This is an optimization exercise on Yosys and OpenROAD, whose aim is a short achievable clock period and few clock cycles, not a production implementation.
RTL that was checked went through simulation tests only; none was proved equivalent to the original.
Not every run is shown, and edits may drop behaviour that the tests do not exercise.
The RTL of runs 2, 3 and 5 to 9 was laid out without a check of its function.
Power figures rest on the tool's default switching activity, not on a simulated workload.

===== flow/design.v =====
module control_unit(
    input wire [7:0] instr,          
    input wire [2:0] state,          
    input wire zf,                   
    input wire reset,                
    output reg [2:0] next_state,     
    output reg pc_we,                
    output reg pc_sel,               
    output reg pc_jmp_sel,           
    output reg [3:0] pc_offset,      
    output reg addr_sel,             
    output reg [3:0] addr_offset,    
    output reg mem_sel,              
    output reg mem_we,               
    output reg [2:0] alu_opcode,     
    output reg alu_sel_a,            
    output reg alu_sel_b,            
    output reg alu_we,               
    output reg zf_we,                
    output reg ir_we,                
    output reg a_sel,                
    output reg a_we,                 
    output reg b_sel,                
    output reg b_we,                 
    output reg halt                  
);
    localparam ADD    = 3'b000;
    localparam AND    = 3'b001;
    localparam NOT    = 3'b010;
    localparam LOAD   = 3'b011;
    localparam STORE  = 3'b100;
    localparam JUMP   = 3'b101;
    localparam JUMPz  = 3'b110;
    localparam HALT   = 3'b111;
    localparam FETCH      = 3'b000; 
    localparam DECODE     = 3'b001;
    localparam EXECUTE    = 3'b010;
    localparam MEMORY     = 3'b011;
    localparam WRITEBACK  = 3'b100;
    localparam HALT_STATE = 3'b101;
    localparam IDLE       = 3'b110;
    always @(*) begin
        pc_we = 0;               
        pc_sel = 0;              
        pc_jmp_sel = 0;          
        pc_offset = 4'b0000;     
        addr_sel = 0;            
        addr_offset = 4'b0000;   
        mem_sel = 0;             
        mem_we = 0;              
        alu_opcode = 3'b000;     
        alu_sel_a = 0;           
        alu_sel_b = 0;           
        alu_we = 0;              
        zf_we = 0;               
        ir_we = 0;               
        a_sel = 0;               
        a_we = 0;                
        b_sel = 0;               
        b_we = 0;                
        halt = 0;                
        next_state = FETCH;      
        if (reset) begin
            next_state = FETCH;      
        end
        else begin
            case (state)
                FETCH: begin                     
                    next_state = DECODE;         
                    pc_we = 1;                   
                    ir_we = 1;                   
                end
                DECODE: begin    
                    case (instr[7:5])       
                        ADD, AND, NOT, JUMP, JUMPz: begin
                            next_state = EXECUTE;       
                        end
                        LOAD, STORE: begin
                            next_state = MEMORY;
                        end
                        HALT: begin
                            next_state = HALT_STATE;
                        end
                    endcase
                end
                EXECUTE: begin                           
                    case (instr[7:5])
                        ADD, AND: begin
                            alu_opcode = instr[7:5];     
                            alu_sel_a = instr[3];        
                            alu_sel_b = instr[2];        
                            alu_we = 1;                  
                            zf_we = 1;                   
                            next_state = WRITEBACK;
                        end
                        NOT: begin
                            alu_opcode = instr[7:5];     
                            alu_sel_a = instr[3];        
                            alu_we = 1;                  
                            zf_we = 1;                   
                            next_state = WRITEBACK;
                        end
                        JUMP: begin
                            pc_jmp_sel = instr[4];       
                            pc_offset = instr[3:0];      
                            pc_sel = 1;                  
                            pc_we = 1;                   
                            next_state = IDLE;
                        end
                        JUMPz: begin
                            if (zf == 1) begin
                                pc_jmp_sel = instr[4];   
                                pc_offset = instr[3:0];  
                                pc_sel = 1;              
                                pc_we = 1;               
                            end
                            next_state = IDLE;
                        end
                    endcase
                end
                MEMORY: begin                                    
                    case (instr[7:5])
                        LOAD: begin
                            addr_offset = instr[3:0];    
                            addr_sel = 1;                
                            next_state = WRITEBACK;
                        end
                        STORE: begin
                            addr_offset = instr[3:0];    
                            addr_sel = 1;                
                            mem_sel = instr[4];          
                            mem_we = 1;                  
                            next_state = IDLE;
                        end
                    endcase
                end
                WRITEBACK: begin                         
                    case (instr[7:5])
                        ADD, AND, NOT: begin
                            if (instr[4] == 0) begin
                                a_sel = 1;               
                                a_we = 1;                
                            end else begin
                                b_sel = 1;               
                                b_we = 1;                
                            end
                            next_state = FETCH;
                        end
                        LOAD: begin
                            if (instr[4] == 0) begin
                                a_we = 1;            
                            end else begin
                                b_we = 1;            
                            end
                            next_state = FETCH;
                        end
                    endcase
                end 
                HALT_STATE: begin
                    halt = 1;
                    next_state = HALT_STATE;
                end
                IDLE: begin
                    next_state = FETCH;
                end
            endcase
        end
    end
endmodule
module alu(
    input wire [2:0] opcode,         
    input wire [7:0] a,              
    input wire [7:0] b,              
    output reg [7:0] y,              
    output reg zf                    
);
    localparam ADD = 3'b000;         
    localparam AND = 3'b001;         
    localparam NOT = 3'b010;         
always @(*) begin
    zf = 0;
    case (opcode)
        ADD: begin             
            y = a + b;
        end
        AND: begin              
            y = a & b;
        end
        NOT: begin              
            y = ~a;
        end
        default: begin               
            y = 8'b00000000;
        end
    endcase
    if (y == 8'b00000000) begin
        zf = 1;
    end
end
endmodule
module register #(
    parameter WIDTH = 8
)(
    input wire clk,                  
    input wire rst,                  
    input wire we,                   
    input wire [WIDTH-1:0] d,        
    output reg [WIDTH-1:0] q         
);
    always @(posedge clk) begin      
        if (rst) begin
            q <= {WIDTH{1'b0}};      
        end else if (we) begin
            q <= d;                  
        end
    end
endmodule
module mux_2to1 (
    input wire [7:0] in0,    
    input wire [7:0] in1,    
    input wire sel,          
    output wire [7:0] out    
);
    assign out = sel ? in1 : in0;
endmodule
module adder(
    input wire [7:0] a,
    input wire [7:0] b,
    output wire [7:0] sum
);
    assign sum = a + b;
endmodule
module zext(
    input wire [3:0] in,
    output wire [7:0] out
);
assign out = {4'b0000, in};
endmodule
module cpu_8b(
    input wire clk,
    input wire rst,
    output wire halt,
    output wire mem_we,
    output wire [7:0] mem_addr,
    output wire [7:0] mem_wdata,
    input wire [7:0] mem_rdata
);
    wire [7:0] mem_d_i;
    wire [7:0] mem_d_o;
    assign mem_wdata = mem_d_i;
    assign mem_d_o = mem_rdata;
    wire [2:0] alu_opcode;
    wire [7:0] alu_a;
    wire [7:0] alu_b;
    wire a_we;
    wire [7:0] a_reg_i;
    wire [7:0] a_reg_o;
    wire b_we;
    wire [7:0] b_reg_i;
    wire [7:0] b_reg_o;
    wire alu_we;
    wire [7:0] alu_res_next;
    wire [7:0] alu_res;
    wire zf_we;
    wire zf_next;
    wire zf;
    wire ir_we;
    wire [7:0] instr;
    wire [2:0] next_state;
    wire [2:0] state;
    wire pc_we;
    wire [7:0] pc_next;
    wire [7:0] pc;
    wire alu_sel_a;
    wire alu_sel_b;
    wire a_sel;
    wire b_sel;
    wire mem_sel;
    wire [7:0] offset_addr;
    wire addr_sel;
    wire [7:0] addr_offset_zext;
    wire [3:0] addr_offset;
    wire [3:0] pc_offset;
    wire [7:0] pc_offset_zext;
    wire [7:0] inc_pc;
    wire [7:0] new_pc;
    wire pc_sel;
    wire [7:0] jmp_reg_val;
    wire pc_jmp_sel;
    control_unit cpu_control(
        .instr(instr),
        .state(state),
        .zf(zf),
        .reset(rst),
        .next_state(next_state),
        .pc_we(pc_we),
        .pc_sel(pc_sel),
        .pc_jmp_sel(pc_jmp_sel),
        .pc_offset(pc_offset),
        .addr_sel(addr_sel),
        .addr_offset(addr_offset),
        .mem_sel(mem_sel),
        .mem_we(mem_we),
        .alu_opcode(alu_opcode),
        .alu_sel_a(alu_sel_a),
        .alu_sel_b(alu_sel_b),
        .alu_we(alu_we),
        .zf_we(zf_we),
        .ir_we(ir_we),
        .a_sel(a_sel),
        .a_we(a_we),
        .b_sel(b_sel),
        .b_we(b_we),
        .halt(halt)
    );
    alu alu_unit(
        .opcode(alu_opcode),
        .a(alu_a),
        .b(alu_b),
        .y(alu_res_next),
        .zf(zf_next)
    );
    register #(.WIDTH(8)) a_register(
        .clk(clk),
        .rst(rst),
        .we(a_we),
        .d(a_reg_i),
        .q(a_reg_o)
    );
    register #(.WIDTH(8)) b_register(
        .clk(clk),
        .rst(rst),
        .we(b_we),
        .d(b_reg_i),
        .q(b_reg_o)
    );
    register #(.WIDTH(8)) alu_register(
        .clk(clk),
        .rst(rst),
        .we(alu_we),
        .d(alu_res_next),
        .q(alu_res)
    );
    register #(.WIDTH(1)) zf_register(
        .clk(clk),
        .rst(rst),
        .we(zf_we),
        .d(zf_next),
        .q(zf)
    );
    register #(.WIDTH(8)) instruction_register(
        .clk(clk),
        .rst(rst),
        .we(ir_we),
        .d(mem_d_o),
        .q(instr)
    );
    register #(.WIDTH(3)) state_register(
        .clk(clk),
        .rst(rst),
        .we(1'b1),
        .d(next_state),
        .q(state)
    );
    register #(.WIDTH(8)) program_counter(
        .clk(clk),
        .rst(rst),
        .we(pc_we),
        .d(pc_next),
        .q(pc)
    );
    mux_2to1 alu_a_mux(
        .in0(a_reg_o),
        .in1(b_reg_o),
        .sel(alu_sel_a),
        .out(alu_a)
    );
    mux_2to1 alu_b_mux(
        .in0(a_reg_o),
        .in1(b_reg_o),
        .sel(alu_sel_b),
        .out(alu_b)
    );
    mux_2to1 a_register_mux(
        .in0(mem_d_o),
        .in1(alu_res),
        .sel(a_sel),
        .out(a_reg_i)
    );
    mux_2to1 b_register_mux(
        .in0(mem_d_o),
        .in1(alu_res),
        .sel(b_sel),
        .out(b_reg_i)
    );
    mux_2to1 mem_data_mux(
        .in0(a_reg_o),
        .in1(b_reg_o),
        .sel(mem_sel),
        .out(mem_d_i)
    );
    mux_2to1 mem_addr_mux(
        .in0(pc),
        .in1(offset_addr),
        .sel(addr_sel),
        .out(mem_addr)
    );
    adder addr_adder(
        .a(addr_offset_zext),
        .b(pc),
        .sum(offset_addr)
    );
    zext addr_zext(
        .in(addr_offset),
        .out(addr_offset_zext)
    );
    zext pc_zext(
        .in(pc_offset),
        .out(pc_offset_zext)
    );
    mux_2to1 pc_mux(
        .in0(inc_pc),
        .in1(new_pc),
        .sel(pc_sel),
        .out(pc_next)
    );
    adder inc_pc_adder(
        .a(pc),
        .b(8'b00000001),
        .sum(inc_pc)
    );
    adder new_pc_adder(
        .a(pc_offset_zext),
        .b(jmp_reg_val),
        .sum(new_pc)
    );
    mux_2to1 jump_mux(
        .in0(a_reg_o),
        .in1(b_reg_o),
        .sel(pc_jmp_sel),
        .out(jmp_reg_val)
    );
endmodule

===== flow/run.sh =====
#!/bin/bash
# synth_recipe.tcl (not shown) runs the flow's synth.tcl, then flattens the netlist and writes it again
# the make line also repeats each setting of config.mk as NAME=value (left out here)
make -C /OpenROAD-flow-scripts/flow DESIGN_CONFIG=/design/flow/config.mk WORK_HOME=/design/flow/orfs CLKGATE_MAP_FILE= SYNTH_SCRIPT=/design/flow/synth_recipe.tcl finish

===== flow/config.mk =====
export PLATFORM = sky130hd
export DESIGN_NAME = cpu_8b
export DESIGN_NICKNAME = cpu_8b
export VERILOG_FILES = /design/flow/design.v
export SDC_FILE = /design/flow/constraint.sdc
export NUM_CORES = 4
export LEC_CHECK = 0
export CAP_MARGIN = 20
export CORE_MARGIN = 2
export CORE_UTILIZATION = 40
export SLEW_MARGIN = 20

===== flow/constraint.sdc =====
create_clock -name core_clock -period 5.0 [get_ports {clk}]
set_input_delay 1.0000 -clock core_clock [delete_from_list [all_inputs] [get_ports {clk}]]
set_output_delay 1.0000 -clock core_clock [all_outputs]
set_load 0.01 [all_outputs]

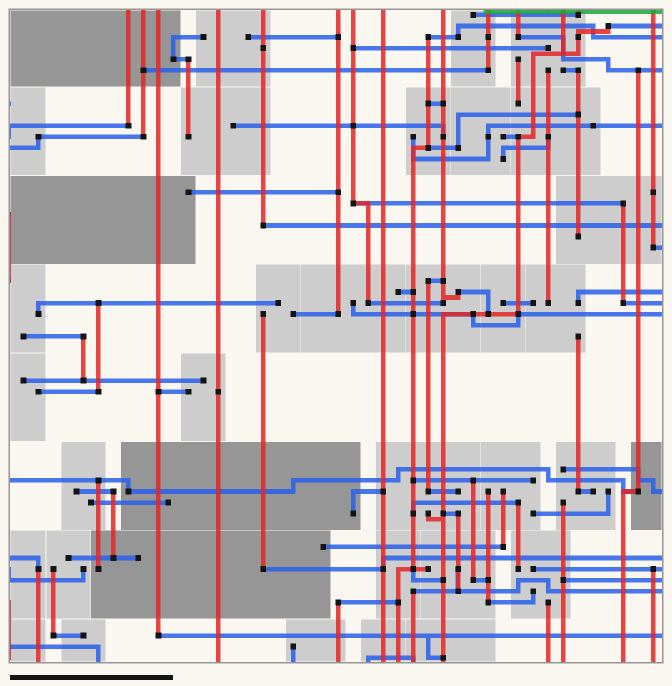
*Layout detail, run 1*
The bar under the picture is 5 um long. Window x 15 to 35, y 15 to 35 um. Cells in grey, sequential cells in the stronger grey; small squares are vias.
metal 2: drawn in red. metal 3: drawn in green. metal 1: drawn in blue.
Sequential cells in the window: 4. Most frequent: nor2_1 (5), nand2_1 (4), dfxtp_1 (4). Netlist names of flops here include instruction_register.q (2). 30 logic cells have their middle in the window.

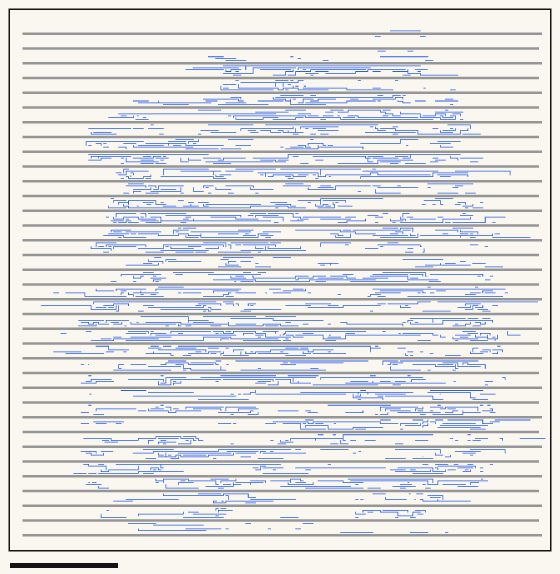
*Signal wires on met1, run 1*
The bar under the picture is 20 um long. Supply wires on this layer in grey.
The longest straight run is 36.3 um. The wires run mostly horizontal. 487 nets have wire on it. The layer holds 46% of the routed length. The layer carries 4560 um of wire.
via count: 3367
M1 GR Usage: 27.07%
Routed WL: 9.841 mm

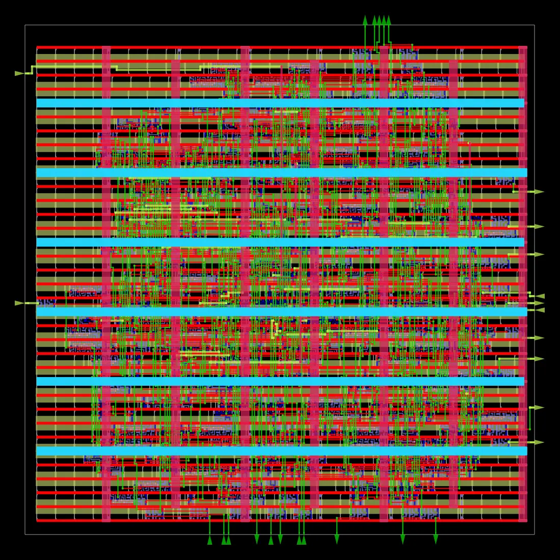
*Finished layout with every layer on, run 1*
Die Span X: 99.57 um
Finished Core Util: 47.30%
Top Ports: 28
Site Rows: 34

## run 1: layout make-up
type,count,area [um^2]
clock inverter,3,22.52
multi-input combinational,370,2522
inverter,22,82.58
tap,108,135.1
timing repair buffer,43,392.9
fill,866,4641
clock buffer,5,68.82
sequential,47,940.9
## run 1: worst max-delay path: stages
cell and delay, ps:
clkdlybuf4s50_1 460, nor2_2 140, nand2_1 80, nor2b_1 150, buf_4 150, nand2_1 90
inv_1 70, ha_1 220, a21o_1 190, a21oi_1 220, o21ai_0 100, nand3_1 140
nor2_1 80, xor2_1 120, clkdlybuf4s50_1 550
## run 1: state kept, by name, indices dropped and copies added (netlist names), named ones only
register and count:
a_register.q 8, program_counter.q 8, alu_register.q 8, state_register.q 3, b_register.q 8, zf_register.q 1, instruction_register.q 8
## run 1: cell usage after synthesis, drive strengths merged (2+ instances only)
master,count
nor2,62
nand2,55
dfxtp,47
a21oi,27
mux2,25
a211oi,22
o21ai,22
inv,21
mux2i,19
ha,18
clkbuf,14
nand3,14
xnor2,12
nor2b,11
buf,9
nor3,9
and2,7
xor2,7
nand2b,5
o22ai,5
nand4,4
or3,4
a21o,3
fa,3
o32ai,3
a2111oi,2
a221oi,2
a32oi,2
and3,2
nor4,2
o21bai,2
o221ai,2
o31ai,2
## run 1: kinds of logic after synthesis
logic type      Yosys count
mux                      44
buf+inv                  45
compound gates          103
flops                    47
fa+ha+maj                21
simple gates            183
xor+xnor                 19
## run 1: layer usage
metal	global-route usage [%]	share of wire (%)	vias to the layer above
li1	-	-	1701
met1	27.07	46	1592
met2	35.14	49	65
met3	2.249	3.5	9
met4	4.953	1.3	0
met5	0	0	-
## run 1: where the power goes
group	total, W	switching [W]	internal [W]
Combinational	0.000338	0.000190	0.000148
Sequential	0.000470	0.0000584	0.000411
Clock	0.000243	0.000142	0.000100
Total	0.00105	0.000391	0.000660
## run 1: worst paths after layout
check | to | slack (ps) | cells past startpoint
setup / recovery | mem_addr[7] | 240 | 15
hold / removal | alu_register.q[0] | 480 | 2
setup reg to reg | zf_register.q | 920 | 12
hold reg to reg | alu_register.q[0] | 480 | 2
## run 1: stage by stage
stage	util [%]	hold slack [ps]
after global routing	47.30	507.7
after detailed placement	46.18	460.7
after CTS	47.22	475.7
final	47.30	477.3
after floorplan	-	436.0
after global placement	46.18	457.4
==> results.json, run 1 <==
{
  "status": "timing/DRC/antenna clean",
  "layout.nets": 520,
  "synth_area_leader_cell": "dfxtp_1",
  "post-place-cells": 590,
  "setup_viol": 0,
  "relSlewSlack_pct": 59.51,
  "synth-simple-area-share_pct": 24.62,
  "synthTopCellsByArea": "dfxtp_1 26%, mux2_2 7.4%, nor2_1 6.3%",
  "required_ps": 4000,
  "grt_pass1_wl_mm": 16.19,
  "gp_congestion": 0.9447,
  "p_per_area_nw_per_um2": 252.3,
  "fin_skew_ps": 17.12,
  "placed_area_um2": 4066,
  "layout_commonest_cell": "nor2_1",
  "critPathMaxFanout": 5,
  "synthCells": 462,
  "cts_buffer_depth": 2,
  "hp-class": "reg2reg",
  "route.detailed.wl_per_inst_um": 16.46,
  "fin_setup_tns_ps": 0,
  "post-place-ws_ps": 117.0,
  "fmax_mhz": 209.9,
  "worstMarginPinSlew_ps": 604.0,
  "hold_violations": 0,
  "report.final.slew_viol_count": 0,
  "worstPathArrival_ps": 3760,
  "synthArstFlopShare_pct": 0,
  "worstSetupPathType": "in2out",
  "syn-cell-area_um2": 3654,
  "synth_top_cell_area_share_pct": 25.75,
  "synthFlopType": "dfxtp_1",
  "synth_xor_area_share_pct": 4.555,
  "grt_usage_pct": 20.31,
  "finalPower_w": 0.001051,
  "rsz0062_at_grt": "no",
  "cts_tree": "built"
}
Testbench counts for the RTL of run 1, summed over its fixed seeds: cycles 97,468.
### Signal wires on met2, run 1

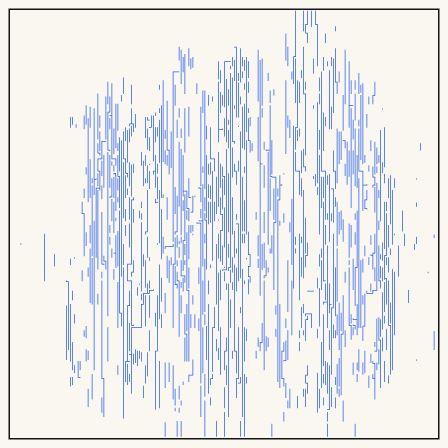

--- run 2 (changed files replaced; the others as in run 1) ---
==> flow/design.v <==
module control_unit(
    input wire [7:0] instr,          
    input wire [2:0] state,          
    input wire zf,                   
    input wire reset,                
    output reg [2:0] next_state,     
    output reg pc_we,                
    output reg pc_sel,               
    output reg pc_jmp_sel,           
    output reg [3:0] pc_offset,      
    output reg addr_sel,             
    output reg [3:0] addr_offset,    
    output reg mem_sel,              
    output reg mem_we,               
    output reg [2:0] alu_opcode,     
    output reg alu_sel_a,            
    output reg alu_sel_b,            
    output reg alu_we,               
    output reg zf_we,                
    output reg ir_we,                
    output reg a_sel,                
    output reg a_we,                 
    output reg b_sel,                
    output reg b_we,                 
    output reg halt                  
);
    localparam ADD    = 3'b000;
    localparam AND    = 3'b001;
    localparam NOT    = 3'b010;
    localparam LOAD   = 3'b011;
    localparam STORE  = 3'b100;
    localparam JUMP   = 3'b101;
    localparam JUMPz  = 3'b110;
    localparam HALT   = 3'b111;
    localparam FETCH      = 3'b000; 
    localparam DECODE     = 3'b001;
    localparam EXECUTE    = 3'b010;
    localparam MEMORY     = 3'b011;
    localparam WRITEBACK  = 3'b100;
    localparam HALT_STATE = 3'b101;
    localparam IDLE       = 3'b110;
    always @(*) begin
        pc_we = 0;               
        pc_sel = 0;              
        pc_jmp_sel = 0;          
        pc_offset = 4'b0000;     
        addr_sel = 0;            
        addr_offset = 4'b0000;   
        mem_sel = 0;             
        mem_we = 0;              
        alu_opcode = 3'b000;     
        alu_sel_a = 0;           
        alu_sel_b = 0;           
        alu_we = 0;              
        zf_we = 0;               
        ir_we = 0;               
        a_sel = 0;               
        a_we = 0;                
        b_sel = 0;               
        b_we = 0;                
        halt = 0;                
        next_state = FETCH;      
        if (reset) begin
            next_state = FETCH;      
        end
        else begin
            case (state)
                FETCH: begin                     
                    next_state = DECODE;         
                    pc_we = 1;                   
                    ir_we = 1;                   
                end
                DECODE: begin    
                    case (instr[7:5])       
                        ADD, AND, NOT, JUMP, JUMPz: begin
                            next_state = EXECUTE;       
                        end
                        LOAD, STORE: begin
                            next_state = MEMORY;
                        end
                        HALT: begin
                            next_state = HALT_STATE;
                        end
                    endcase
                end
                EXECUTE: begin                           
                    case (instr[7:5])
                        ADD, AND: begin
                            alu_opcode = instr[7:5];     
                            alu_sel_a = instr[3];        
                            alu_sel_b = instr[2];        
                            alu_we = 1;                  
                            zf_we = 1;                   
                            next_state = WRITEBACK;
                        end
                        NOT: begin
                            alu_opcode = instr[7:5];     
                            alu_sel_a = instr[3];        
                            alu_we = 1;                  
                            zf_we = 1;                   
                            next_state = WRITEBACK;
                        end
                        JUMP: begin
                            pc_jmp_sel = instr[4];       
                            pc_offset = instr[3:0];      
                            pc_sel = 1;                  
                            pc_we = 1;                   
                            next_state = IDLE;
                        end
                        JUMPz: begin
                            if (zf == 1) begin
                                pc_jmp_sel = instr[4];   
                                pc_offset = instr[3:0];  
                                pc_sel = 1;              
                                pc_we = 1;               
                            end
                            next_state = IDLE;
                        end
                    endcase
                end
                MEMORY: begin                                    
                    case (instr[7:5])
                        LOAD: begin
                            addr_offset = instr[3:0];    
                            addr_sel = 1;                
                            next_state = WRITEBACK;
                        end
                        STORE: begin
                            addr_offset = instr[3:0];    
                            addr_sel = 1;                
                            mem_sel = instr[4];          
                            mem_we = 1;                  
                            next_state = IDLE;
                        end
                    endcase
                end
                WRITEBACK: begin                         
                    case (instr[7:5])
                        ADD, AND, NOT: begin
                            if (instr[4] == 0) begin
                                a_sel = 1;               
                                a_we = 1;                
                            end else begin
                                b_sel = 1;               
                                b_we = 1;                
                            end
                            next_state = FETCH;
                        end
                        LOAD: begin
                            if (instr[4] == 0) begin
                                a_we = 1;            
                            end else begin
                                b_we = 1;            
                            end
                            next_state = FETCH;
                        end
                    endcase
                end 
                HALT_STATE: begin
                    halt = 1;
                    next_state = HALT_STATE;
                end
                IDLE: begin
                    next_state = FETCH;
                end
            endcase
        end
    end
endmodule
module alu(
    input wire [2:0] opcode,         
    input wire [7:0] a,              
    input wire [7:0] b,              
    output reg [7:0] y,              
    output reg zf                    
);
    localparam ADD = 3'b000;         
    localparam AND = 3'b001;         
    localparam NOT = 3'b010;         
always @(*) begin
    zf = 0;
    case (opcode)
        ADD: begin             
            y = a + b;
        end
        AND: begin              
            y = a & b;
        end
        NOT: begin              
            y = ~a;
        end
        default: begin               
            y = 8'b00000000;
        end
    endcase
    if (y == 8'b00000000) begin
        zf = 1;
    end
end
endmodule
module register #(
    parameter WIDTH = 8
)(
    input wire clk,                  
    input wire rst,                  
    input wire we,                   
    input wire [WIDTH-1:0] d,        
    output reg [WIDTH-1:0] q         
);
    always @(posedge clk) begin      
        if (rst) begin
            q <= {WIDTH{1'b0}};      
        end else if (we) begin
            q <= d;                  
        end
    end
endmodule
module mux_2to1 (
    input wire [7:0] in0,    
    input wire [7:0] in1,    
    input wire sel,          
    output wire [7:0] out    
);
    assign out = sel ? in1 : in0;
endmodule
module adder(
    input wire [7:0] a,
    input wire [7:0] b,
    output wire [7:0] sum
);
    assign sum = a + b;
endmodule
module zext(
    input wire [3:0] in,
    output wire [7:0] out
);
assign out = {4'b0000, in};
endmodule
module cpu_8b(
    input wire clk,
    input wire rst,
    output wire halt,
    output wire mem_we,
    output wire [7:0] mem_addr,
    output wire [7:0] mem_wdata,
    input wire [7:0] mem_rdata
);
    reg [7:0] ra, rb;
    reg zf;
    reg halted;
    reg [7:0] pc;         
    reg [7:0] addr;
    reg we;
    reg [7:0] wdata;
    reg rvalid;           
    reg s;                
    reg w;                
    reg lp;               
    reg lpr;              
    reg ld;               
    reg ldr;              
    assign halt = halted;
    assign mem_we = we;
    assign mem_addr = addr;
    assign mem_wdata = wdata;
    wire [7:0] ins = mem_rdata;
    wire [2:0] op = ins[7:5];
    wire [3:0] off = ins[3:0];
    wire is_alu = (op == 3'd0) | (op == 3'd1) | (op == 3'd2);
    wire is_ld = (op == 3'd3);
    wire is_st = (op == 3'd4);
    wire is_jmp = (op == 3'd5);
    wire is_jz = (op == 3'd6);
    wire is_halt = (op == 3'd7);
    wire taken = is_jmp | (is_jz & zf);
    wire rd3 = is_alu;                        
    wire rd2 = (op == 3'd0) | (op == 3'd1);   
    wire rd4 = is_st | taken;                 
    wire wr4 = is_alu;                        
    wire hz = lp & ((rd3 & (ins[3] == lpr)) | (rd2 & (ins[2] == lpr)) |
                    ((rd4 | wr4) & (ins[4] == lpr)));
    wire ex = rvalid & ~halted & ~hz;
    wire [7:0] sa = ins[3] ? rb : ra;
    wire [7:0] sb = ins[2] ? rb : ra;
    wire [7:0] r4 = ins[4] ? rb : ra;
    reg [7:0] y;
    always @(*) begin
        case (op[1:0])
            2'd0: y = sa + sb;
            2'd1: y = sa & sb;
            default: y = ~sa;
        endcase
    end
    wire [7:0] pc1 = pc + 8'd1;
    wire [7:0] pc2 = pc + 8'd2;
    wire [7:0] ea = pc1 + {4'd0, off};
    wire [7:0] tgt = r4 + {4'd0, off};
    always @(posedge clk) begin
        if (rst) begin
            ra <= 8'd0;
            rb <= 8'd0;
            zf <= 1'b0;
            halted <= 1'b0;
            pc <= 8'd0;
            addr <= 8'd0;
            we <= 1'b0;
            wdata <= 8'd0;
            rvalid <= 1'b1;
            s <= 1'b0;
            w <= 1'b0;
            lp <= 1'b0;
            lpr <= 1'b0;
            ld <= 1'b0;
            ldr <= 1'b0;
        end else begin
            we <= 1'b0;
            lp <= 1'b0;
            ld <= lp;
            ldr <= lpr;
            s <= 1'b0;
            w <= 1'b0;
            rvalid <= 1'b0;
            if (ld) begin
                if (ldr) rb <= mem_rdata;
                else ra <= mem_rdata;
            end
            if (ex) begin
                if (is_alu) begin
                    if (ins[4]) rb <= y;
                    else ra <= y;
                    zf <= (y == 8'd0);
                end
                if (is_halt) halted <= 1'b1;
                pc <= taken ? tgt : pc1;
                if (is_ld) begin
                    addr <= ea;
                    lp <= 1'b1;
                    lpr <= ins[4];
                    rvalid <= s;
                end else if (is_st) begin
                    addr <= ea;
                    we <= 1'b1;
                    wdata <= r4;
                    rvalid <= s & (off != 4'd0);
                    w <= (off == 4'd0);
                end else if (taken) begin
                    addr <= tgt;
                    w <= 1'b1;
                end else if (s) begin
                    addr <= pc2;
                    rvalid <= 1'b1;
                    s <= 1'b1;
                end else begin
                    addr <= pc1;
                    w <= 1'b1;
                end
            end else if (w & ~rvalid) begin
                addr <= pc1;
                rvalid <= 1'b1;
                s <= 1'b1;
            end else begin
                addr <= pc;
                w <= 1'b1;
            end
        end
    end
endmodule
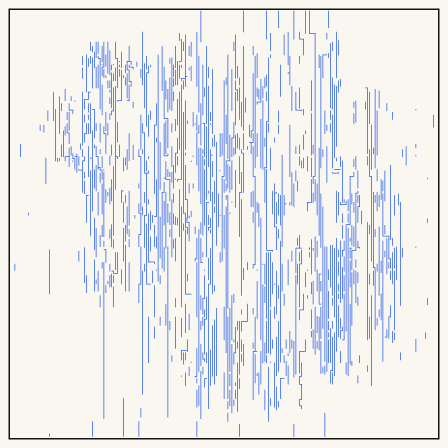
*Signal wires on met2, run 2*
The wires run mostly vertical. 429 nets have wire on it. The layer carries 4940 um of wire. The longest straight run is 53.7 um.
Routed WL: 10.88 mm
via count: 3661
M2 GR Usage: 33.60%

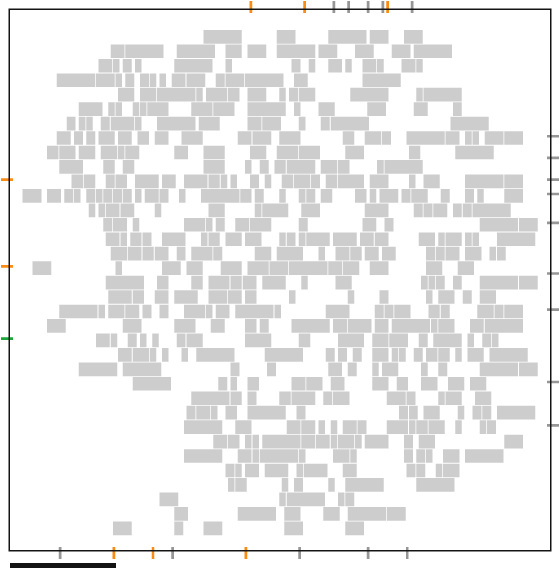
*Pin map, run 2*
The bar under the picture is 20 um long. Pins as bars across the die edge, other pins in grey.
halt: drawn in green, pins 1, direction output, edge left. mem_rdata: drawn in orange, pins 8, direction input, edge 3 bottom, 3 top, 2 left.
port bufs: 27
Die Y-Extent: 101.6 um
Die Span X: 101.6 um

==> results.json, run 2 <==
{
  "r2r_setup_slack_ps": 2050,
  "status": "timing/DRC/antenna clean",
  "route.detailed.wl_per_inst_um": 17.61,
  "slowest_delay_ps": 550,
  "worstPathArrival_ps": 4120,
  "post-place-cells": 611,
  "hold_violations": 0,
  "holdPathEnd": "wdata[2]",
  "crit_family": "compound AO/OA/AOI/OAI gates",
  "io_pins": 28,
  "ys_warn_count": 1,
  "setup_viol": 0,
  "critPathMaxFanout": 4,
  "p_per_area_nw_per_um2": 249.0,
  "cp_cell_sequence": "clkdlybuf4s50_1 > mux2_2 > ha_1 > fa_1 > a211oi_1 > o21ai_0 > and4_1 > nor3_1 > nor2_1 > a311oi_1",
  "final_util_pct": 45.81,
  "hold_depth": 2,
  "met1_usage_pct": 30.27,
  "fin_skew_ps": 8.167,
  "rsz0062_at_grt": "no",
  "placed_area_um2": 4150,
  "synth_edf_count": 0,
  "clock_latency_ps": 300,
  "layout.nets": 520,
  "worstSetupPathType": "in2reg",
  "synthArstFlopShare_pct": 0,
  "r2r_cells": 9,
  "synth_top_cell_area_share_pct": 26.26,
  "synthCells": 480,
  "gp_congestion": 0.8727,
  "grt_usage_pct": 21.69,
  "finalPower_w": 0.001054,
  "grt_pass1_wl_mm": 17.64,
  "grt_pass1_vias": 3392,
  "post_cts_buffers": 0,
  "synthTopCellsByArea": "dfxtp_1 26%, ha_1 5.9%, nor2_1 5.7%",
  "nFillCells": 938,
  "core_area_um2": 9240,
  "syn-cell-area_um2": 3811,
  "synth.most_common_cell": "nor2_1",
  "synth_area_leader_cell": "dfxtp_1",
  "fmax_mhz": 255.5,
  "worstMarginPinSlew_ps": 805.0,
  "synthTopCellsByCount": "58 x nor2_1, 50 x dfxtp_1, 36 x nand2_1",
  "antennaDiodeCount": 0,
  "grt_util_met3_pct": 3.106,
  "report.final.slew_viol_count": 0,
  "timing.rr.end": "rb[6]",
  "cts_tree": "built",
  "synthFlopType": "dfxtp_1",
  "cp_slowest_cell": "clkdlybuf4s50_1",
  "gr-max-usage-layer": "met2",
  "cts_buffer_depth": 2,
  "relSlewSlack_pct": 46.22,
  "path_buf_inv": 1,
  "hp-class": "reg2reg",
  "required_ps": 5210,
  "clock-root-buffer": "clkbuf_8",
  "fin_setup_tns_ps": 0,
  "layout_commonest_cell": "nor2_1"
}
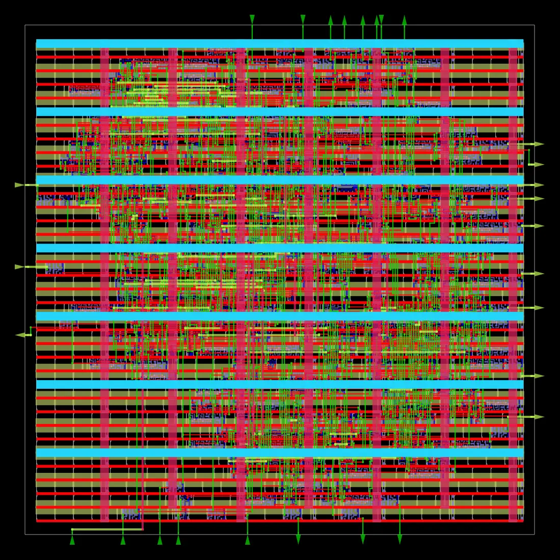
*Finished layout with every layer on, run 2*
final cell count without fillers: 618
Final Cell Area: 4233 um^2
die area: 10320 um^2
Site Rows: 35

==> run 2: logic make-up after synthesis <==
| group | Yosys count | synth area share, % |
|---|---|---|
| and+or+nand+nor | 177 | 22.49 |
| AOI/OAI and AO/OA | 132 | 23.93 |
| DFF | 50 | 26.26 |
| buffers and inverters | 41 | 4.563 |
| muxes | 32 | 9.061 |
| xor gates and xnor gates | 27 | 6.205 |
| adders and majority gates | 21 | 7.485 |
==> run 2: area by class of cell <==
| type | instances | area [um^2] | share of cell area [%] |
|---|---|---|---|
| clock buffers | 5 | 68.82 | 1.626 |
| clock inverters | 2 | 10.01 | 0.2365 |
| inverters | 9 | 33.78 | 0.7981 |
| multi-input cells | 389 | 2640 | 62.37 |
| flip-flops and latches | 50 | 1001 | 23.65 |
| well taps | 129 | 161.4 | 3.813 |
| repair buffers | 34 | 317.8 | 7.508 |
==> run 2: how the worst max path moves through the flow <==
stage / start / slack, ps / to / cells after the start
2_1_floorplan: mem_rdata[2] / 1360 / zf / 10
6_report: mem_rdata[3] / 1090 / rb[6] / 10
3_5_place_dp: mem_rdata[3] / 820 / rb[6] / 10
5_1_grt: mem_rdata[3] / 980 / rb[6] / 10
3_3_place_gp: mem_rdata[3] / 920 / ra[6] / 10
4_1_cts: mem_rdata[3] / 1130 / rb[6] / 10
==> run 2: through the flow <==
stage,hold slack (ps),setup slack (ps)
after floorplan,448.5,1355
after global placement,487.0,916.1
after detailed placement,489.9,823.7
after CTS,502.7,1127
after global routing,520.5,982.3
final,497.9,1087
==> run 2: layer usage <==
layer | routed length (um) | part of all wire (%) | vias up
li1 | - | - | 1779
met2 | 4935 | 45 | 132
met1 | 4992 | 46 | 1725
met5 | 0 | 0 | -
met3 | 643 | 5.9 | 25
met4 | 311 | 2.9 | 0
==> run 2: power by group <==
part,switching [W],internal [W]
sequential,0.0000390,0.000431
combinational,0.000203,0.000155
clock,0.000131,0.0000943
total,0.000373,0.000681
==> run 2: worst min-delay path, cell delays in order (launching register included) <==
cell and delay (ps):
dfxtp_1 320, nor2_1 90, nor3_1 50
### Signal wires on met1, run 2

The bar under the picture is 20 um long. Supply wires on this layer in grey.
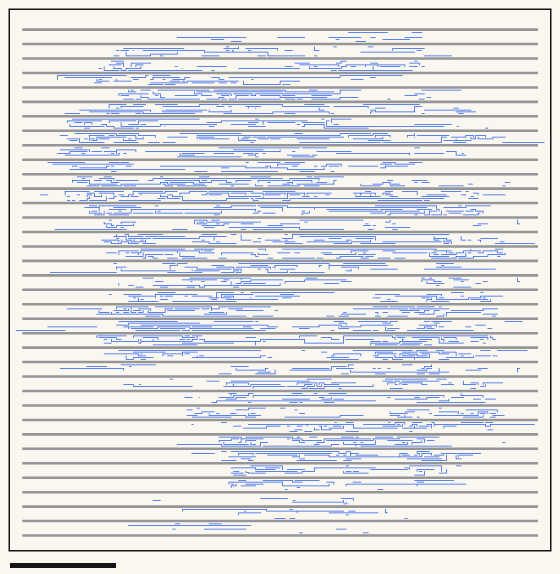

--- run 3 (diff from run 2) ---
--- a/flow/config.mk
+++ b/flow/config.mk
@@ -6,6 +6,9 @@
 export NUM_CORES = 4
 export LEC_CHECK = 0
+export ABC_CLOCK_PERIOD_IN_PS = 1500
 export CAP_MARGIN = 20
 export CORE_MARGIN = 2
 export CORE_UTILIZATION = 40
+export SETUP_SLACK_MARGIN = 3.3
 export SLEW_MARGIN = 20
+export TNS_END_PERCENT = 100
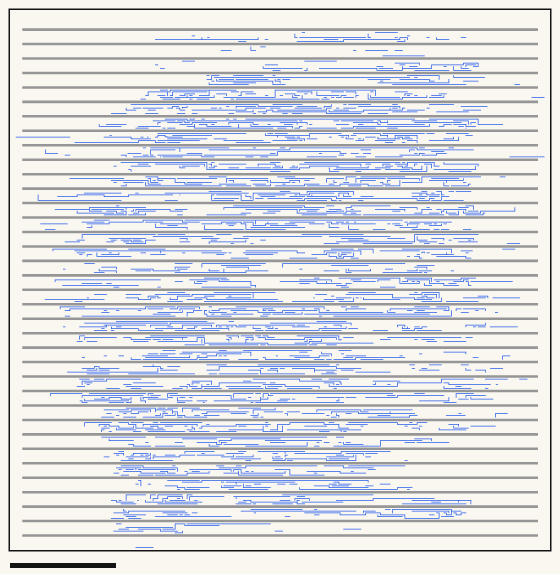
*Signal wires on met1, run 3*
The bar under the picture is 20 um long. Supply wires on this layer in grey.
The longest straight run is 40.9 um. The layer carries 5810 um of wire. The layer holds 44% of the routed length.
via count: 4078
M1 GR Usage: 35.63%

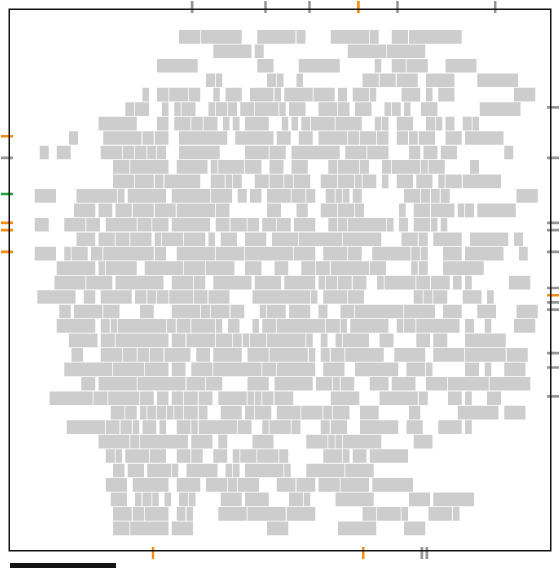
*Pin map, run 3*
The bar under the picture is 20 um long. Pins as bars across the die edge, other pins in grey.
mem_rdata: drawn in orange, pins 8, direction input, edge 4 left, 2 bottom, 1 right, 1 top. halt: drawn in green, pins 1, direction output, edge left.

==> results.json, run 3 <==
{
  "status": "timing/DRC/antenna clean",
  "cts_tree": "built",
  "layout_commonest_cell": "nor2_1",
  "grt_max_degree": 52,
  "hold_violations": 0,
  "grt_usage_pct": 25.03,
  "relSlewSlack_pct": 51.42,
  "synthCells": 480,
  "grt_pass1_vias": 3810,
  "grt_pass1_wl_mm": 20.23,
  "synth_area_leader_cell": "dfxtp_1",
  "clock-root-buffer": "clkbuf_8",
  "route.detailed.wl_per_inst_um": 19.39,
  "synthFlopType": "dfxtp_1",
  "report.final.slew_viol_count": 0,
  "layout.nets": 579,
  "synth_top_cell_area_share_pct": 26.26,
  "critPathMaxFanout": 5,
  "worstSetupPathType": "in2reg",
  "syn-cell-area_um2": 3811,
  "ys_warn_count": 1,
  "synth.most_common_cell": "nor2_1",
  "setup_viol": 0,
  "grt-ovfl-total": 0,
  "postRouteWirelength_mm": 13.15,
  "cap_violations": 0,
  "fmax_mhz": 327.3,
  "rsz0062_at_grt": "yes",
  "antenna_found_initial": 0,
  "rows": 35,
  "cts_buffer_depth": 2,
  "io_pins": 28,
  "gp_congestion": 0.8664,
  "antennaDiodeCount": 0,
  "clock_latency_ps": 310,
  "portBuffers": 27,
  "fin_setup_tns_ps": 0,
  "core_area_um2": 9240,
  "synthArstFlopShare_pct": 0,
  "required_ps": 5240,
  "synth_edf_count": 0,
  "fp.dieW_um": 101.6,
  "worstPathArrival_ps": 3290,
  "fin_skew_ps": 5.241,
  "p_per_area_nw_per_um2": 232.3,
  "post-place-cells": 611,
  "worstMarginPinSlew_ps": 725.5
}
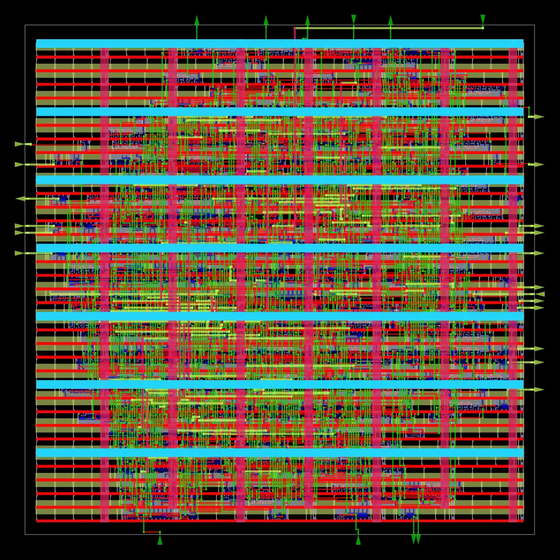
*Finished layout with every layer on, run 3*
final cell count without fillers: 678
Finished Core Util: 60.91%

run 3: area by class of cell:
class / count / area [um^2]
timing repair buffer: 90 / 873.3
tap: 129 / 161.4
clock inverter: 3 / 40.04
inverter: 9 / 33.78
fill: 744 / 3612
sequential: 50 / 1020
clock buffer: 5 / 68.82
multi-input combinational: 392 / 3431
run 3: path summary, 6_finish.rpt:
path / slack [ps] / end / start / depth (start not counted)
worst min register to register: 500 / wdata[1] / wdata[1] / 2
worst max-delay path: 1940 / zf / mem_rdata[3] / 10
worst max register to register: 2390 / zf / ra[0] / 8
worst min-delay path: 500 / wdata[1] / wdata[1] / 2
run 3: cell families (layout without fill, tap and decap cells):
| kind of cell | count (synthesis) | in the layout | share of synthesized area (%) |
|---|---|---|---|
| muxes | 32 | 32 | 9.061 |
| DFF | 50 | 50 | 26.26 |
| buffers and inverters | 41 | 107 | 4.563 |
| and+or+nand+nor | 177 | 180 | 22.49 |
| xor gates and xnor gates | 27 | 27 | 6.205 |
| AOI/OAI and AO/OA | 132 | 132 | 23.93 |
| adders and majority gates | 21 | 21 | 7.485 |
run 3: critical path, cell delays in order:
cell,delay (ps)
buf_12,110
buf_8,130
mux2_4,320
ha_4,230
or3_1,360
a31o_1,240
a211o_1,250
and3b_2,220
or2_1,210
o31ai_1,220
run 3: timing repair:
action                                  in CTS  in global routing
gates resized for setup                    232                 64
cloned                                       4                  2
pin swaps                                   59                 41
endpoints found under the setup margin      66                 65
buffers inserted                            38                 15
run 3: power breakdown:
part	leakage (nW)	internal (W)	switching [W]
combinational	1.62	0.000248	0.000288
clock	0.0579	0.000148	0.000149
sequential	0.415	0.000434	0.0000408
run 3: routing by layer:
layer	global-route usage [%]	part of all wire, %
met5	0	0
met4	8.524	1.9
met3	3.934	7.0
met2	38.41	47
met1	35.63	44
run 3: metrics by stage:
step / setup WS, ps / utilization, % / power (W) / instance area, um^2
floorplan: 1641 / - / 0.0007586 / 4098
global placement: 602.8 / 46.78 / 0.0008422 / 4323
detailed placement: 617.6 / 46.78 / 0.0008449 / 4323
CTS: 1992 / 56.41 / 0.001231 / 5213
global route: 1869 / 60.91 / 0.001370 / 5628
finish: 1945 / 60.91 / 0.001308 / 5628
### Layout detail, run 3

The bar under the picture is 5 um long. Window x 15 to 35, y 15 to 35 um. Cells in grey, sequential cells in the stronger grey; small squares are vias.
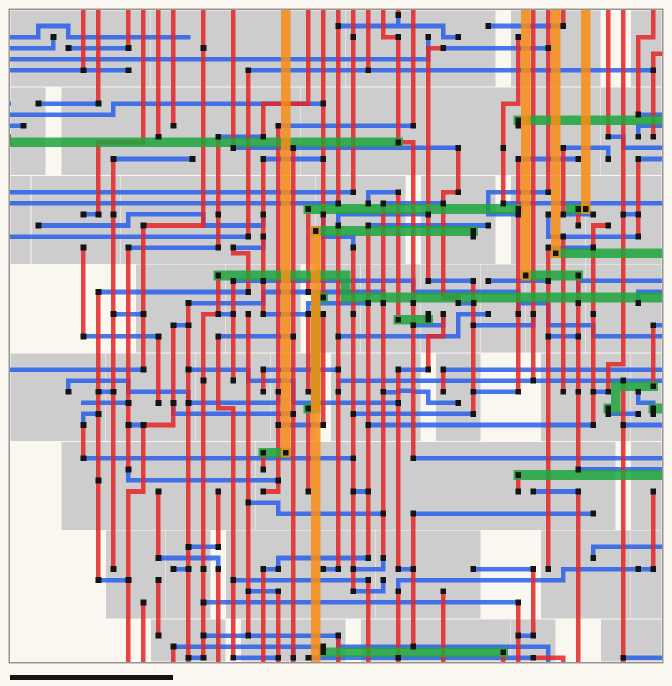

--- run 4 (diff from run 3) ---
--- a/flow/design.v
+++ b/flow/design.v
@@ -247,5 +247,5 @@
 );
     reg [7:0] ra, rb;
-    reg zf;
+    reg [7:0] res;        
     reg halted;
     reg [7:0] pc;         
@@ -260,12 +260,18 @@
     reg ld;               
     reg ldr;              
+    reg kl;               
+    reg fw;
+    reg [1:0] fop;
+    reg f4, f3, f2;
     assign halt = halted;
     assign mem_we = we;
     assign mem_addr = addr;
     assign mem_wdata = wdata;
+    wire zf = (res == 8'd0);
     wire [7:0] ins = mem_rdata;
     wire [2:0] op = ins[7:5];
     wire [3:0] off = ins[3:0];
-    wire is_alu = (op == 3'd0) | (op == 3'd1) | (op == 3'd2);
+    wire is_add = (op == 3'd0);
+    wire is_alu = (op[2:1] == 2'b00) | (op == 3'd2);
     wire is_ld = (op == 3'd3);
     wire is_st = (op == 3'd4);
@@ -274,20 +280,29 @@
     wire is_halt = (op == 3'd7);
     wire taken = is_jmp | (is_jz & zf);
-    wire rd3 = is_alu;                        
-    wire rd2 = (op == 3'd0) | (op == 3'd1);   
-    wire rd4 = is_st | taken;                 
-    wire wr4 = is_alu;                        
-    wire hz = lp & ((rd3 & (ins[3] == lpr)) | (rd2 & (ins[2] == lpr)) |
-                    ((rd4 | wr4) & (ins[4] == lpr)));
-    wire ex = rvalid & ~halted & ~hz;
-    wire [7:0] sa = ins[3] ? rb : ra;
-    wire [7:0] sb = ins[2] ? rb : ra;
-    wire [7:0] r4 = ins[4] ? rb : ra;
-    reg [7:0] y;
+    wire u3 = ins[3] == lpr;
+    wire u2 = ins[2] == lpr;
+    wire u4 = ins[4] == lpr;
+    wire rd_l = is_alu & (u3 | (~op[1] & u2));       
+    wire stall = lp & ((is_add & (ins[3] ^ ins[2]) & rd_l) |
+                       ((is_st | taken) & u4));
+    wire defer = lp & is_alu & rd_l & ~stall;          
+    wire kill = lp & is_alu & ~rd_l & u4;              
+    wire ex = rvalid & ~halted & ~stall;
+    wire [7:0] aa = ra + ra;
+    wire [7:0] ab = ra + rb;
+    wire [7:0] bb = rb + rb;
+    wire [7:0] nd = ra & rb;
+    wire [7:0] y_add = ins[3] ? (ins[2] ? bb : ab) : (ins[2] ? ab : aa);
+    wire [7:0] y_and = ins[3] ? (ins[2] ? rb : nd) : (ins[2] ? nd : ra);
+    wire [7:0] y_not = ins[3] ? ~rb : ~ra;
+    wire [7:0] y = op[1] ? y_not : (op[0] ? y_and : y_add);
+    wire [7:0] fs3 = (f3 == ldr) ? mem_rdata : (f3 ? rb : ra);
+    wire [7:0] fs2 = (f2 == ldr) ? mem_rdata : (f2 ? rb : ra);
+    reg [7:0] yf;
     always @(*) begin
-        case (op[1:0])
-            2'd0: y = sa + sb;
-            2'd1: y = sa & sb;
-            default: y = ~sa;
+        case (fop)
+            2'd0: yf = {fs3[6:0], 1'b0};
+            2'd1: yf = fs3 & fs2;
+            default: yf = ~fs3;
         endcase
     end
@@ -295,10 +310,13 @@
     wire [7:0] pc2 = pc + 8'd2;
     wire [7:0] ea = pc1 + {4'd0, off};
-    wire [7:0] tgt = r4 + {4'd0, off};
+    wire [7:0] ta = ra + {4'd0, off};
+    wire [7:0] tb = rb + {4'd0, off};
+    wire [7:0] tgt = ins[4] ? tb : ta;
+    wire wr_alu = ex & is_alu & ~defer;
     always @(posedge clk) begin
         if (rst) begin
             ra <= 8'd0;
             rb <= 8'd0;
-            zf <= 1'b0;
+            res <= 8'd1;
             halted <= 1'b0;
             pc <= 8'd0;
@@ -313,4 +331,10 @@
             ld <= 1'b0;
             ldr <= 1'b0;
+            kl <= 1'b0;
+            fw <= 1'b0;
+            fop <= 2'd0;
+            f4 <= 1'b0;
+            f3 <= 1'b0;
+            f2 <= 1'b0;
         end else begin
             we <= 1'b0;
@@ -318,17 +342,26 @@
             ld <= lp;
             ldr <= lpr;
+            kl <= ex & kill;
+            fw <= ex & defer;
+            fop <= op[1:0];
+            f4 <= ins[4];
+            f3 <= ins[3];
+            f2 <= ins[2];
             s <= 1'b0;
             w <= 1'b0;
             rvalid <= 1'b0;
-            if (ld) begin
-                if (ldr) rb <= mem_rdata;
-                else ra <= mem_rdata;
+            if (ld & ~kl & ~ldr & ~(fw & ~f4)) ra <= mem_rdata;
+            if (ld & ~kl & ldr & ~(fw & f4)) rb <= mem_rdata;
+            if (fw) begin
+                if (f4) rb <= yf;
+                else ra <= yf;
+                res <= yf;
+            end
+            if (wr_alu) begin
+                if (ins[4]) rb <= y;
+                else ra <= y;
+                res <= y;
             end
             if (ex) begin
-                if (is_alu) begin
-                    if (ins[4]) rb <= y;
-                    else ra <= y;
-                    zf <= (y == 8'd0);
-                end
                 if (is_halt) halted <= 1'b1;
                 pc <= taken ? tgt : pc1;
@@ -341,5 +374,5 @@
                     addr <= ea;
                     we <= 1'b1;
-                    wdata <= r4;
+                    wdata <= ins[4] ? rb : ra;
                     rvalid <= s & (off != 4'd0);
                     w <= (off == 4'd0);
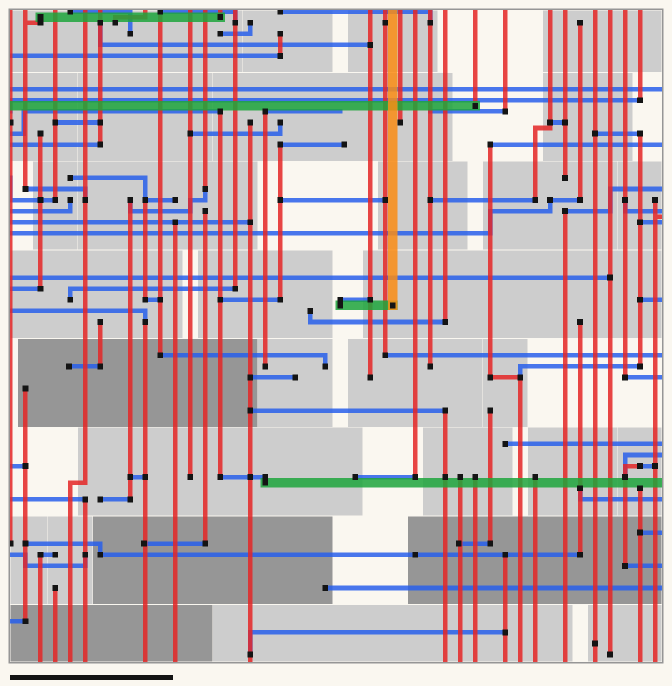
*Layout detail, run 4*
The bar under the picture is 5 um long. Window x 20 to 40, y 20 to 40 um. Cells in grey, sequential cells in the stronger grey; small squares are vias.
metal 1: drawn in blue. metal 2: drawn in red. metal 4: drawn in orange. metal 3: drawn in green.
28 logic cells have their middle in the window. Most frequent: buf_4 (5), dfxtp_1 (3), buf_6 (3). Sequential cells in the window: 4.

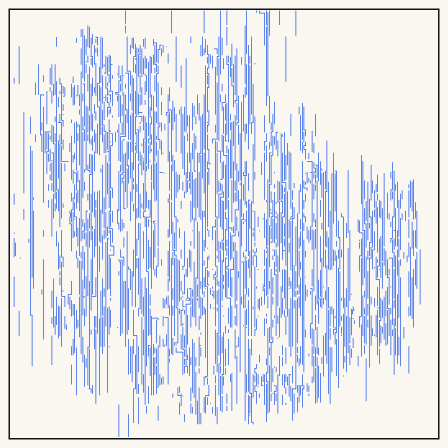
*Signal wires on met2, run 4*
The wires run mostly vertical. The layer holds 48% of the routed length. 689 nets have wire on it. The longest straight run is 57.1 um.
via count: 5857
Routed WL: 20.24 mm
M2 GR Usage: 47.09%

==> results.json, run 4 <==
{
  "synth_compound_area_share_pct": 27.12,
  "critPathMaxFanout": 5,
  "report.final.slew_viol_count": 0,
  "synthTopCellsByCount": "71 x nand2_1, 64 x dfxtp_1, 52 x nor2_1",
  "synthArstFlopShare_pct": 0,
  "relSlewSlack_pct": 35.98,
  "portBuffers": 27,
  "grt-ovfl-total": 0,
  "gp_congestion": 0.9469,
  "synth_xor_area_share_pct": 4.354,
  "hold_violations": 0,
  "status": "timing/DRC/antenna clean",
  "synthFlopType": "dfxtp_1",
  "fin_setup_tns_ps": 0,
  "crit_family": "compound AO/OA/AOI/OAI gates",
  "layout_commonest_cell": "nand2_1",
  "cts_buffer_depth": 2,
  "timing.rr.end": "addr[6]",
  "grt_max_degree": 50,
  "synth-simple-area-share_pct": 19.50,
  "setup_viol": 0,
  "synthTopCellsByArea": "dfxtp_1 24%, mux2i_1 9.1%, nand2_1 4.9%",
  "worstSetupPathType": "in2reg",
  "holdPathEnd": "halted",
  "route.detailed.wl_per_inst_um": 21.81,
  "cts_tree": "built",
  "synth-adder-area-share_pct": 5.512,
  "cp_slowest_cell": "fa_2",
  "regToRegStartpoint": "pc[0]",
  "core_area_um2": 13240,
  "antennaDiodeCount": 0,
  "cp_cell_sequence": "buf_12 > mux2_4 > ha_4 > inv_2 > fa_2 > nand2b_4 > a221oi_2 > xor2_1 > nand2_1 > a22oi_2 > o221ai_2",
  "antenna_found_initial": 0
}
Testbench counts for the RTL of run 4, summed over its fixed seeds: cycles 35,084.
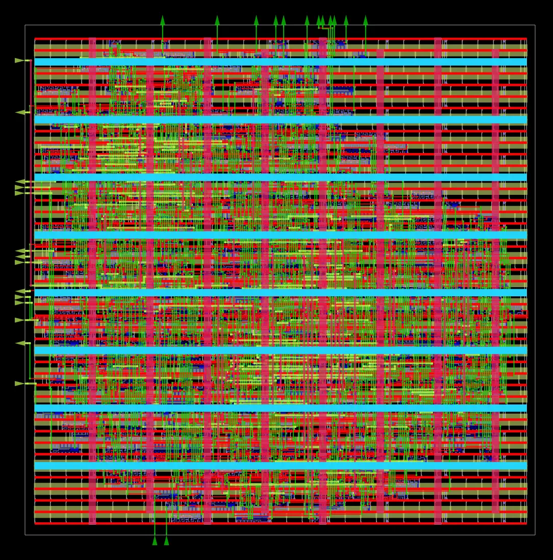
*Finished layout with every layer on, run 4*
die area: 14450 um^2
Site Rows: 42
Die Span X: 120.2 um
Final Cell Area: 7569 um^2
final cell count without fillers: 928

[run 4: cell count changes in the layout (fill, tap and decap cells not counted), sizes merged, moves of 10 or more]
cell / change
a21oi: +20
a311oi: -10
buf: +20
dfxtp: +14
mux2i: +37
nand2: +33
o211ai: +12
o21ai: +17
o22ai: +14
[run 4: routing by layer]
metal	vias up	GRT usage, %	part of all wire (%)
met5	-	0	0
met1	2845	34.66	40
met4	0	14.32	4.5
met2	291	47.09	48
met3	69	4.717	7.1
li1	2652	-	-
[run 4: stage by stage]
step                      instance area [um^2]  worst slack [ps]
after global placement                    5983              1228
after global routing                      7569              2220
after floorplan                           5788              1946
after detailed placement                  5983              1166
after CTS                                 7296              2312
final                                     7569              2292
[run 4: where the power goes]
group / internal, W / switching, W / total [W]
logic: 0.000290 / 0.000338 / 0.000628
registers: 0.000548 / 0.0000564 / 0.000604
clock network: 0.000401 / 0.000259 / 0.000660
[run 4: timing repair]
item | 4_1_cts | 5_1_grt
endpoints found under the setup margin | 78 | 76
gates resized for setup | 272 | 39
pin swaps | 50 | 26
cloned | 5 | 0
buffers inserted | 55 | 14
hold buffers | 0 | 0
[run 4: worst reg2reg max path, stage by stage, from the launching register on]
cell      delay [ps]
dfxtp_1          540
ha_1             310
nand2b_1         160
nand2_1          110
ha_1             360
a21o_1           210
a21oi_2          210
nor3_1           100
xor2_1           170
a22oi_2          160
o221ai_2         110
[run 4: layout make-up]
cell class,instances,area [um^2]
fill,1185,5674
multi-input combinational,543,4523
sequential,64,1313
timing repair buffer,110,1107
clock buffer,10,239.0
tap,176,220.2
inverter,19,98.84
clock inverter,6,67.56
[run 4: logic make-up (layout without fill, tap and decap cells)]
| family | after synthesis | count (layout) |
|---|---|---|
| xor gates and xnor gates | 26 | 26 |
| muxes | 67 | 67 |
| DFF | 64 | 64 |
| buffers and inverters | 70 | 145 |
| AOI/OAI and AO/OA | 211 | 213 |
| and+or+nand+nor | 215 | 215 |
| adders and majority gates | 22 | 22 |
[run 4: worst max path at each step]
stage	startpoint	to	cells past startpoint
2_1_floorplan	mem_rdata[4]	addr[6]	12
3_3_place_gp	mem_rdata[4]	addr[6]	12
3_5_place_dp	mem_rdata[4]	addr[6]	12
4_1_cts	mem_rdata[4]	addr[6]	11
5_1_grt	mem_rdata[4]	addr[6]	11
6_report	mem_rdata[4]	addr[6]	11
### Signal wires on met1, run 4

The bar under the picture is 20 um long. Supply wires on this layer in grey.
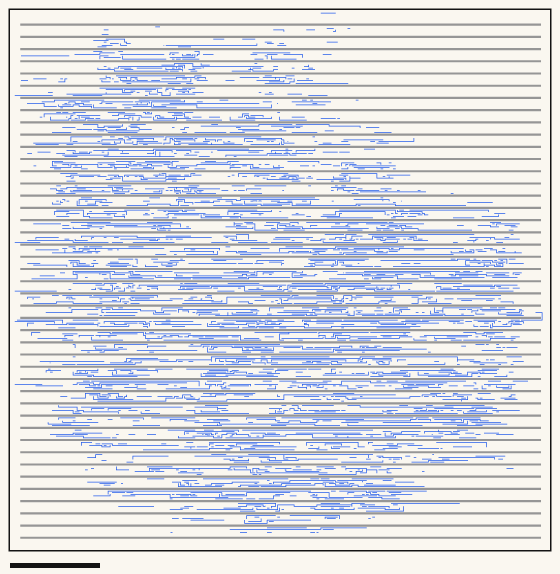

## Run 5: files that changed since run 4, shown whole
==> flow/design.v <==
module control_unit(
    input wire [7:0] instr,          
    input wire [2:0] state,          
    input wire zf,                   
    input wire reset,                
    output reg [2:0] next_state,     
    output reg pc_we,                
    output reg pc_sel,               
    output reg pc_jmp_sel,           
    output reg [3:0] pc_offset,      
    output reg addr_sel,             
    output reg [3:0] addr_offset,    
    output reg mem_sel,              
    output reg mem_we,               
    output reg [2:0] alu_opcode,     
    output reg alu_sel_a,            
    output reg alu_sel_b,            
    output reg alu_we,               
    output reg zf_we,                
    output reg ir_we,                
    output reg a_sel,                
    output reg a_we,                 
    output reg b_sel,                
    output reg b_we,                 
    output reg halt                  
);
    localparam ADD    = 3'b000;
    localparam AND    = 3'b001;
    localparam NOT    = 3'b010;
    localparam LOAD   = 3'b011;
    localparam STORE  = 3'b100;
    localparam JUMP   = 3'b101;
    localparam JUMPz  = 3'b110;
    localparam HALT   = 3'b111;
    localparam FETCH      = 3'b000; 
    localparam DECODE     = 3'b001;
    localparam EXECUTE    = 3'b010;
    localparam MEMORY     = 3'b011;
    localparam WRITEBACK  = 3'b100;
    localparam HALT_STATE = 3'b101;
    localparam IDLE       = 3'b110;
    always @(*) begin
        pc_we = 0;               
        pc_sel = 0;              
        pc_jmp_sel = 0;          
        pc_offset = 4'b0000;     
        addr_sel = 0;            
        addr_offset = 4'b0000;   
        mem_sel = 0;             
        mem_we = 0;              
        alu_opcode = 3'b000;     
        alu_sel_a = 0;           
        alu_sel_b = 0;           
        alu_we = 0;              
        zf_we = 0;               
        ir_we = 0;               
        a_sel = 0;               
        a_we = 0;                
        b_sel = 0;               
        b_we = 0;                
        halt = 0;                
        next_state = FETCH;      
        if (reset) begin
            next_state = FETCH;      
        end
        else begin
            case (state)
                FETCH: begin                     
                    next_state = DECODE;         
                    pc_we = 1;                   
                    ir_we = 1;                   
                end
                DECODE: begin    
                    case (instr[7:5])       
                        ADD, AND, NOT, JUMP, JUMPz: begin
                            next_state = EXECUTE;       
                        end
                        LOAD, STORE: begin
                            next_state = MEMORY;
                        end
                        HALT: begin
                            next_state = HALT_STATE;
                        end
                    endcase
                end
                EXECUTE: begin                           
                    case (instr[7:5])
                        ADD, AND: begin
                            alu_opcode = instr[7:5];     
                            alu_sel_a = instr[3];        
                            alu_sel_b = instr[2];        
                            alu_we = 1;                  
                            zf_we = 1;                   
                            next_state = WRITEBACK;
                        end
                        NOT: begin
                            alu_opcode = instr[7:5];     
                            alu_sel_a = instr[3];        
                            alu_we = 1;                  
                            zf_we = 1;                   
                            next_state = WRITEBACK;
                        end
                        JUMP: begin
                            pc_jmp_sel = instr[4];       
                            pc_offset = instr[3:0];      
                            pc_sel = 1;                  
                            pc_we = 1;                   
                            next_state = IDLE;
                        end
                        JUMPz: begin
                            if (zf == 1) begin
                                pc_jmp_sel = instr[4];   
                                pc_offset = instr[3:0];  
                                pc_sel = 1;              
                                pc_we = 1;               
                            end
                            next_state = IDLE;
                        end
                    endcase
                end
                MEMORY: begin                                    
                    case (instr[7:5])
                        LOAD: begin
                            addr_offset = instr[3:0];    
                            addr_sel = 1;                
                            next_state = WRITEBACK;
                        end
                        STORE: begin
                            addr_offset = instr[3:0];    
                            addr_sel = 1;                
                            mem_sel = instr[4];          
                            mem_we = 1;                  
                            next_state = IDLE;
                        end
                    endcase
                end
                WRITEBACK: begin                         
                    case (instr[7:5])
                        ADD, AND, NOT: begin
                            if (instr[4] == 0) begin
                                a_sel = 1;               
                                a_we = 1;                
                            end else begin
                                b_sel = 1;               
                                b_we = 1;                
                            end
                            next_state = FETCH;
                        end
                        LOAD: begin
                            if (instr[4] == 0) begin
                                a_we = 1;            
                            end else begin
                                b_we = 1;            
                            end
                            next_state = FETCH;
                        end
                    endcase
                end 
                HALT_STATE: begin
                    halt = 1;
                    next_state = HALT_STATE;
                end
                IDLE: begin
                    next_state = FETCH;
                end
            endcase
        end
    end
endmodule
module alu(
    input wire [2:0] opcode,         
    input wire [7:0] a,              
    input wire [7:0] b,              
    output reg [7:0] y,              
    output reg zf                    
);
    localparam ADD = 3'b000;         
    localparam AND = 3'b001;         
    localparam NOT = 3'b010;         
always @(*) begin
    zf = 0;
    case (opcode)
        ADD: begin             
            y = a + b;
        end
        AND: begin              
            y = a & b;
        end
        NOT: begin              
            y = ~a;
        end
        default: begin               
            y = 8'b00000000;
        end
    endcase
    if (y == 8'b00000000) begin
        zf = 1;
    end
end
endmodule
module register #(
    parameter WIDTH = 8
)(
    input wire clk,                  
    input wire rst,                  
    input wire we,                   
    input wire [WIDTH-1:0] d,        
    output reg [WIDTH-1:0] q         
);
    always @(posedge clk) begin      
        if (rst) begin
            q <= {WIDTH{1'b0}};      
        end else if (we) begin
            q <= d;                  
        end
    end
endmodule
module mux_2to1 (
    input wire [7:0] in0,    
    input wire [7:0] in1,    
    input wire sel,          
    output wire [7:0] out    
);
    assign out = sel ? in1 : in0;
endmodule
module adder(
    input wire [7:0] a,
    input wire [7:0] b,
    output wire [7:0] sum
);
    assign sum = a + b;
endmodule
module zext(
    input wire [3:0] in,
    output wire [7:0] out
);
assign out = {4'b0000, in};
endmodule
module cpu_8b(
    input wire clk,
    input wire rst,
    output wire halt,
    output wire mem_we,
    output wire [7:0] mem_addr,
    output wire [7:0] mem_wdata,
    input wire [7:0] mem_rdata
);
    reg [7:0] ra, rb;
    reg [7:0] res;        
    reg halted;
    reg [7:0] pc;         
    reg [7:0] pc1;        
    reg pcfix;            
    reg [7:0] sq, tq;
    reg we;
    reg [7:0] wdata;
    reg rvalid;           
    reg s;                
    reg w;                
    reg lp;               
    reg lpr;              
    reg ld;               
    reg ldr;              
    reg kl;               
    reg fw;
    reg [1:0] fop;
    reg f4, f3, f2;
    assign halt = halted;
    assign mem_we = we;
    assign mem_addr = sq | tq;
    assign mem_wdata = wdata;
    wire [7:0] ins = mem_rdata;
    wire [7:0] pcv, pcv1, pc2, seq, nox, ab, nd;
    wire [3:0] peh, pe1, rah1, rbh1;
    wire [79:0] te, ta, tb;
    wire zf, e0, wnr, lpa, lpb;
    cpu_pre pre(
        .ra(ra), .rb(rb), .res(res), .pc(pc), .pc1(pc1), .tq(tq), .pcfix(pcfix),
        .halted(halted), .rvalid(rvalid), .s(s), .w(w), .lp(lp), .lpr(lpr),
        .pcv(pcv), .pcv1(pcv1), .pc2(pc2), .seq(seq), .nox(nox),
        .pe1(pe1), .rah1(rah1), .rbh1(rbh1), .te(te), .ta(ta), .tb(tb),
        .ab(ab), .nd(nd), .zf(zf), .e0(e0), .wnr(wnr), .lpa(lpa), .lpb(lpb)
    );
    wire ex, stall, defer, kill, is_ld, is_st, is_halt, taken;
    wire [7:0] gsel;      
    wire wra, wrb, wrr;   
    wire ge, ga, gb;      
    wire gs, gp, gn;      
    cpu_dec dec(
        .rst(rst), .ins(ins[7:2]), .e0(e0), .zf(zf), .lp(lp), .lpa(lpa), .lpb(lpb),
        .ex(ex), .stall(stall), .defer(defer), .kill(kill),
        .is_ld(is_ld), .is_st(is_st), .is_halt(is_halt), .taken(taken),
        .gsel(gsel), .wra(wra), .wrb(wrb), .wrr(wrr),
        .ge(ge), .ga(ga), .gb(gb), .gs(gs), .gp(gp), .gn(gn)
    );
    wire [7:0] yf;
    cpu_fwd fwd(.ins(ins), .ra(ra), .rb(rb), .fop(fop), .f3(f3), .f2(f2),
                .ldr(ldr), .yf(yf));
    wire zr = ~rst & ~e0;
    wire fwa = fw & ~f4;
    wire fwb = fw & f4;
    wire lda = ld & ~kl & ~ldr & ~fwa;
    wire ldb = ld & ~kl & ldr & ~fwb;
    wire [7:0] za = fwa ? yf : (lda ? ins : ra);
    wire [7:0] zb = fwb ? yf : (ldb ? ins : rb);
    wire [7:0] zres = fw ? yf : res;
    wire [7:0] n_ra, n_rb, n_res0;
    wire [7:0] n_res = {n_res0[7:1], n_res0[0] | rst};   
    cpu_wr wr_a(.rst(rst), .e0(e0), .wr(wra), .gsel(gsel), .ra(ra), .rb(rb), .nd(nd),
                .ab(ab), .hold(ra), .zr(zr), .z(za), .d(n_ra));
    cpu_wr wr_b(.rst(rst), .e0(e0), .wr(wrb), .gsel(gsel), .ra(ra), .rb(rb), .nd(nd),
                .ab(ab), .hold(rb), .zr(zr), .z(zb), .d(n_rb));
    cpu_wr wr_r(.rst(rst), .e0(e0), .wr(wrr), .gsel(gsel), .ra(ra), .rb(rb), .nd(nd),
                .ab(ab), .hold(res), .zr(zr), .z(zres), .d(n_res0));
    wire [4:0] le, la, lb;
    cpu_lk lk_e(.o(ins[3:0]), .t(te), .y(le));
    cpu_lk lk_a(.o(ins[3:0]), .t(ta), .y(la));
    cpu_lk lk_b(.o(ins[3:0]), .t(tb), .y(lb));
    wire [7:0] n_tq, n_sq;
    cpu_tq tqs(.ge(ge), .ga(ga), .gb(gb), .le(le), .la(la), .lb(lb),
               .eh(pc1[7:4]), .eh1(pe1), .ah(ra[7:4]), .ah1(rah1),
               .bh(rb[7:4]), .bh1(rbh1), .d(n_tq));
    cpu_sq sqs(.gs(gs), .gp(gp), .gn(gn), .seq(seq), .pc(pc), .nox(nox), .d(n_sq));
    always @(posedge clk) begin
        ra <= n_ra;
        rb <= n_rb;
        res <= n_res;
        tq <= n_tq;
        sq <= n_sq;
        if (rst) begin
            halted <= 1'b0;
            pc <= 8'd0;
            pc1 <= 8'd1;
            pcfix <= 1'b0;
            we <= 1'b0;
            wdata <= 8'd0;
            rvalid <= 1'b1;
            s <= 1'b0;
            w <= 1'b0;
            lp <= 1'b0;
            lpr <= 1'b0;
            ld <= 1'b0;
            ldr <= 1'b0;
            kl <= 1'b0;
            fw <= 1'b0;
            fop <= 2'd0;
            f4 <= 1'b0;
            f3 <= 1'b0;
            f2 <= 1'b0;
        end else begin
            halted <= halted | (e0 & is_halt);
            pc <= ex ? pc1 : pcv;
            pc1 <= ex ? pc2 : pcv1;
            pcfix <= ex & taken;
            we <= ex & is_st;
            wdata <= ins[4] ? rb : ra;
            lp <= e0 & is_ld;
            lpr <= ins[4];
            ld <= lp;
            ldr <= lpr;
            kl <= e0 & kill;
            fw <= e0 & defer & ~stall;
            fop <= ins[6:5];
            f4 <= ins[4];
            f3 <= ins[3];
            f2 <= ins[2];
            if (e0 & ~stall) begin
                if (is_ld) begin
                    rvalid <= s;
                    s <= 1'b0;
                    w <= 1'b0;
                end else if (is_st) begin
                    rvalid <= s & (ins[3:0] != 4'd0);
                    s <= 1'b0;
                    w <= (ins[3:0] == 4'd0);
                end else if (taken) begin
                    rvalid <= 1'b0;
                    s <= 1'b0;
                    w <= 1'b1;
                end else begin
                    rvalid <= s;
                    s <= s;
                    w <= ~s;
                end
            end else if (e0) begin
                rvalid <= 1'b0;
                s <= 1'b0;
                w <= 1'b1;
            end else begin
                rvalid <= wnr;
                s <= wnr;
                w <= ~wnr;
            end
        end
    end
endmodule
module cpu_pre(
    input wire [7:0] ra, rb, res, pc, pc1, tq,
    input wire pcfix, halted, rvalid, s, w, lp, lpr,
    output wire [7:0] pcv, pcv1, pc2, seq, nox,
    output wire [3:0] pe1, rah1, rbh1,
    output wire [79:0] te, ta, tb,
    output wire [7:0] ab, nd,
    output wire zf, e0, wnr, lpa, lpb
);
    assign pcv = pcfix ? tq : pc;
    assign pcv1 = pcfix ? tq + 8'd1 : pc1;
    assign pc2 = pc1 + 8'd1;
    assign seq = s ? pc2 : pc1;
    assign wnr = w & ~rvalid;
    assign nox = wnr ? pcv1 : pcv;
    assign pe1 = pc1[7:4] + 4'd1;
    assign rah1 = ra[7:4] + 4'd1;
    assign rbh1 = rb[7:4] + 4'd1;
    genvar k;
    generate
        for (k = 0; k < 16; k = k + 1) begin : tab
            assign te[5*k +: 5] = {1'b0, pc1[3:0]} + k;
            assign ta[5*k +: 5] = {1'b0, ra[3:0]} + k;
            assign tb[5*k +: 5] = {1'b0, rb[3:0]} + k;
        end
    endgenerate
    assign ab = ra + rb;
    assign nd = ra & rb;
    assign zf = (res == 8'd0);
    assign e0 = rvalid & ~halted;
    assign lpa = lp & ~lpr;
    assign lpb = lp & lpr;
endmodule
module cpu_dec(
    input wire rst,
    input wire [7:2] ins,
    input wire e0, zf, lp, lpa, lpb,
    output wire ex, stall, defer, kill, is_ld, is_st, is_halt, taken,
    output wire [7:0] gsel,
    output wire wra, wrb, wrr,
    output wire ge, ga, gb, gs, gp, gn
);
    wire [2:0] op = ins[7:5];
    wire is_add = (op == 3'd0);
    wire is_and = (op == 3'd1);
    wire is_not = (op == 3'd2);
    wire is_alu = is_add | is_and | is_not;
    assign is_ld = (op == 3'd3);
    assign is_st = (op == 3'd4);
    wire is_jmp = (op == 3'd5);
    wire is_jz = (op == 3'd6);
    assign is_halt = (op == 3'd7);
    assign taken = is_jmp | (is_jz & zf);
    wire ldst = is_ld | is_st;
    wire u3 = ins[3] ? lpb : lpa;
    wire u2 = ins[2] ? lpb : lpa;
    wire u4 = ins[4] ? lpb : lpa;
    assign defer = is_alu & (u3 | (~op[1] & u2));
    assign stall = (is_add & lp & (ins[3] != ins[2])) | ((is_st | taken) & u4);
    assign kill = is_alu & ~defer & u4;
    assign ex = e0 & ~stall;
    wire b3 = ins[3], b2 = ins[2];
    assign gsel[0] = is_add & (b3 != b2);      
    assign gsel[1] = is_add & ~b3 & ~b2;       
    assign gsel[2] = is_add & b3 & b2;         
    assign gsel[3] = is_and & (b3 != b2);      
    assign gsel[4] = (is_and & ~b3 & ~b2);     
    assign gsel[5] = (is_and & b3 & b2);       
    assign gsel[6] = is_not & ~b3;             
    assign gsel[7] = is_not & b3;              
    wire wr = e0 & is_alu & ~defer & ~rst;
    assign wra = wr & ~ins[4];
    assign wrb = wr & ins[4];
    assign wrr = wr;
    wire sel = ex & (ldst | taken) & ~rst;
    assign ge = sel & ldst;
    assign ga = sel & ~ldst & ~ins[4];
    assign gb = sel & ~ldst & ins[4];
    assign gs = ex & ~(ldst | taken) & ~rst;
    assign gp = e0 & stall & ~rst;
    assign gn = ~e0 & ~rst;
endmodule
module cpu_fwd(
    input wire [7:0] ins, ra, rb,
    input wire [1:0] fop,
    input wire f3, f2, ldr,
    output reg [7:0] yf
);
    wire [7:0] fs3 = (f3 == ldr) ? ins : (f3 ? rb : ra);
    wire [7:0] fs2 = (f2 == ldr) ? ins : (f2 ? rb : ra);
    always @(*) begin
        case (fop)
            2'd0: yf = {fs3[6:0], 1'b0};
            2'd1: yf = fs3 & fs2;
            default: yf = ~fs3;
        endcase
    end
endmodule
module cpu_wr(
    input wire rst, e0, wr,
    input wire [7:0] gsel,
    input wire [7:0] ra, rb, nd, ab, hold,
    input wire zr,
    input wire [7:0] z,
    output wire [7:0] d
);
    wire [7:0] r;
    cpu_wr_rest rest(.rst(rst), .e0(e0), .wr(wr), .gsel(gsel[7:1]), .ra(ra), .rb(rb),
                     .nd(nd), .hold(hold), .zr(zr), .z(z), .r(r));
    cpu_or_and fin(.g(wr & gsel[0]), .a(ab), .r(r), .d(d));
endmodule
module cpu_wr_rest(
    input wire rst, e0, wr,
    input wire [7:1] gsel,
    input wire [7:0] ra, rb, nd, hold,
    input wire zr,
    input wire [7:0] z,
    output wire [7:0] r
);
    wire [7:0] aa = {ra[6:0], 1'b0};
    wire [7:0] bb = {rb[6:0], 1'b0};
    wire h = e0 & ~wr & ~rst;
    assign r = ({8{wr & gsel[1]}} & aa) | ({8{wr & gsel[2]}} & bb) |
               ({8{wr & gsel[3]}} & nd) | ({8{wr & gsel[4]}} & ra) |
               ({8{wr & gsel[5]}} & rb) | ({8{wr & gsel[6]}} & ~ra) |
               ({8{wr & gsel[7]}} & ~rb) | ({8{h}} & hold) | ({8{zr}} & z);
endmodule
module cpu_or_and(
    input wire g,
    input wire [7:0] a, r,
    output wire [7:0] d
);
    assign d = ({8{g}} & a) | r;
endmodule
module cpu_lk(
    input wire [3:0] o,
    input wire [79:0] t,
    output wire [4:0] y
);
    assign y = t[5*o +: 5];
endmodule
module cpu_tq(
    input wire ge, ga, gb,
    input wire [4:0] le, la, lb,
    input wire [3:0] eh, eh1, ah, ah1, bh, bh1,
    output wire [7:0] d
);
    wire [3:0] he = le[4] ? eh1 : eh;
    wire [3:0] ha = la[4] ? ah1 : ah;
    wire [3:0] hb = lb[4] ? bh1 : bh;
    assign d = ({8{ge}} & {he, le[3:0]}) | ({8{ga}} & {ha, la[3:0]}) |
               ({8{gb}} & {hb, lb[3:0]});
endmodule
module cpu_sq(
    input wire gs, gp, gn,
    input wire [7:0] seq, pc, nox,
    output wire [7:0] d
);
    assign d = ({8{gs}} & seq) | ({8{gp}} & pc) | ({8{gn}} & nox);
endmodule
==> flow/config.mk <==
export PLATFORM = sky130hd
export DESIGN_NAME = cpu_8b
export DESIGN_NICKNAME = cpu_8b
export VERILOG_FILES = /design/flow/design.v
export SDC_FILE = /design/flow/constraint.sdc
export NUM_CORES = 4
export LEC_CHECK = 0
export CAP_MARGIN = 20
export CORE_MARGIN = 2
export CORE_UTILIZATION = 40
export SETUP_SLACK_MARGIN = 3.3
export SLEW_MARGIN = 20
export SYNTH_HIERARCHICAL = 1
export TNS_END_PERCENT = 100
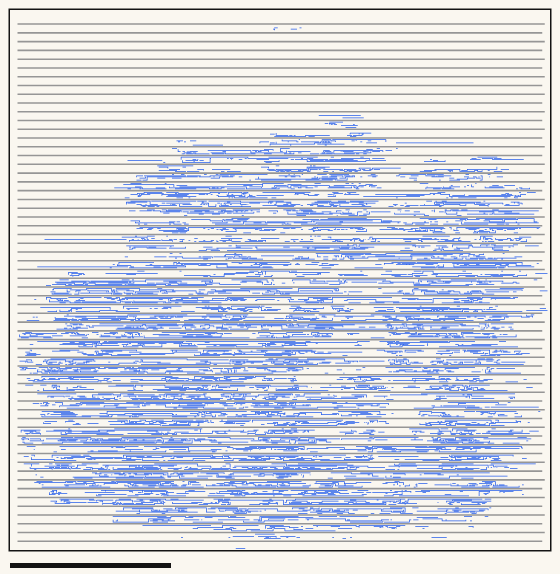
*Signal wires on met1, run 5*
The bar under the picture is 50 um long. Supply wires on this layer in grey.
The layer holds 45% of the routed length. 1194 nets have wire on it. The longest straight run is 42.3 um. The layer carries 15100 um of wire. The wires run mostly horizontal.
Routed WL: 33.79 mm
M1 GR Usage: 32.42%
via count: 9539

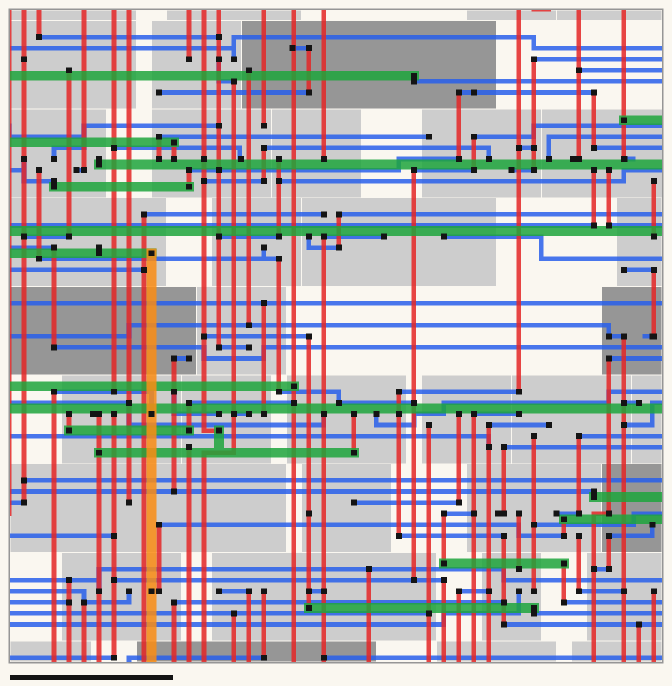
*Layout detail, run 5*
The bar under the picture is 5 um long. Window x 32 to 52, y 32 to 52 um. Cells in grey, sequential cells in the stronger grey; small squares are vias.
metal 4: drawn in orange. metal 1: drawn in blue. metal 3: drawn in green. metal 2: drawn in red.
Sequential cells in the window: 2. Most frequent: a21o_1 (4), a32o_1 (4), buf_4 (4). Netlist names of flops here include ra (1), rb (1). 26 logic cells have their middle in the window.

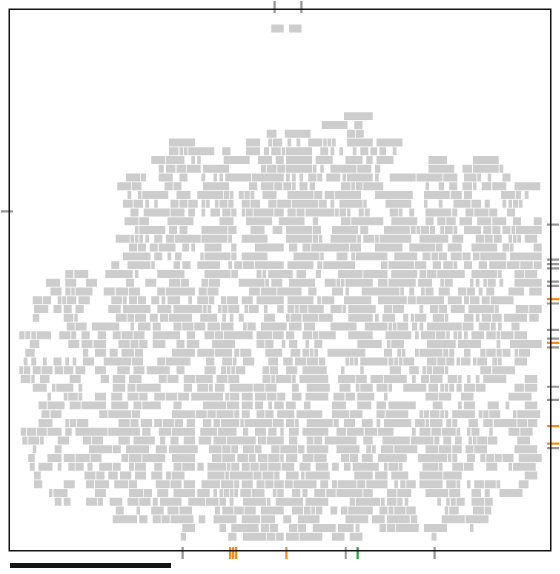
*Pin map, run 5*
The bar under the picture is 50 um long. Pins as bars across the die edge, other pins in grey.
halt: drawn in green, pins 1, direction output, edge bottom. mem_rdata: drawn in orange, pins 8, direction input, edge 4 right, 4 bottom.
All pins by edge: 17 right, 8 bottom, 2 top, 1 left.
Die Y-Extent: 167.6 um
Die Span X: 167.6 um

==> results.json, run 5 <==
{
  "status": "timing/DRC/antenna clean",
  "synth_edf_count": 0,
  "layout_commonest_cell": "buf_4",
  "grt_usage_pct": 23.40,
  "synth_top_cell_area_share_pct": 14.96,
  "ctsHoldBuffers": 0,
  "hold_violations": 0,
  "relSlewSlack_pct": 45.49,
  "ctsResizeCount": 319,
  "final_cells": 1567,
  "worstSetupPathType": "in2reg",
  "setup_viol": 0,
  "synth_area_leader_cell": "dfxtp_1",
  "internal_power_w": 0.001470,
  "grt_pass1_wl_mm": 52.11,
  "synth_compound_area_share_pct": 17.50,
  "rsz0062_at_grt": "yes",
  "worstMarginPinSlew_ps": 816.5,
  "route.detailed.wl_per_inst_um": 21.56,
  "clock-root-buffer": "clkbuf_16",
  "layout.nets": 1284,
  "fin_skew_ps": 9.590,
  "report.final.slew_viol_count": 0,
  "rows": 59,
  "synth_xor_area_share_pct": 4.735,
  "p_comb_share_pct": 35.7
}
[run 5: layer usage]
metal / wire length, um / track usage [%] / vias up
met5: 0 / 0 / -
met4: 607 / 5.747 / 0
met3: 2514 / 3.758 / 52
met2: 15550 / 38.16 / 446
met1: 15120 / 32.42 / 4678
li1: - / - / 4363
[run 5: through the flow]
stage                     utilization (%)  setup WS [ps]  hold WS (ps)
after floorplan                         -           2300         445.2
after global placement              39.31           1073         469.8
after detailed placement            39.31           1002         473.3
after CTS                           47.68           2430         486.7
after global routing                49.64           2278         527.4
final                               49.64           2400         482.9
[run 5: final timing paths]
check / start / depth (start not counted) / to
max: mem_rdata[2] / 10 / tq[7]
min: pc[0] / 2 / sq[0]
max reg2reg: rb[3] / 9 / tq[5]
min reg2reg: pc[0] / 2 / sq[0]
[run 5: cells by family after synthesis]
group / Yosys count
flip-flops: 80
XOR/XNOR: 57
AND/OR/NAND/NOR: 312
buffers and inverters: 292
other: 1
multiplexers: 195
AO/OA/AOI/OAI: 239
adder cells (fa/ha/maj): 47
[run 5: final cells by class]
class / instances / area, um^2 / area share (%)
Multi-Input combinational cell: 855 / 8053 / 62.08
Timing Repair Buffer: 191 / 2102 / 16.21
Sequential cell: 80 / 1698 / 13.09
Tap cell: 335 / 419.2 / 3.231
Inverter: 90 / 384.1 / 2.961
Clock buffer: 11 / 252.7 / 1.948
Clock inverter: 5 / 62.56 / 0.4823
[run 5: Yosys stat by module, one instance, submodules excluded]
module | times used | area (um^2) | cells | flip-flops and latches
cpu_8b | 1 | 2660 | 239 | 80
cpu_dec | 1 | 331.6 | 50 | 0
cpu_fwd | 1 | 649.4 | 76 | 0
cpu_lk | 3 | 600.6 | 47 | 0
cpu_or_and | 3 | 71.32 | 9 | 0
cpu_pre | 1 | 3203 | 464 | 0
cpu_sq | 1 | 120.1 | 18 | 0
cpu_tq | 1 | 259.0 | 31 | 0
cpu_wr | 3 | 6.256 | 1 | 0
cpu_wr_rest | 3 | 481.7 | 58 | 0
[run 5: power groups by stage]
stage	Clock (W)	Sequential, W	Combinational [W]
final	0.000723	0.000690	0.000785
after CTS	0.000729	0.000690	0.000730
after detailed placement	0	0.000728	0.000544
after floorplan	0	0.000701	0.000537
after global routing	0.000751	0.000693	0.000834
after global placement	0	0.000727	0.000534
[run 5: tightest hold or removal path, stage by stage (launching register included)]
cell and delay (ps):
dfxtp_1 330, a222oi_1 80, inv_1 50
### Signal wires on met2, run 5

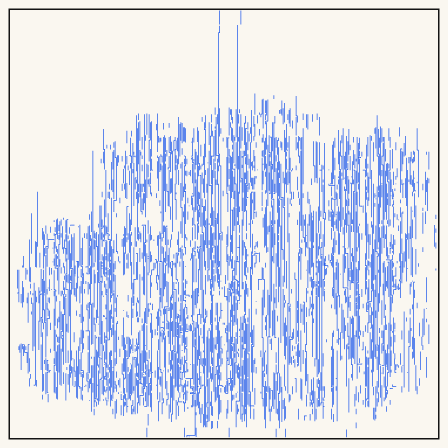

--- run 6 (diff from run 5) ---
--- a/flow/config.mk
+++ b/flow/config.mk
@@ -9,6 +9,5 @@
 export CORE_MARGIN = 2
 export CORE_UTILIZATION = 40
-export SETUP_SLACK_MARGIN = 3.3
+export SETUP_SLACK_MARGIN = 2.7
 export SLEW_MARGIN = 20
 export SYNTH_HIERARCHICAL = 1
-export TNS_END_PERCENT = 100
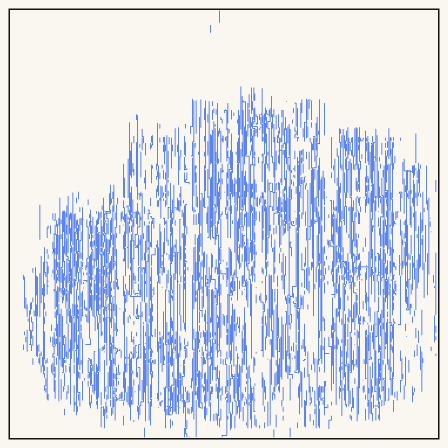
*Signal wires on met2, run 6*
The layer holds 47% of the routed length. 1052 nets have wire on it. The layer carries 15600 um of wire.
Routed WL: 33.22 mm
via count: 9445
M2 GR Usage: 37.16%

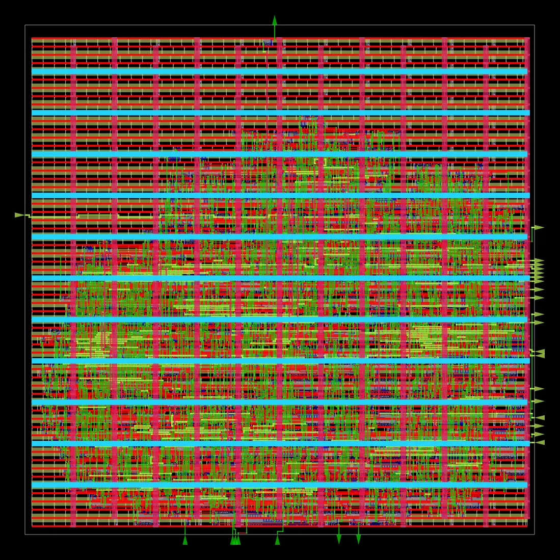
*Finished layout with every layer on, run 6*
final cell count without fillers: 1546
die area: 28080 um^2
Final Cell Area: 12850 um^2
Site Rows: 59
Finished Core Util: 49.17%

==> results.json, run 6 <==
{
  "status": "timing/DRC/antenna clean",
  "synth_top_cell_area_share_pct": 14.96,
  "grt_max_degree": 46,
  "gp_congestion": 0.8461,
  "p_per_area_nw_per_um2": 173.4,
  "fin_skew_ps": 4.934,
  "cp_slowest_cell": "a222oi_1",
  "nFillCells": 2387,
  "critPathMaxFanout": 5,
  "synth_top_family_by_area": "multiplexers",
  "worstSetupPathType": "in2reg",
  "die_y_um": 167.6,
  "hp-class": "reg2reg",
  "grt-ovfl-total": 0,
  "antennaDiodeCount": 0,
  "core_area_um2": 26130,
  "synth_compound_area_share_pct": 17.50,
  "clock_latency_ps": 350,
  "multiInputGateArea_um2": 8077,
  "route.detailed.wl_per_inst_um": 21.49,
  "synthFlopType": "dfxtp_1",
  "holdWs_ps": 497.9,
  "cap_violations": 0,
  "synth_xor_area_share_pct": 4.735,
  "layout.nets": 1264,
  "synth_edf_count": 0
}
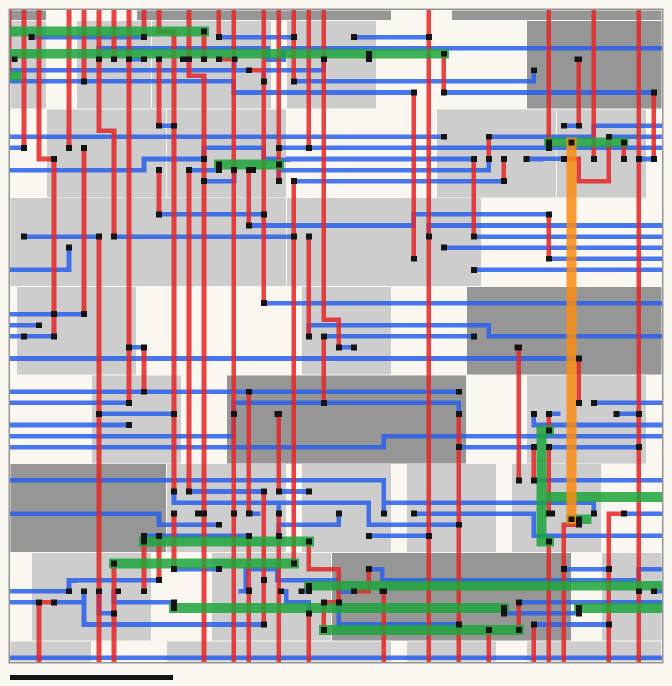
*Layout detail, run 6*
The bar under the picture is 5 um long. Window x 32 to 52, y 32 to 52 um. Cells in grey, sequential cells in the stronger grey; small squares are vias.
metal 1: drawn in blue. metal 2: drawn in red. metal 3: drawn in green. metal 4: drawn in orange.
Netlist names of flops here include res (3). 26 logic cells have their middle in the window. Most frequent: a32o_1 (5), a21o_1 (4), dfxtp_1 (4). Sequential cells in the window: 5.

==> run 6: changes by cell type in the layout (fill, tap and decap cells not counted), moves of 5 or more <==
cell             previous run  this run
buf_4                     115        99
buf_6                      42        19
clkdlybuf4s15_1             0         7
clkdlybuf4s50_1             0         5
dfxtp_1                    45        53
ha_4                        4         9
or2_2                       0         8
or2_4                      11         3
==> run 6: cells by family after synthesis <==
| group | after synthesis |
|---|---|
| and+or+nand+nor | 312 |
| buffers and inverters | 292 |
| muxes | 195 |
| AOI/OAI and AO/OA | 239 |
| other | 1 |
| adders and majority gates | 47 |
| xor gates and xnor gates | 57 |
| DFF | 80 |
==> run 6: final timing paths <==
kind / start / slack (ps) / end
worst max-delay path: mem_rdata[2] / 2420 / tq[6]
worst max register to register: pc1[2] / 2430 / tq[3]
worst min register to register: pc[2] / 500 / sq[2]
worst min-delay path: pc[2] / 500 / sq[2]
==> run 6: layout make-up <==
| class | instances | share of cell area [%] |
|---|---|---|
| clock inverters | 6 | 0.9056 |
| multi-input cells | 855 | 62.85 |
| repair buffers | 171 | 15.14 |
| inverters | 90 | 3.028 |
| well taps | 335 | 3.262 |
| flip-flops and latches | 80 | 13.06 |
| clock buffers | 9 | 1.753 |
==> run 6: timing repair <==
item,in CTS,in global routing
setup endpoints to repair,73,67
cloned,16,6
pin swaps,50,51
resized for setup,220,82
setup buffers,88,15
==> run 6: layer usage <==
metal,global-route usage (%),wire length [um],up-vias,part of all wire [%]
met4,6.692,710,0,2.1
li1,-,-,4320,-
met1,31.07,14550,4700,44
met5,0,0,-,0
met3,4.562,2378,53,7.2
met2,37.16,15580,372,47
==> run 6: modules after synthesis, one instance, submodules excluded, excerpt <==
module | cells | area [um^2]
cpu_fwd | 76 | 649.4
cpu_wr_rest | 58 | 481.7
cpu_lk | 47 | 600.6
cpu_or_and | 9 | 71.32
cpu_wr | 1 | 6.256
cpu_8b | 239 | 2660
cpu_pre | 464 | 3203
cpu_tq | 31 | 259.0
cpu_sq | 18 | 120.1
==> run 6: worst max-delay path, delay by kind of cell <==
family | cells | cell delay, ps
buffers and inverters | 4 | 580
AO/OA/AOI/OAI | 2 | 540
AND/OR/NAND/NOR | 2 | 350
multiplexers | 1 | 330
==> run 6: power by group <==
group	internal, W	switching, W
clock	0.000489	0.000295
sequential	0.000656	0.0000400
combinational	0.000378	0.000369
total	0.00152	0.000704
### Signal wires on met1, run 6

The bar under the picture is 50 um long. Supply wires on this layer in grey.
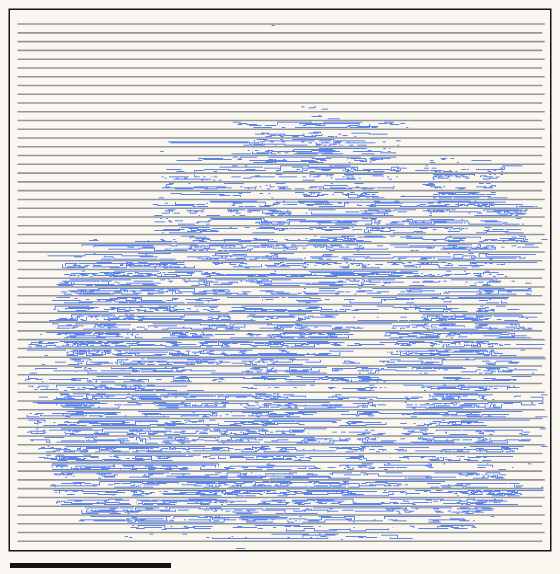

--- run 7 (diff from run 6) ---
--- a/flow/config.mk
+++ b/flow/config.mk
@@ -8,6 +8,8 @@
 export CAP_MARGIN = 20
 export CORE_MARGIN = 2
-export CORE_UTILIZATION = 40
-export SETUP_SLACK_MARGIN = 2.7
+export CORE_UTILIZATION = 60
+export PLACE_DENSITY = 0.7
+export SETUP_SLACK_MARGIN = 3.0
 export SLEW_MARGIN = 20
 export SYNTH_HIERARCHICAL = 1
+export TNS_END_PERCENT = 100
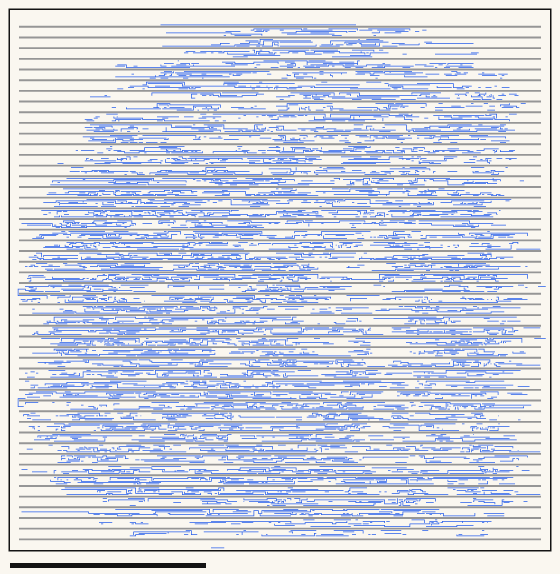
*Signal wires on met1, run 7*
The bar under the picture is 50 um long. Supply wires on this layer in grey.
The longest straight run is 49.7 um. The layer holds 38% of the routed length. The wires run mostly horizontal. 1185 nets have wire on it.
Routed WL: 34.90 mm
M1 GR Usage: 46.22%
via count: 10120

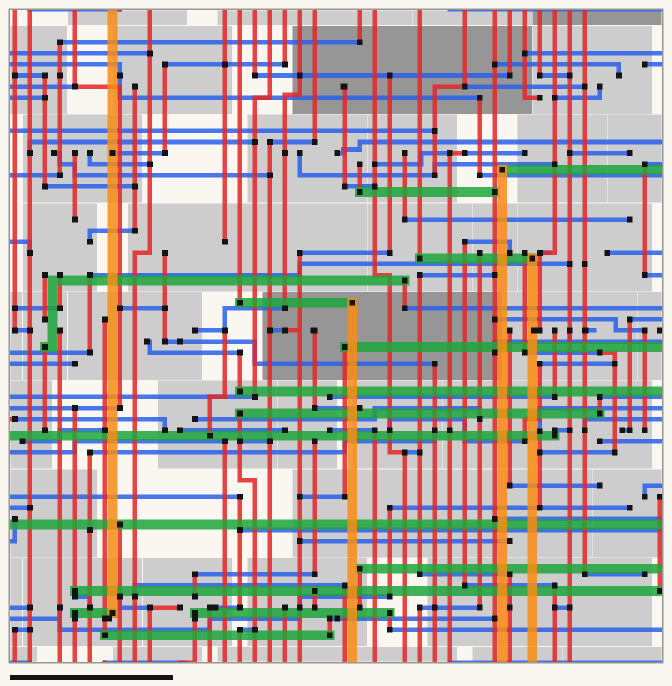
*Layout detail, run 7*
The bar under the picture is 5 um long. Window x 24 to 44, y 24 to 44 um. Cells in grey, sequential cells in the stronger grey; small squares are vias.
metal 2: drawn in red. metal 1: drawn in blue. metal 4: drawn in orange. metal 3: drawn in green.
29 logic cells have their middle in the window. Netlist names of flops here include res (2). Sequential cells in the window: 2. Most frequent: a32o_1 (6), a21o_1 (3).

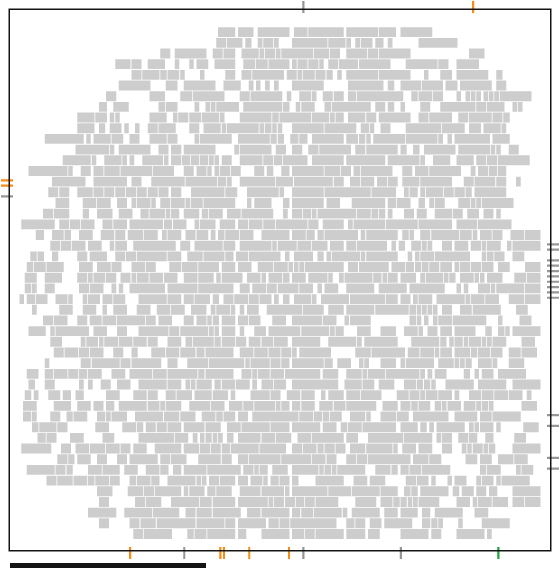
*Pin map, run 7*
The bar under the picture is 50 um long. Pins as bars across the die edge, other pins in grey.
mem_rdata: drawn in orange, pins 8, direction input, edge 5 bottom, 2 left, 1 top. halt: drawn in green, pins 1, direction output, edge bottom.
All pins by edge: 14 right, 9 bottom, 3 left, 2 top.
Die Span X: 137.6 um
Die Y-Extent: 137.6 um

==> results.json, run 7 <==
{
  "ys_warn_count": 8,
  "synth_top_cell_area_share_pct": 14.96,
  "grt_max_degree": 46,
  "synthFlopType": "dfxtp_1",
  "internal_power_w": 0.001507,
  "synth_area_leader_cell": "dfxtp_1",
  "post-place-cells": 1297,
  "p_clk_share_pct": 33.4,
  "required_ps": 5230,
  "grt_util_met3_pct": 6.917,
  "final_util_pct": 74.16,
  "timing.rr.end": "tq[6]",
  "grt_pass1_wl_mm": 52.10,
  "setup_viol": 0,
  "path_buf_inv": 3,
  "wl_met3_mm": 3.495,
  "synthTopCellsByArea": "dfxtp_1 15%, mux4_2 13%, mux2i_1 9.7%",
  "use_met2_pct": 57.85,
  "grt_pass1_vias": 9366,
  "regToRegStartpoint": "rb[1]",
  "cp_slowest_cell": "mux4_2",
  "synthTopCellsByCount": "127 x buf_4, 104 x mux2i_1, 90 x inv_1",
  "cp.depth": 10,
  "status": "timing/DRC/antenna clean",
  "hp-class": "reg2reg",
  "relSlewSlack_pct": 48.13,
  "hold_violations": 0,
  "highest_layer": "met4",
  "r2r_cells": 10,
  "p_sw_w": 0.0007491,
  "antennaDiodeCount": 0,
  "p_sw_share_pct": 33.20,
  "grt-ovfl-total": 0,
  "finalPower_w": 0.002256,
  "cp_cell_sequence": "inv_8 > ha_4 > inv_1 > a21o_1 > mux4_2 > a22oi_2 > nand3_4 > mux2_4 > a222oi_1 > inv_1",
  "die_area_um2": 18920,
  "r2r_setup_slack_ps": 2330,
  "core_area_um2": 17360,
  "holdPathEnd": "sq[2]",
  "cap_violations": 0,
  "hold_depth": 2,
  "rsz0062_at_grt": "yes",
  "critPathMaxFanout": 4,
  "wirelength_met1_mm": 13.38,
  "fmax_mhz": 374.0,
  "worstMarginPinSlew_ps": 776.9,
  "fin_skew_ps": 10.67,
  "p_comb_share_pct": 35.9,
  "gp_congestion": 0.8562,
  "rows": 48,
  "gr-max-usage-layer": "met2"
}
[run 7: power by group through the flow]
stage	registers, W	clock network [W]	logic [W]
3_5_place_dp	0.000724	0	0.000535
6_report	0.000692	0.000754	0.000809
5_1_grt	0.000694	0.000777	0.000854
4_1_cts	0.000689	0.000753	0.000740
2_1_floorplan	0.000701	0	0.000536
3_3_place_gp	0.000724	0	0.000526
[run 7: kinds of logic (layout without fill, tap and decap cells)]
family,Yosys count,in the layout,synth area share (%)
and+or+nand+nor,312,313,14.88
xor gates and xnor gates,57,57,4.735
muxes,195,195,25.72
DFF,80,80,14.96
AOI/OAI and AO/OA,239,239,17.50
other,1,3,0.03504
adders and majority gates,47,47,5.565
buffers and inverters,292,301,16.60
[run 7: through the flow]
| stage | area (um^2) | hold WS (ps) |
|---|---|---|
| 3_5_place_dp | 10120 | 468.9 |
| 5_1_grt | 12870 | 511.8 |
| 6_report | 12870 | 488.2 |
| 4_1_cts | 12420 | 485.0 |
| 2_1_floorplan | 10920 | 445.2 |
| 3_3_place_gp | 10120 | 463.6 |
[run 7: what timing repair did]
action,in CTS,in global routing
setup buffers,111,19
pin swaps,82,42
endpoints found under the setup margin,92,74
resized for setup,280,66
gates cloned,15,2
hold buffers,0,0
[run 7: area by class of cell]
type | count | area, um^2 | share of cell area (%)
multi-input cells | 854 | 8048 | 62.53
repair buffers | 195 | 2147 | 16.68
flip-flops and latches | 80 | 1683 | 13.07
inverters | 90 | 382.9 | 2.975
well taps | 225 | 281.5 | 2.187
clock buffers | 9 | 225.2 | 1.750
clock inverters | 7 | 103.9 | 0.8068
[run 7: Yosys stat by module, one instance, submodules excluded]
module | cells inside | times used
cpu_wr_rest | 58 | 3
cpu_8b | 239 | 1
cpu_pre | 464 | 1
cpu_wr | 1 | 3
cpu_lk | 47 | 3
cpu_or_and | 9 | 3
cpu_tq | 31 | 1
cpu_fwd | 76 | 1
cpu_dec | 50 | 1
cpu_sq | 18 | 1
[run 7: worst register-to-register path: stages (launching register included)]
cell and delay [ps]:
dfxtp_4 390, inv_8 80, ha_4 150, inv_1 60
a21o_1 190, mux4_2 510, a22oi_2 260, nand3_4 160
mux2_4 330, a222oi_1 340, inv_1 70
### Signal wires on met2, run 7

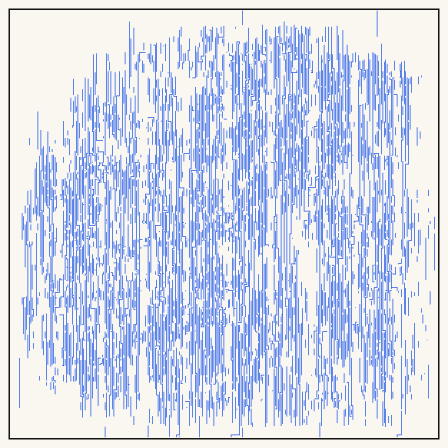

## Run 8: files that changed since run 7, shown whole
==> flow/design.v <==
module control_unit(
    input wire [7:0] instr,          
    input wire [2:0] state,          
    input wire zf,                   
    input wire reset,                
    output reg [2:0] next_state,     
    output reg pc_we,                
    output reg pc_sel,               
    output reg pc_jmp_sel,           
    output reg [3:0] pc_offset,      
    output reg addr_sel,             
    output reg [3:0] addr_offset,    
    output reg mem_sel,              
    output reg mem_we,               
    output reg [2:0] alu_opcode,     
    output reg alu_sel_a,            
    output reg alu_sel_b,            
    output reg alu_we,               
    output reg zf_we,                
    output reg ir_we,                
    output reg a_sel,                
    output reg a_we,                 
    output reg b_sel,                
    output reg b_we,                 
    output reg halt                  
);
    localparam ADD    = 3'b000;
    localparam AND    = 3'b001;
    localparam NOT    = 3'b010;
    localparam LOAD   = 3'b011;
    localparam STORE  = 3'b100;
    localparam JUMP   = 3'b101;
    localparam JUMPz  = 3'b110;
    localparam HALT   = 3'b111;
    localparam FETCH      = 3'b000; 
    localparam DECODE     = 3'b001;
    localparam EXECUTE    = 3'b010;
    localparam MEMORY     = 3'b011;
    localparam WRITEBACK  = 3'b100;
    localparam HALT_STATE = 3'b101;
    localparam IDLE       = 3'b110;
    always @(*) begin
        pc_we = 0;               
        pc_sel = 0;              
        pc_jmp_sel = 0;          
        pc_offset = 4'b0000;     
        addr_sel = 0;            
        addr_offset = 4'b0000;   
        mem_sel = 0;             
        mem_we = 0;              
        alu_opcode = 3'b000;     
        alu_sel_a = 0;           
        alu_sel_b = 0;           
        alu_we = 0;              
        zf_we = 0;               
        ir_we = 0;               
        a_sel = 0;               
        a_we = 0;                
        b_sel = 0;               
        b_we = 0;                
        halt = 0;                
        next_state = FETCH;      
        if (reset) begin
            next_state = FETCH;      
        end
        else begin
            case (state)
                FETCH: begin                     
                    next_state = DECODE;         
                    pc_we = 1;                   
                    ir_we = 1;                   
                end
                DECODE: begin    
                    case (instr[7:5])       
                        ADD, AND, NOT, JUMP, JUMPz: begin
                            next_state = EXECUTE;       
                        end
                        LOAD, STORE: begin
                            next_state = MEMORY;
                        end
                        HALT: begin
                            next_state = HALT_STATE;
                        end
                    endcase
                end
                EXECUTE: begin                           
                    case (instr[7:5])
                        ADD, AND: begin
                            alu_opcode = instr[7:5];     
                            alu_sel_a = instr[3];        
                            alu_sel_b = instr[2];        
                            alu_we = 1;                  
                            zf_we = 1;                   
                            next_state = WRITEBACK;
                        end
                        NOT: begin
                            alu_opcode = instr[7:5];     
                            alu_sel_a = instr[3];        
                            alu_we = 1;                  
                            zf_we = 1;                   
                            next_state = WRITEBACK;
                        end
                        JUMP: begin
                            pc_jmp_sel = instr[4];       
                            pc_offset = instr[3:0];      
                            pc_sel = 1;                  
                            pc_we = 1;                   
                            next_state = IDLE;
                        end
                        JUMPz: begin
                            if (zf == 1) begin
                                pc_jmp_sel = instr[4];   
                                pc_offset = instr[3:0];  
                                pc_sel = 1;              
                                pc_we = 1;               
                            end
                            next_state = IDLE;
                        end
                    endcase
                end
                MEMORY: begin                                    
                    case (instr[7:5])
                        LOAD: begin
                            addr_offset = instr[3:0];    
                            addr_sel = 1;                
                            next_state = WRITEBACK;
                        end
                        STORE: begin
                            addr_offset = instr[3:0];    
                            addr_sel = 1;                
                            mem_sel = instr[4];          
                            mem_we = 1;                  
                            next_state = IDLE;
                        end
                    endcase
                end
                WRITEBACK: begin                         
                    case (instr[7:5])
                        ADD, AND, NOT: begin
                            if (instr[4] == 0) begin
                                a_sel = 1;               
                                a_we = 1;                
                            end else begin
                                b_sel = 1;               
                                b_we = 1;                
                            end
                            next_state = FETCH;
                        end
                        LOAD: begin
                            if (instr[4] == 0) begin
                                a_we = 1;            
                            end else begin
                                b_we = 1;            
                            end
                            next_state = FETCH;
                        end
                    endcase
                end 
                HALT_STATE: begin
                    halt = 1;
                    next_state = HALT_STATE;
                end
                IDLE: begin
                    next_state = FETCH;
                end
            endcase
        end
    end
endmodule
module alu(
    input wire [2:0] opcode,         
    input wire [7:0] a,              
    input wire [7:0] b,              
    output reg [7:0] y,              
    output reg zf                    
);
    localparam ADD = 3'b000;         
    localparam AND = 3'b001;         
    localparam NOT = 3'b010;         
always @(*) begin
    zf = 0;
    case (opcode)
        ADD: begin             
            y = a + b;
        end
        AND: begin              
            y = a & b;
        end
        NOT: begin              
            y = ~a;
        end
        default: begin               
            y = 8'b00000000;
        end
    endcase
    if (y == 8'b00000000) begin
        zf = 1;
    end
end
endmodule
module register #(
    parameter WIDTH = 8
)(
    input wire clk,                  
    input wire rst,                  
    input wire we,                   
    input wire [WIDTH-1:0] d,        
    output reg [WIDTH-1:0] q         
);
    always @(posedge clk) begin      
        if (rst) begin
            q <= {WIDTH{1'b0}};      
        end else if (we) begin
            q <= d;                  
        end
    end
endmodule
module mux_2to1 (
    input wire [7:0] in0,    
    input wire [7:0] in1,    
    input wire sel,          
    output wire [7:0] out    
);
    assign out = sel ? in1 : in0;
endmodule
module adder(
    input wire [7:0] a,
    input wire [7:0] b,
    output wire [7:0] sum
);
    assign sum = a + b;
endmodule
module zext(
    input wire [3:0] in,
    output wire [7:0] out
);
assign out = {4'b0000, in};
endmodule
module cpu_8b(
    input wire clk,
    input wire rst,
    output wire halt,
    output wire mem_we,
    output wire [7:0] mem_addr,
    output wire [7:0] mem_wdata,
    input wire [7:0] mem_rdata
);
    reg [7:0] ra, rb;
    reg [7:0] res;        
    reg halted;
    reg [7:0] pc;         
    reg pcfix;            
    reg [7:0] sq, tq;
    reg sel;              
    reg we;
    reg [7:0] wdata;
    reg rvalid;           
    reg s;                
    reg w;                
    reg lp;               
    reg lpr;              
    reg ld;               
    reg ldr;              
    reg kl;               
    reg fw;
    reg [1:0] fop;
    reg f4, f3, f2;
    assign halt = halted;
    assign mem_we = we;
    assign mem_addr = sel ? tq : sq;
    assign mem_wdata = wdata;
    wire [7:0] pcv, pc1, seq, nox, aa, ab, bb, nd;
    wire [3:0] pc1h1, rah1, rbh1;
    wire [79:0] te, ta, tb;
    wire zf, e0, wnr, lpa, lpb;
    cpu_pre pre(
        .ra(ra), .rb(rb), .res(res), .pc(pc), .tq(tq), .pcfix(pcfix),
        .halted(halted), .rvalid(rvalid), .s(s), .w(w), .lp(lp), .lpr(lpr),
        .pcv(pcv), .pc1(pc1), .seq(seq), .nox(nox),
        .pc1h1(pc1h1), .rah1(rah1), .rbh1(rbh1), .te(te), .ta(ta), .tb(tb),
        .aa(aa), .ab(ab), .bb(bb), .nd(nd),
        .zf(zf), .e0(e0), .wnr(wnr), .lpa(lpa), .lpb(lpb)
    );
    wire [7:0] n_ra, n_rb, n_res, n_pc, n_sq, n_tq, n_wdata;
    wire n_pcfix, n_sel, n_halted, n_we, n_rvalid, n_s, n_w, n_lp, n_lpr;
    wire n_ld, n_ldr, n_kl, n_fw, n_f4, n_f3, n_f2;
    wire [1:0] n_fop;
    cpu_nxt nxt(
        .rst(rst), .ins(mem_rdata),
        .ra(ra), .rb(rb), .res(res), .pc(pc), .wdata(wdata),
        .halted(halted), .s(s), .lp(lp), .lpr(lpr),
        .ld(ld), .ldr(ldr), .kl(kl), .fw(fw), .fop(fop), .f4(f4), .f3(f3), .f2(f2),
        .pcv(pcv), .pc1(pc1), .seq(seq), .nox(nox),
        .pc1h1(pc1h1), .rah1(rah1), .rbh1(rbh1), .te(te), .ta(ta), .tb(tb),
        .aa(aa), .ab(ab), .bb(bb), .nd(nd),
        .zf(zf), .e0(e0), .wnr(wnr), .lpa(lpa), .lpb(lpb),
        .n_ra(n_ra), .n_rb(n_rb), .n_res(n_res), .n_pc(n_pc), .n_pcfix(n_pcfix),
        .n_sq(n_sq), .n_tq(n_tq), .n_sel(n_sel),
        .n_wdata(n_wdata), .n_halted(n_halted), .n_we(n_we), .n_rvalid(n_rvalid),
        .n_s(n_s), .n_w(n_w), .n_lp(n_lp), .n_lpr(n_lpr), .n_ld(n_ld), .n_ldr(n_ldr),
        .n_kl(n_kl), .n_fw(n_fw), .n_fop(n_fop), .n_f4(n_f4), .n_f3(n_f3), .n_f2(n_f2)
    );
    always @(posedge clk) begin
        ra <= n_ra;
        rb <= n_rb;
        res <= n_res;
        halted <= n_halted;
        pc <= n_pc;
        pcfix <= n_pcfix;
        sq <= n_sq;
        tq <= n_tq;
        sel <= n_sel;
        we <= n_we;
        wdata <= n_wdata;
        rvalid <= n_rvalid;
        s <= n_s;
        w <= n_w;
        lp <= n_lp;
        lpr <= n_lpr;
        ld <= n_ld;
        ldr <= n_ldr;
        kl <= n_kl;
        fw <= n_fw;
        fop <= n_fop;
        f4 <= n_f4;
        f3 <= n_f3;
        f2 <= n_f2;
    end
endmodule
module cpu_pre(
    input wire [7:0] ra, rb, res, pc, tq,
    input wire pcfix, halted, rvalid, s, w, lp, lpr,
    output wire [7:0] pcv, pc1, seq, nox,
    output wire [3:0] pc1h1, rah1, rbh1,
    output wire [79:0] te, ta, tb,
    output wire [7:0] aa, ab, bb, nd,
    output wire zf, e0, wnr, lpa, lpb
);
    assign pcv = pcfix ? tq : pc;
    assign pc1 = pc + 8'd1;
    wire [7:0] pcv1 = pcv + 8'd1;
    assign seq = s ? pc + 8'd2 : pc1;
    assign wnr = w & ~rvalid;
    assign nox = wnr ? pcv1 : pcv;
    assign pc1h1 = pc1[7:4] + 4'd1;
    assign rah1 = ra[7:4] + 4'd1;
    assign rbh1 = rb[7:4] + 4'd1;
    genvar k;
    generate
        for (k = 0; k < 16; k = k + 1) begin : tab
            assign te[5*k +: 5] = {1'b0, pc1[3:0]} + k;
            assign ta[5*k +: 5] = {1'b0, ra[3:0]} + k;
            assign tb[5*k +: 5] = {1'b0, rb[3:0]} + k;
        end
    endgenerate
    assign aa = ra + ra;
    assign ab = ra + rb;
    assign bb = rb + rb;
    assign nd = ra & rb;
    assign zf = (res == 8'd0);
    assign e0 = rvalid & ~halted;
    assign lpa = lp & ~lpr;
    assign lpb = lp & lpr;
endmodule
module cpu_nxt(
    input wire rst,
    input wire [7:0] ins,
    input wire [7:0] ra, rb, res, pc, wdata,
    input wire halted, s, lp, lpr, ld, ldr, kl, fw,
    input wire [1:0] fop,
    input wire f4, f3, f2,
    input wire [7:0] pcv, pc1, seq, nox,
    input wire [3:0] pc1h1, rah1, rbh1,
    input wire [79:0] te, ta, tb,
    input wire [7:0] aa, ab, bb, nd,
    input wire zf, e0, wnr, lpa, lpb,
    output reg [7:0] n_ra, n_rb, n_res, n_pc, n_sq, n_tq, n_wdata,
    output reg n_pcfix, n_sel, n_halted, n_we, n_rvalid, n_s, n_w, n_lp, n_lpr,
    output reg n_ld, n_ldr, n_kl, n_fw,
    output reg [1:0] n_fop,
    output reg n_f4, n_f3, n_f2
);
    wire [2:0] op = ins[7:5];
    wire [3:0] off = ins[3:0];
    wire is_add = (op == 3'd0);
    wire is_alu = (op[2:1] == 2'b00) | (op == 3'd2);
    wire is_ld = (op == 3'd3);
    wire is_st = (op == 3'd4);
    wire is_jmp = (op == 3'd5);
    wire is_jz = (op == 3'd6);
    wire is_halt = (op == 3'd7);
    wire taken = is_jmp | (is_jz & zf);
    wire ldst = is_ld | is_st;
    wire u3 = ins[3] ? lpb : lpa;
    wire u2 = ins[2] ? lpb : lpa;
    wire u4 = ins[4] ? lpb : lpa;
    wire defer = is_alu & (u3 | (~op[1] & u2));   
    wire stall = (is_add & lp & (ins[3] ? ~ins[2] : ins[2])) |
                 ((is_st | taken) & u4);
    wire kill = is_alu & ~defer & u4;
    wire ex = e0 & ~stall;
    wire [7:0] y_add = ins[3] ? (ins[2] ? bb : ab) : (ins[2] ? ab : aa);
    wire [7:0] y_and = ins[3] ? (ins[2] ? rb : nd) : (ins[2] ? nd : ra);
    wire [7:0] y_not = ins[3] ? ~rb : ~ra;
    wire [7:0] y = op[1] ? y_not : (op[0] ? y_and : y_add);
    wire [7:0] fs3 = (f3 == ldr) ? ins : (f3 ? rb : ra);
    wire [7:0] fs2 = (f2 == ldr) ? ins : (f2 ? rb : ra);
    reg [7:0] yf;
    always @(*) begin
        case (fop)
            2'd0: yf = {fs3[6:0], 1'b0};
            2'd1: yf = fs3 & fs2;
            default: yf = ~fs3;
        endcase
    end
    function [7:0] addoff(input [7:0] b, input [3:0] h1, input [79:0] t,
                          input [3:0] o);
        reg [4:0] lo;
        begin
            lo = t[5*o +: 5];
            addoff = {lo[4] ? h1 : b[7:4], lo[3:0]};
        end
    endfunction
    wire [7:0] ea = addoff(pc1, pc1h1, te, off);
    wire [7:0] tga = addoff(ra, rah1, ta, off);
    wire [7:0] tgb = addoff(rb, rbh1, tb, off);
    wire wr_alu = e0 & is_alu & ~defer;
    always @(*) begin
        n_ra = ra;
        n_rb = rb;
        n_res = res;
        n_halted = halted | (e0 & is_halt);
        n_wdata = ins[4] ? rb : ra;
        n_lp = e0 & is_ld;
        n_lpr = ins[4];
        n_ld = lp;
        n_ldr = lpr;
        n_kl = e0 & kill;
        n_fw = e0 & defer & ~stall;
        n_fop = op[1:0];
        n_f4 = ins[4];
        n_f3 = ins[3];
        n_f2 = ins[2];
        if (ld & ~kl & ~ldr & ~(fw & ~f4)) n_ra = ins;
        if (ld & ~kl & ldr & ~(fw & f4)) n_rb = ins;
        if (fw) begin
            if (f4) n_rb = yf;
            else n_ra = yf;
            n_res = yf;
        end
        if (wr_alu) begin
            if (ins[4]) n_rb = y;
            else n_ra = y;
            n_res = y;
        end
        n_tq = ldst ? ea : (ins[4] ? tgb : tga);
        n_sel = ex & (ldst | taken);
        n_sq = e0 ? (stall ? pc : seq) : nox;
        n_pc = ex ? pc1 : pcv;
        n_pcfix = ex & taken;
        n_we = 1'b0;
        n_s = 1'b0;
        n_w = 1'b0;
        if (e0) begin
            if (is_ld) begin
                n_rvalid = s;
            end else if (is_st) begin
                n_we = 1'b1;
                n_rvalid = s & (off != 4'd0);
                n_w = (off == 4'd0);
            end else if (taken) begin
                n_rvalid = 1'b0;
                n_w = 1'b1;
            end else begin
                n_rvalid = s;
                n_s = s;
                n_w = ~s;
            end
        end else begin
            n_rvalid = wnr;
            n_s = wnr;
            n_w = ~wnr;
        end
        if (stall & e0) begin
            n_we = 1'b0;
            n_rvalid = 1'b0;
            n_s = 1'b0;
            n_w = 1'b1;
        end
        if (rst) begin
            n_ra = 8'd0;
            n_rb = 8'd0;
            n_res = 8'd1;
            n_halted = 1'b0;
            n_pc = 8'd0;
            n_pcfix = 1'b0;
            n_sq = 8'd0;
            n_tq = 8'd0;
            n_sel = 1'b0;
            n_we = 1'b0;
            n_wdata = 8'd0;
            n_rvalid = 1'b1;
            n_s = 1'b0;
            n_w = 1'b0;
            n_lp = 1'b0;
            n_lpr = 1'b0;
            n_ld = 1'b0;
            n_ldr = 1'b0;
            n_kl = 1'b0;
            n_fw = 1'b0;
            n_fop = 2'd0;
            n_f4 = 1'b0;
            n_f3 = 1'b0;
            n_f2 = 1'b0;
        end
    end
endmodule
==> flow/config.mk <==
export PLATFORM = sky130hd
export DESIGN_NAME = cpu_8b
export DESIGN_NICKNAME = cpu_8b
export VERILOG_FILES = /design/flow/design.v
export SDC_FILE = /design/flow/constraint.sdc
export NUM_CORES = 4
export LEC_CHECK = 0
export CAP_MARGIN = 20
export CORE_MARGIN = 2
export CORE_UTILIZATION = 40
export SETUP_SLACK_MARGIN = 3.3
export SLEW_MARGIN = 20
export SYNTH_HIERARCHICAL = 1
export TNS_END_PERCENT = 100
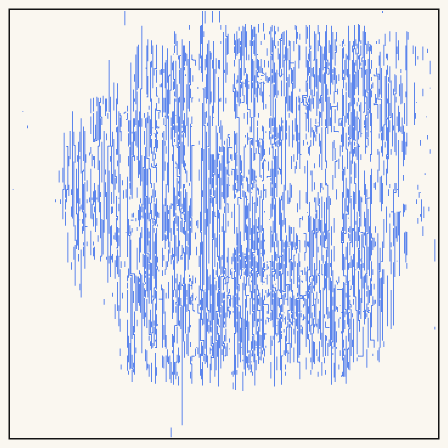
*Signal wires on met2, run 8*
The wires run mostly vertical. 1017 nets have wire on it.
Routed WL: 31.01 mm
M2 GR Usage: 36.81%
via count: 8812

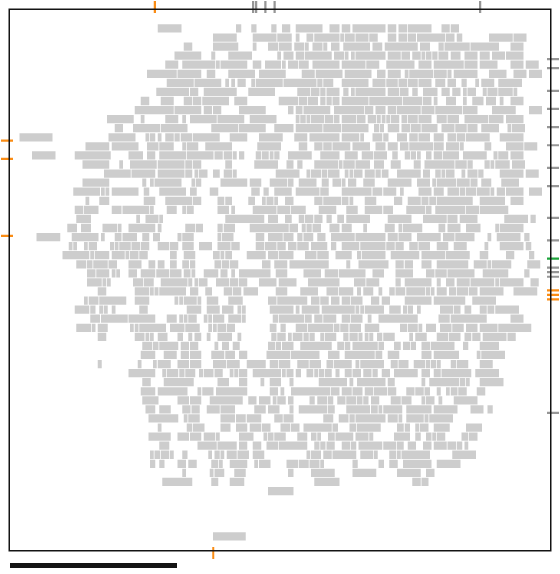
*Pin map, run 8*
The bar under the picture is 50 um long. Pins as bars across the die edge, other pins in grey.
mem_rdata: drawn in orange, pins 8, direction input, edge 3 left, 3 right, 1 top, 1 bottom. halt: drawn in green, pins 1, direction output, edge right.
All pins by edge: 18 right, 6 top, 3 left, 1 bottom.
Die Span X: 161.9 um
Die Y-Extent: 161.9 um

==> results.json, run 8 <==
{
  "synthCells": 1155,
  "synth_top_cell_area_share_pct": 14.85,
  "routed-wl-met2_mm": 14.41,
  "cts_buffer_depth": 2,
  "post-place-cells": 1310,
  "required_ps": 5220,
  "synth_edf_count": 0,
  "layout_commonest_cell": "buf_4",
  "ctsHoldBuffers": 0,
  "grt-ovfl-total": 0,
  "fmax_mhz": 343.5,
  "p_per_area_nw_per_um2": 230.4,
  "clock_latency_ps": 350,
  "critPathMaxFanout": 7,
  "gp_congestion": 0.8433,
  "worstSetupPathType": "reg2reg",
  "fin_skew_ps": 12.98,
  "antennaDiodeCount": 0,
  "setup_viol": 0,
  "synthArstFlopShare_pct": 0,
  "cap_violations": 0,
  "status": "timing/DRC/antenna clean",
  "worstMarginPinSlew_ps": 787.2,
  "hp-class": "reg2reg",
  "slowest_delay_ps": 510,
  "hold_violations": 0,
  "synth.most_common_cell": "buf_4",
  "route.detailed.wl_per_inst_um": 20.91,
  "nFillCells": 2115,
  "antenna_found_initial": 0,
  "cp_slowest_cell": "mux4_2",
  "synthFlopType": "dfxtp_1",
  "crit_family": "multiplexers",
  "ys_warn_count": 8,
  "clock-root-buffer": "clkbuf_16",
  "io_pins": 28,
  "report.final.slew_viol_count": 0,
  "highest_layer": "met4",
  "wirelength_met1_mm": 13.70,
  "synthTopCellsByCount": "147 x buf_4, 93 x mux2i_1, 80 x nand2_1",
  "r2r_setup_slack_ps": 2090,
  "relSlewSlack_pct": 47.32,
  "layout.nets": 1208,
  "cts_tree": "built"
}
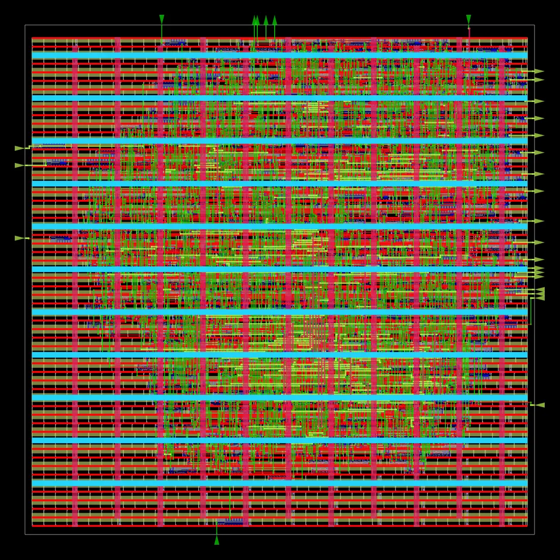
*Finished layout with every layer on, run 8*
Site Rows: 57
final cell count without fillers: 1483
die area: 26220 um^2
Finished Core Util: 51.45%
Final Cell Area: 12550 um^2

[run 8: per-stage QoR]
stage               hold slack, ps  power, W  area, um^2  util (%)  setup WS, ps
floorplan                    453.1  0.001752       10670         -          1950
global placement             497.4  0.001724        9681     39.69          1415
detailed placement           503.8  0.001739        9681     39.69          1357
CTS                          511.8  0.002723       11910     48.81          2151
global route                 524.8  0.003011       12550     51.45          2016
finish                       509.5  0.002891       12550     51.45          2089
[run 8: area by class of cell]
type / instances / area [um^2] / area share, %
Clock buffer: 9 / 225.2 / 1.795
Timing Repair Buffer: 201 / 2203 / 17.56
Timing Repair inverter: 1 / 6.256 / 0.04986
Sequential cell: 74 / 1541 / 12.28
Multi-Input combinational cell: 798 / 7746 / 61.73
Clock inverter: 7 / 98.84 / 0.7877
Tap cell: 324 / 405.4 / 3.231
Inverter: 69 / 321.6 / 2.563
[run 8: cells by family (layout without fill, tap and decap cells)]
kind of cell,count (synthesis),count (layout),share of synthesized area [%]
flip-flops,74,74,14.85
buffers and inverters,287,287,17.48
other,1,5,0.03759
AND/OR/NAND/NOR,279,279,13.62
adder cells (fa/ha/maj),44,44,5.593
multiplexers,189,189,27.20
AO/OA/AOI/OAI,221,221,15.31
XOR/XNOR,60,60,5.907
[run 8: metal layers]
layer | global-route usage (%) | up-vias
met5 | 0 | -
met4 | 5.551 | 0
met3 | 2.656 | 63
met2 | 36.81 | 370
met1 | 32.43 | 4365
li1 | - | 4014
[run 8: what timing repair did]
item / in CTS / in global routing
buffers inserted: 120 / 26
endpoints found under the setup margin: 88 / 74
pin swaps: 19 / 36
resized for setup: 270 / 91
gates cloned: 8 / 3
[run 8: report_power, final]
part	internal, W	switching [W]	total (W)
clock	0.000441	0.000284	0.000725
combinational	0.000755	0.000688	0.00144
sequential	0.000643	0.0000799	0.000723
[run 8: final timing paths]
check,startpoint,to,depth (start not counted)
max,pc[1],tq[7],13
min,lpr,ldr,1
max reg2reg,pc[1],tq[7],13
min reg2reg,lpr,ldr,1
[run 8: modules after synthesis (local to each module, per instance)]
module / cells / area (um^2) / flops+latches
cpu_8b: 83 / 1613 / 74
cpu_nxt: 627 / 5102 / 0
cpu_pre: 445 / 3262 / 0
### Signal wires on met1, run 8

The bar under the picture is 50 um long. Supply wires on this layer in grey.
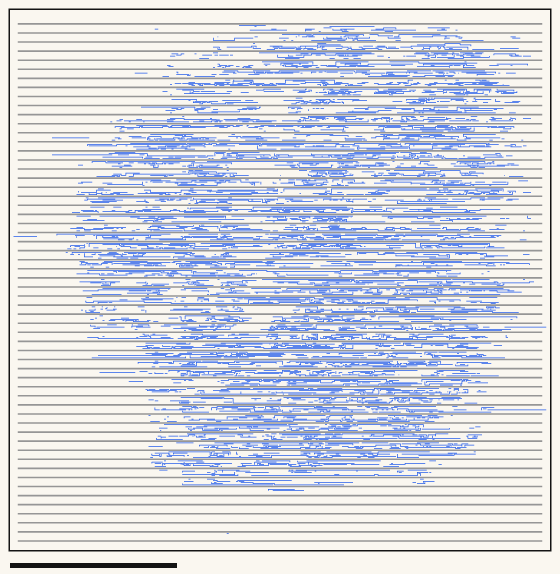

## Run 9: large edit since run 8, in outline
flow/design.v: 517 -> 522 lines; modules unchanged: 6
  cpu_8b: edited, 91 -> 93 lines
  cpu_pre: edited, 35 -> 35 lines
  cpu_nxt: edited, 153 -> 156 lines
==> module cpu_pre as of run 9 <==
module cpu_pre(
    input wire [7:0] ra, rb, res, pc, pc1, tq,
    input wire pcfix, halted, rvalid, s, w, lp, lpr,
    output wire [7:0] pcv, pcv1, pc2, seq, nox,
    output wire [3:0] pc1h1, rah1, rbh1,
    output wire [79:0] te, ta, tb,
    output wire [7:0] aa, ab, bb, nd,
    output wire zf, e0, wnr, lpa, lpb
);
    assign pcv = pcfix ? tq : pc;
    assign pcv1 = pcfix ? tq + 8'd1 : pc1;
    assign pc2 = pc1 + 8'd1;
    assign seq = s ? pc2 : pc1;
    assign wnr = w & ~rvalid;
    assign nox = wnr ? pcv1 : pcv;
    assign pc1h1 = pc1[7:4] + 4'd1;
    assign rah1 = ra[7:4] + 4'd1;
    assign rbh1 = rb[7:4] + 4'd1;
    genvar k;
    generate
        for (k = 0; k < 16; k = k + 1) begin : tab
            assign te[5*k +: 5] = {1'b0, pc1[3:0]} + k;
            assign ta[5*k +: 5] = {1'b0, ra[3:0]} + k;
            assign tb[5*k +: 5] = {1'b0, rb[3:0]} + k;
        end
    endgenerate
    assign aa = ra + ra;
    assign ab = ra + rb;
    assign bb = rb + rb;
    assign nd = ra & rb;
    assign zf = (res == 8'd0);
    assign e0 = rvalid & ~halted;
    assign lpa = lp & ~lpr;
    assign lpb = lp & lpr;
endmodule
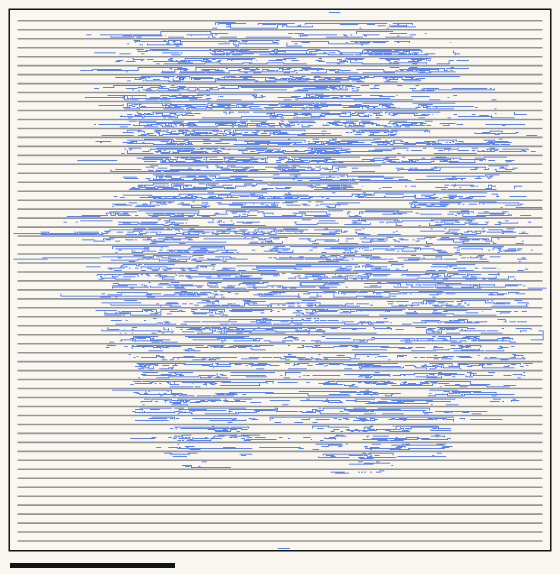
*Signal wires on met1, run 9*
The bar under the picture is 50 um long. Supply wires on this layer in grey.
The longest straight run is 42.3 um. 1125 nets have wire on it. The layer carries 12900 um of wire.
via count: 8649
M1 GR Usage: 29.60%
Routed WL: 30.14 mm

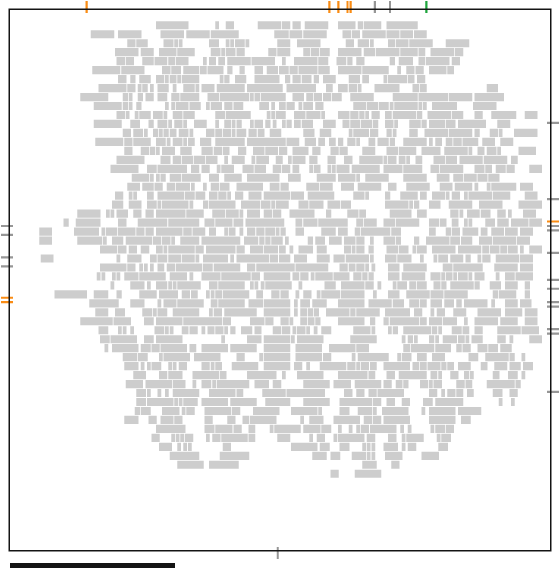
*Pin map, run 9*
The bar under the picture is 50 um long. Pins as bars across the die edge, other pins in grey.
mem_rdata: drawn in orange, pins 8, direction input, edge 5 top, 2 left, 1 right. halt: drawn in green, pins 1, direction output, edge top.
Die Y-Extent: 163.8 um
Die Span X: 163.8 um

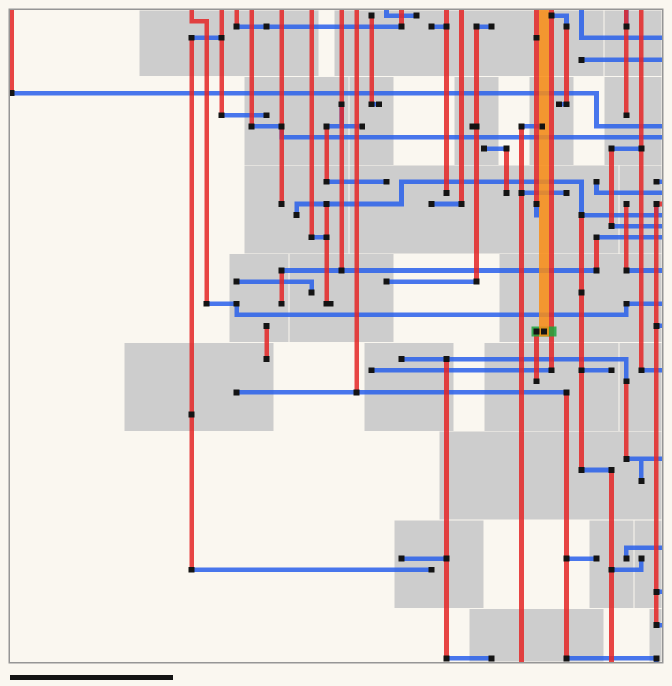
*Layout detail, run 9*
The bar under the picture is 5 um long. Window x 31 to 51, y 31 to 51 um. Cells in grey, sequential cells in the stronger grey; small squares are vias.
metal 3: drawn in green. metal 4: drawn in orange. metal 2: drawn in red. metal 1: drawn in blue.
Sequential cells in the window: 0. Most frequent: nand2_1 (3), inv_1 (3), xnor2_1 (3). 20 logic cells have their middle in the window.

==> results.json, run 9 <==
{
  "status": "timing/DRC/antenna clean",
  "p_comb_share_pct": 50.1,
  "rows": 58,
  "slowest_delay_ps": 500,
  "inv_count": 68,
  "critPathMaxFanout": 4,
  "nFillCells": 2250,
  "seq-cell-share_pct": 13.61,
  "synth_edf_count": 0,
  "final_cells": 1499,
  "finalPower_w": 0.003094,
  "synthMuxAreaShare_pct": 28.59,
  "synth_top_family_by_area": "multiplexers",
  "clock_latency_ps": 370,
  "bufAreaShareNonClock_pct": 15.88,
  "fin_skew_ps": 17.96,
  "synth-adder-area-share_pct": 6.079,
  "io_pins": 28,
  "nNonClkBuffers": 177,
  "worstSetupPathType": "reg2reg",
  "fin_ws_ps": 2387,
  "cp_slowest_cell": "mux4_2",
  "synthTopCellsByCount": "150 x buf_4, 134 x nand2_1, 82 x dfxtp_1",
  "grt_pass1_vias": 8363,
  "comb_power_w": 0.00155,
  "p_per_area_nw_per_um2": 245.3
}
[run 9: cell count changes after synthesis, sizes merged, moves of 9 or more]
cell   before  now
a21oi      42   68
a31oi       0   17
mux2       37   51
mux2i      95   72
mux4       57   69
nand2      81  134
nand3      25   13
nor3       22   11
o21ai      37   27
o22ai      26    8
or3        11    2
[run 9: layer usage]
metal	GRT usage, %	part of all wire [%]	vias to the layer above
li1	-	-	4035
met1	29.60	43	4212
met2	36.65	47	330
met3	4.217	6.2	72
met4	9.011	3.9	0
met5	0	0	-
[run 9: final timing paths]
path	from	end	slack (ps)	cells after the start
max	ra[1]	res[4]	2390	12
min	lpr	ldr	500	1
max reg2reg	ra[1]	res[4]	2390	12
min reg2reg	lpr	ldr	500	1
[run 9: Yosys stat by module (local to each module, per instance)]
module	flops+latches	cell area, um^2	cells
cpu_pre	0	3308	462
cpu_nxt	0	5127	635
cpu_8b	82	1773	91
[run 9: cell families after synthesis]
family	Yosys count
adder cells (fa/ha/maj)	49
AND/OR/NAND/NOR	298
flip-flops	82
multiplexers	192
buffers and inverters	290
other	1
XOR/XNOR	52
AO/OA/AOI/OAI	224
[run 9: timing repair]
action	CTS	global route
resized for setup	329	131
pin swaps	59	70
buffers inserted	98	25
cloned	17	0
hold endpoints to repair	0	0
setup endpoints to repair	97	84
hold buffers	0	0

Setup slack of run 9, layout unchanged: 2.387 ns with ideal ports, 2.368 ns with driving cells assumed (clock clkbuf_16, inputs buf_2), 1.966 ns with port delays also shifted by the 0.401 ns mid clock arrival.
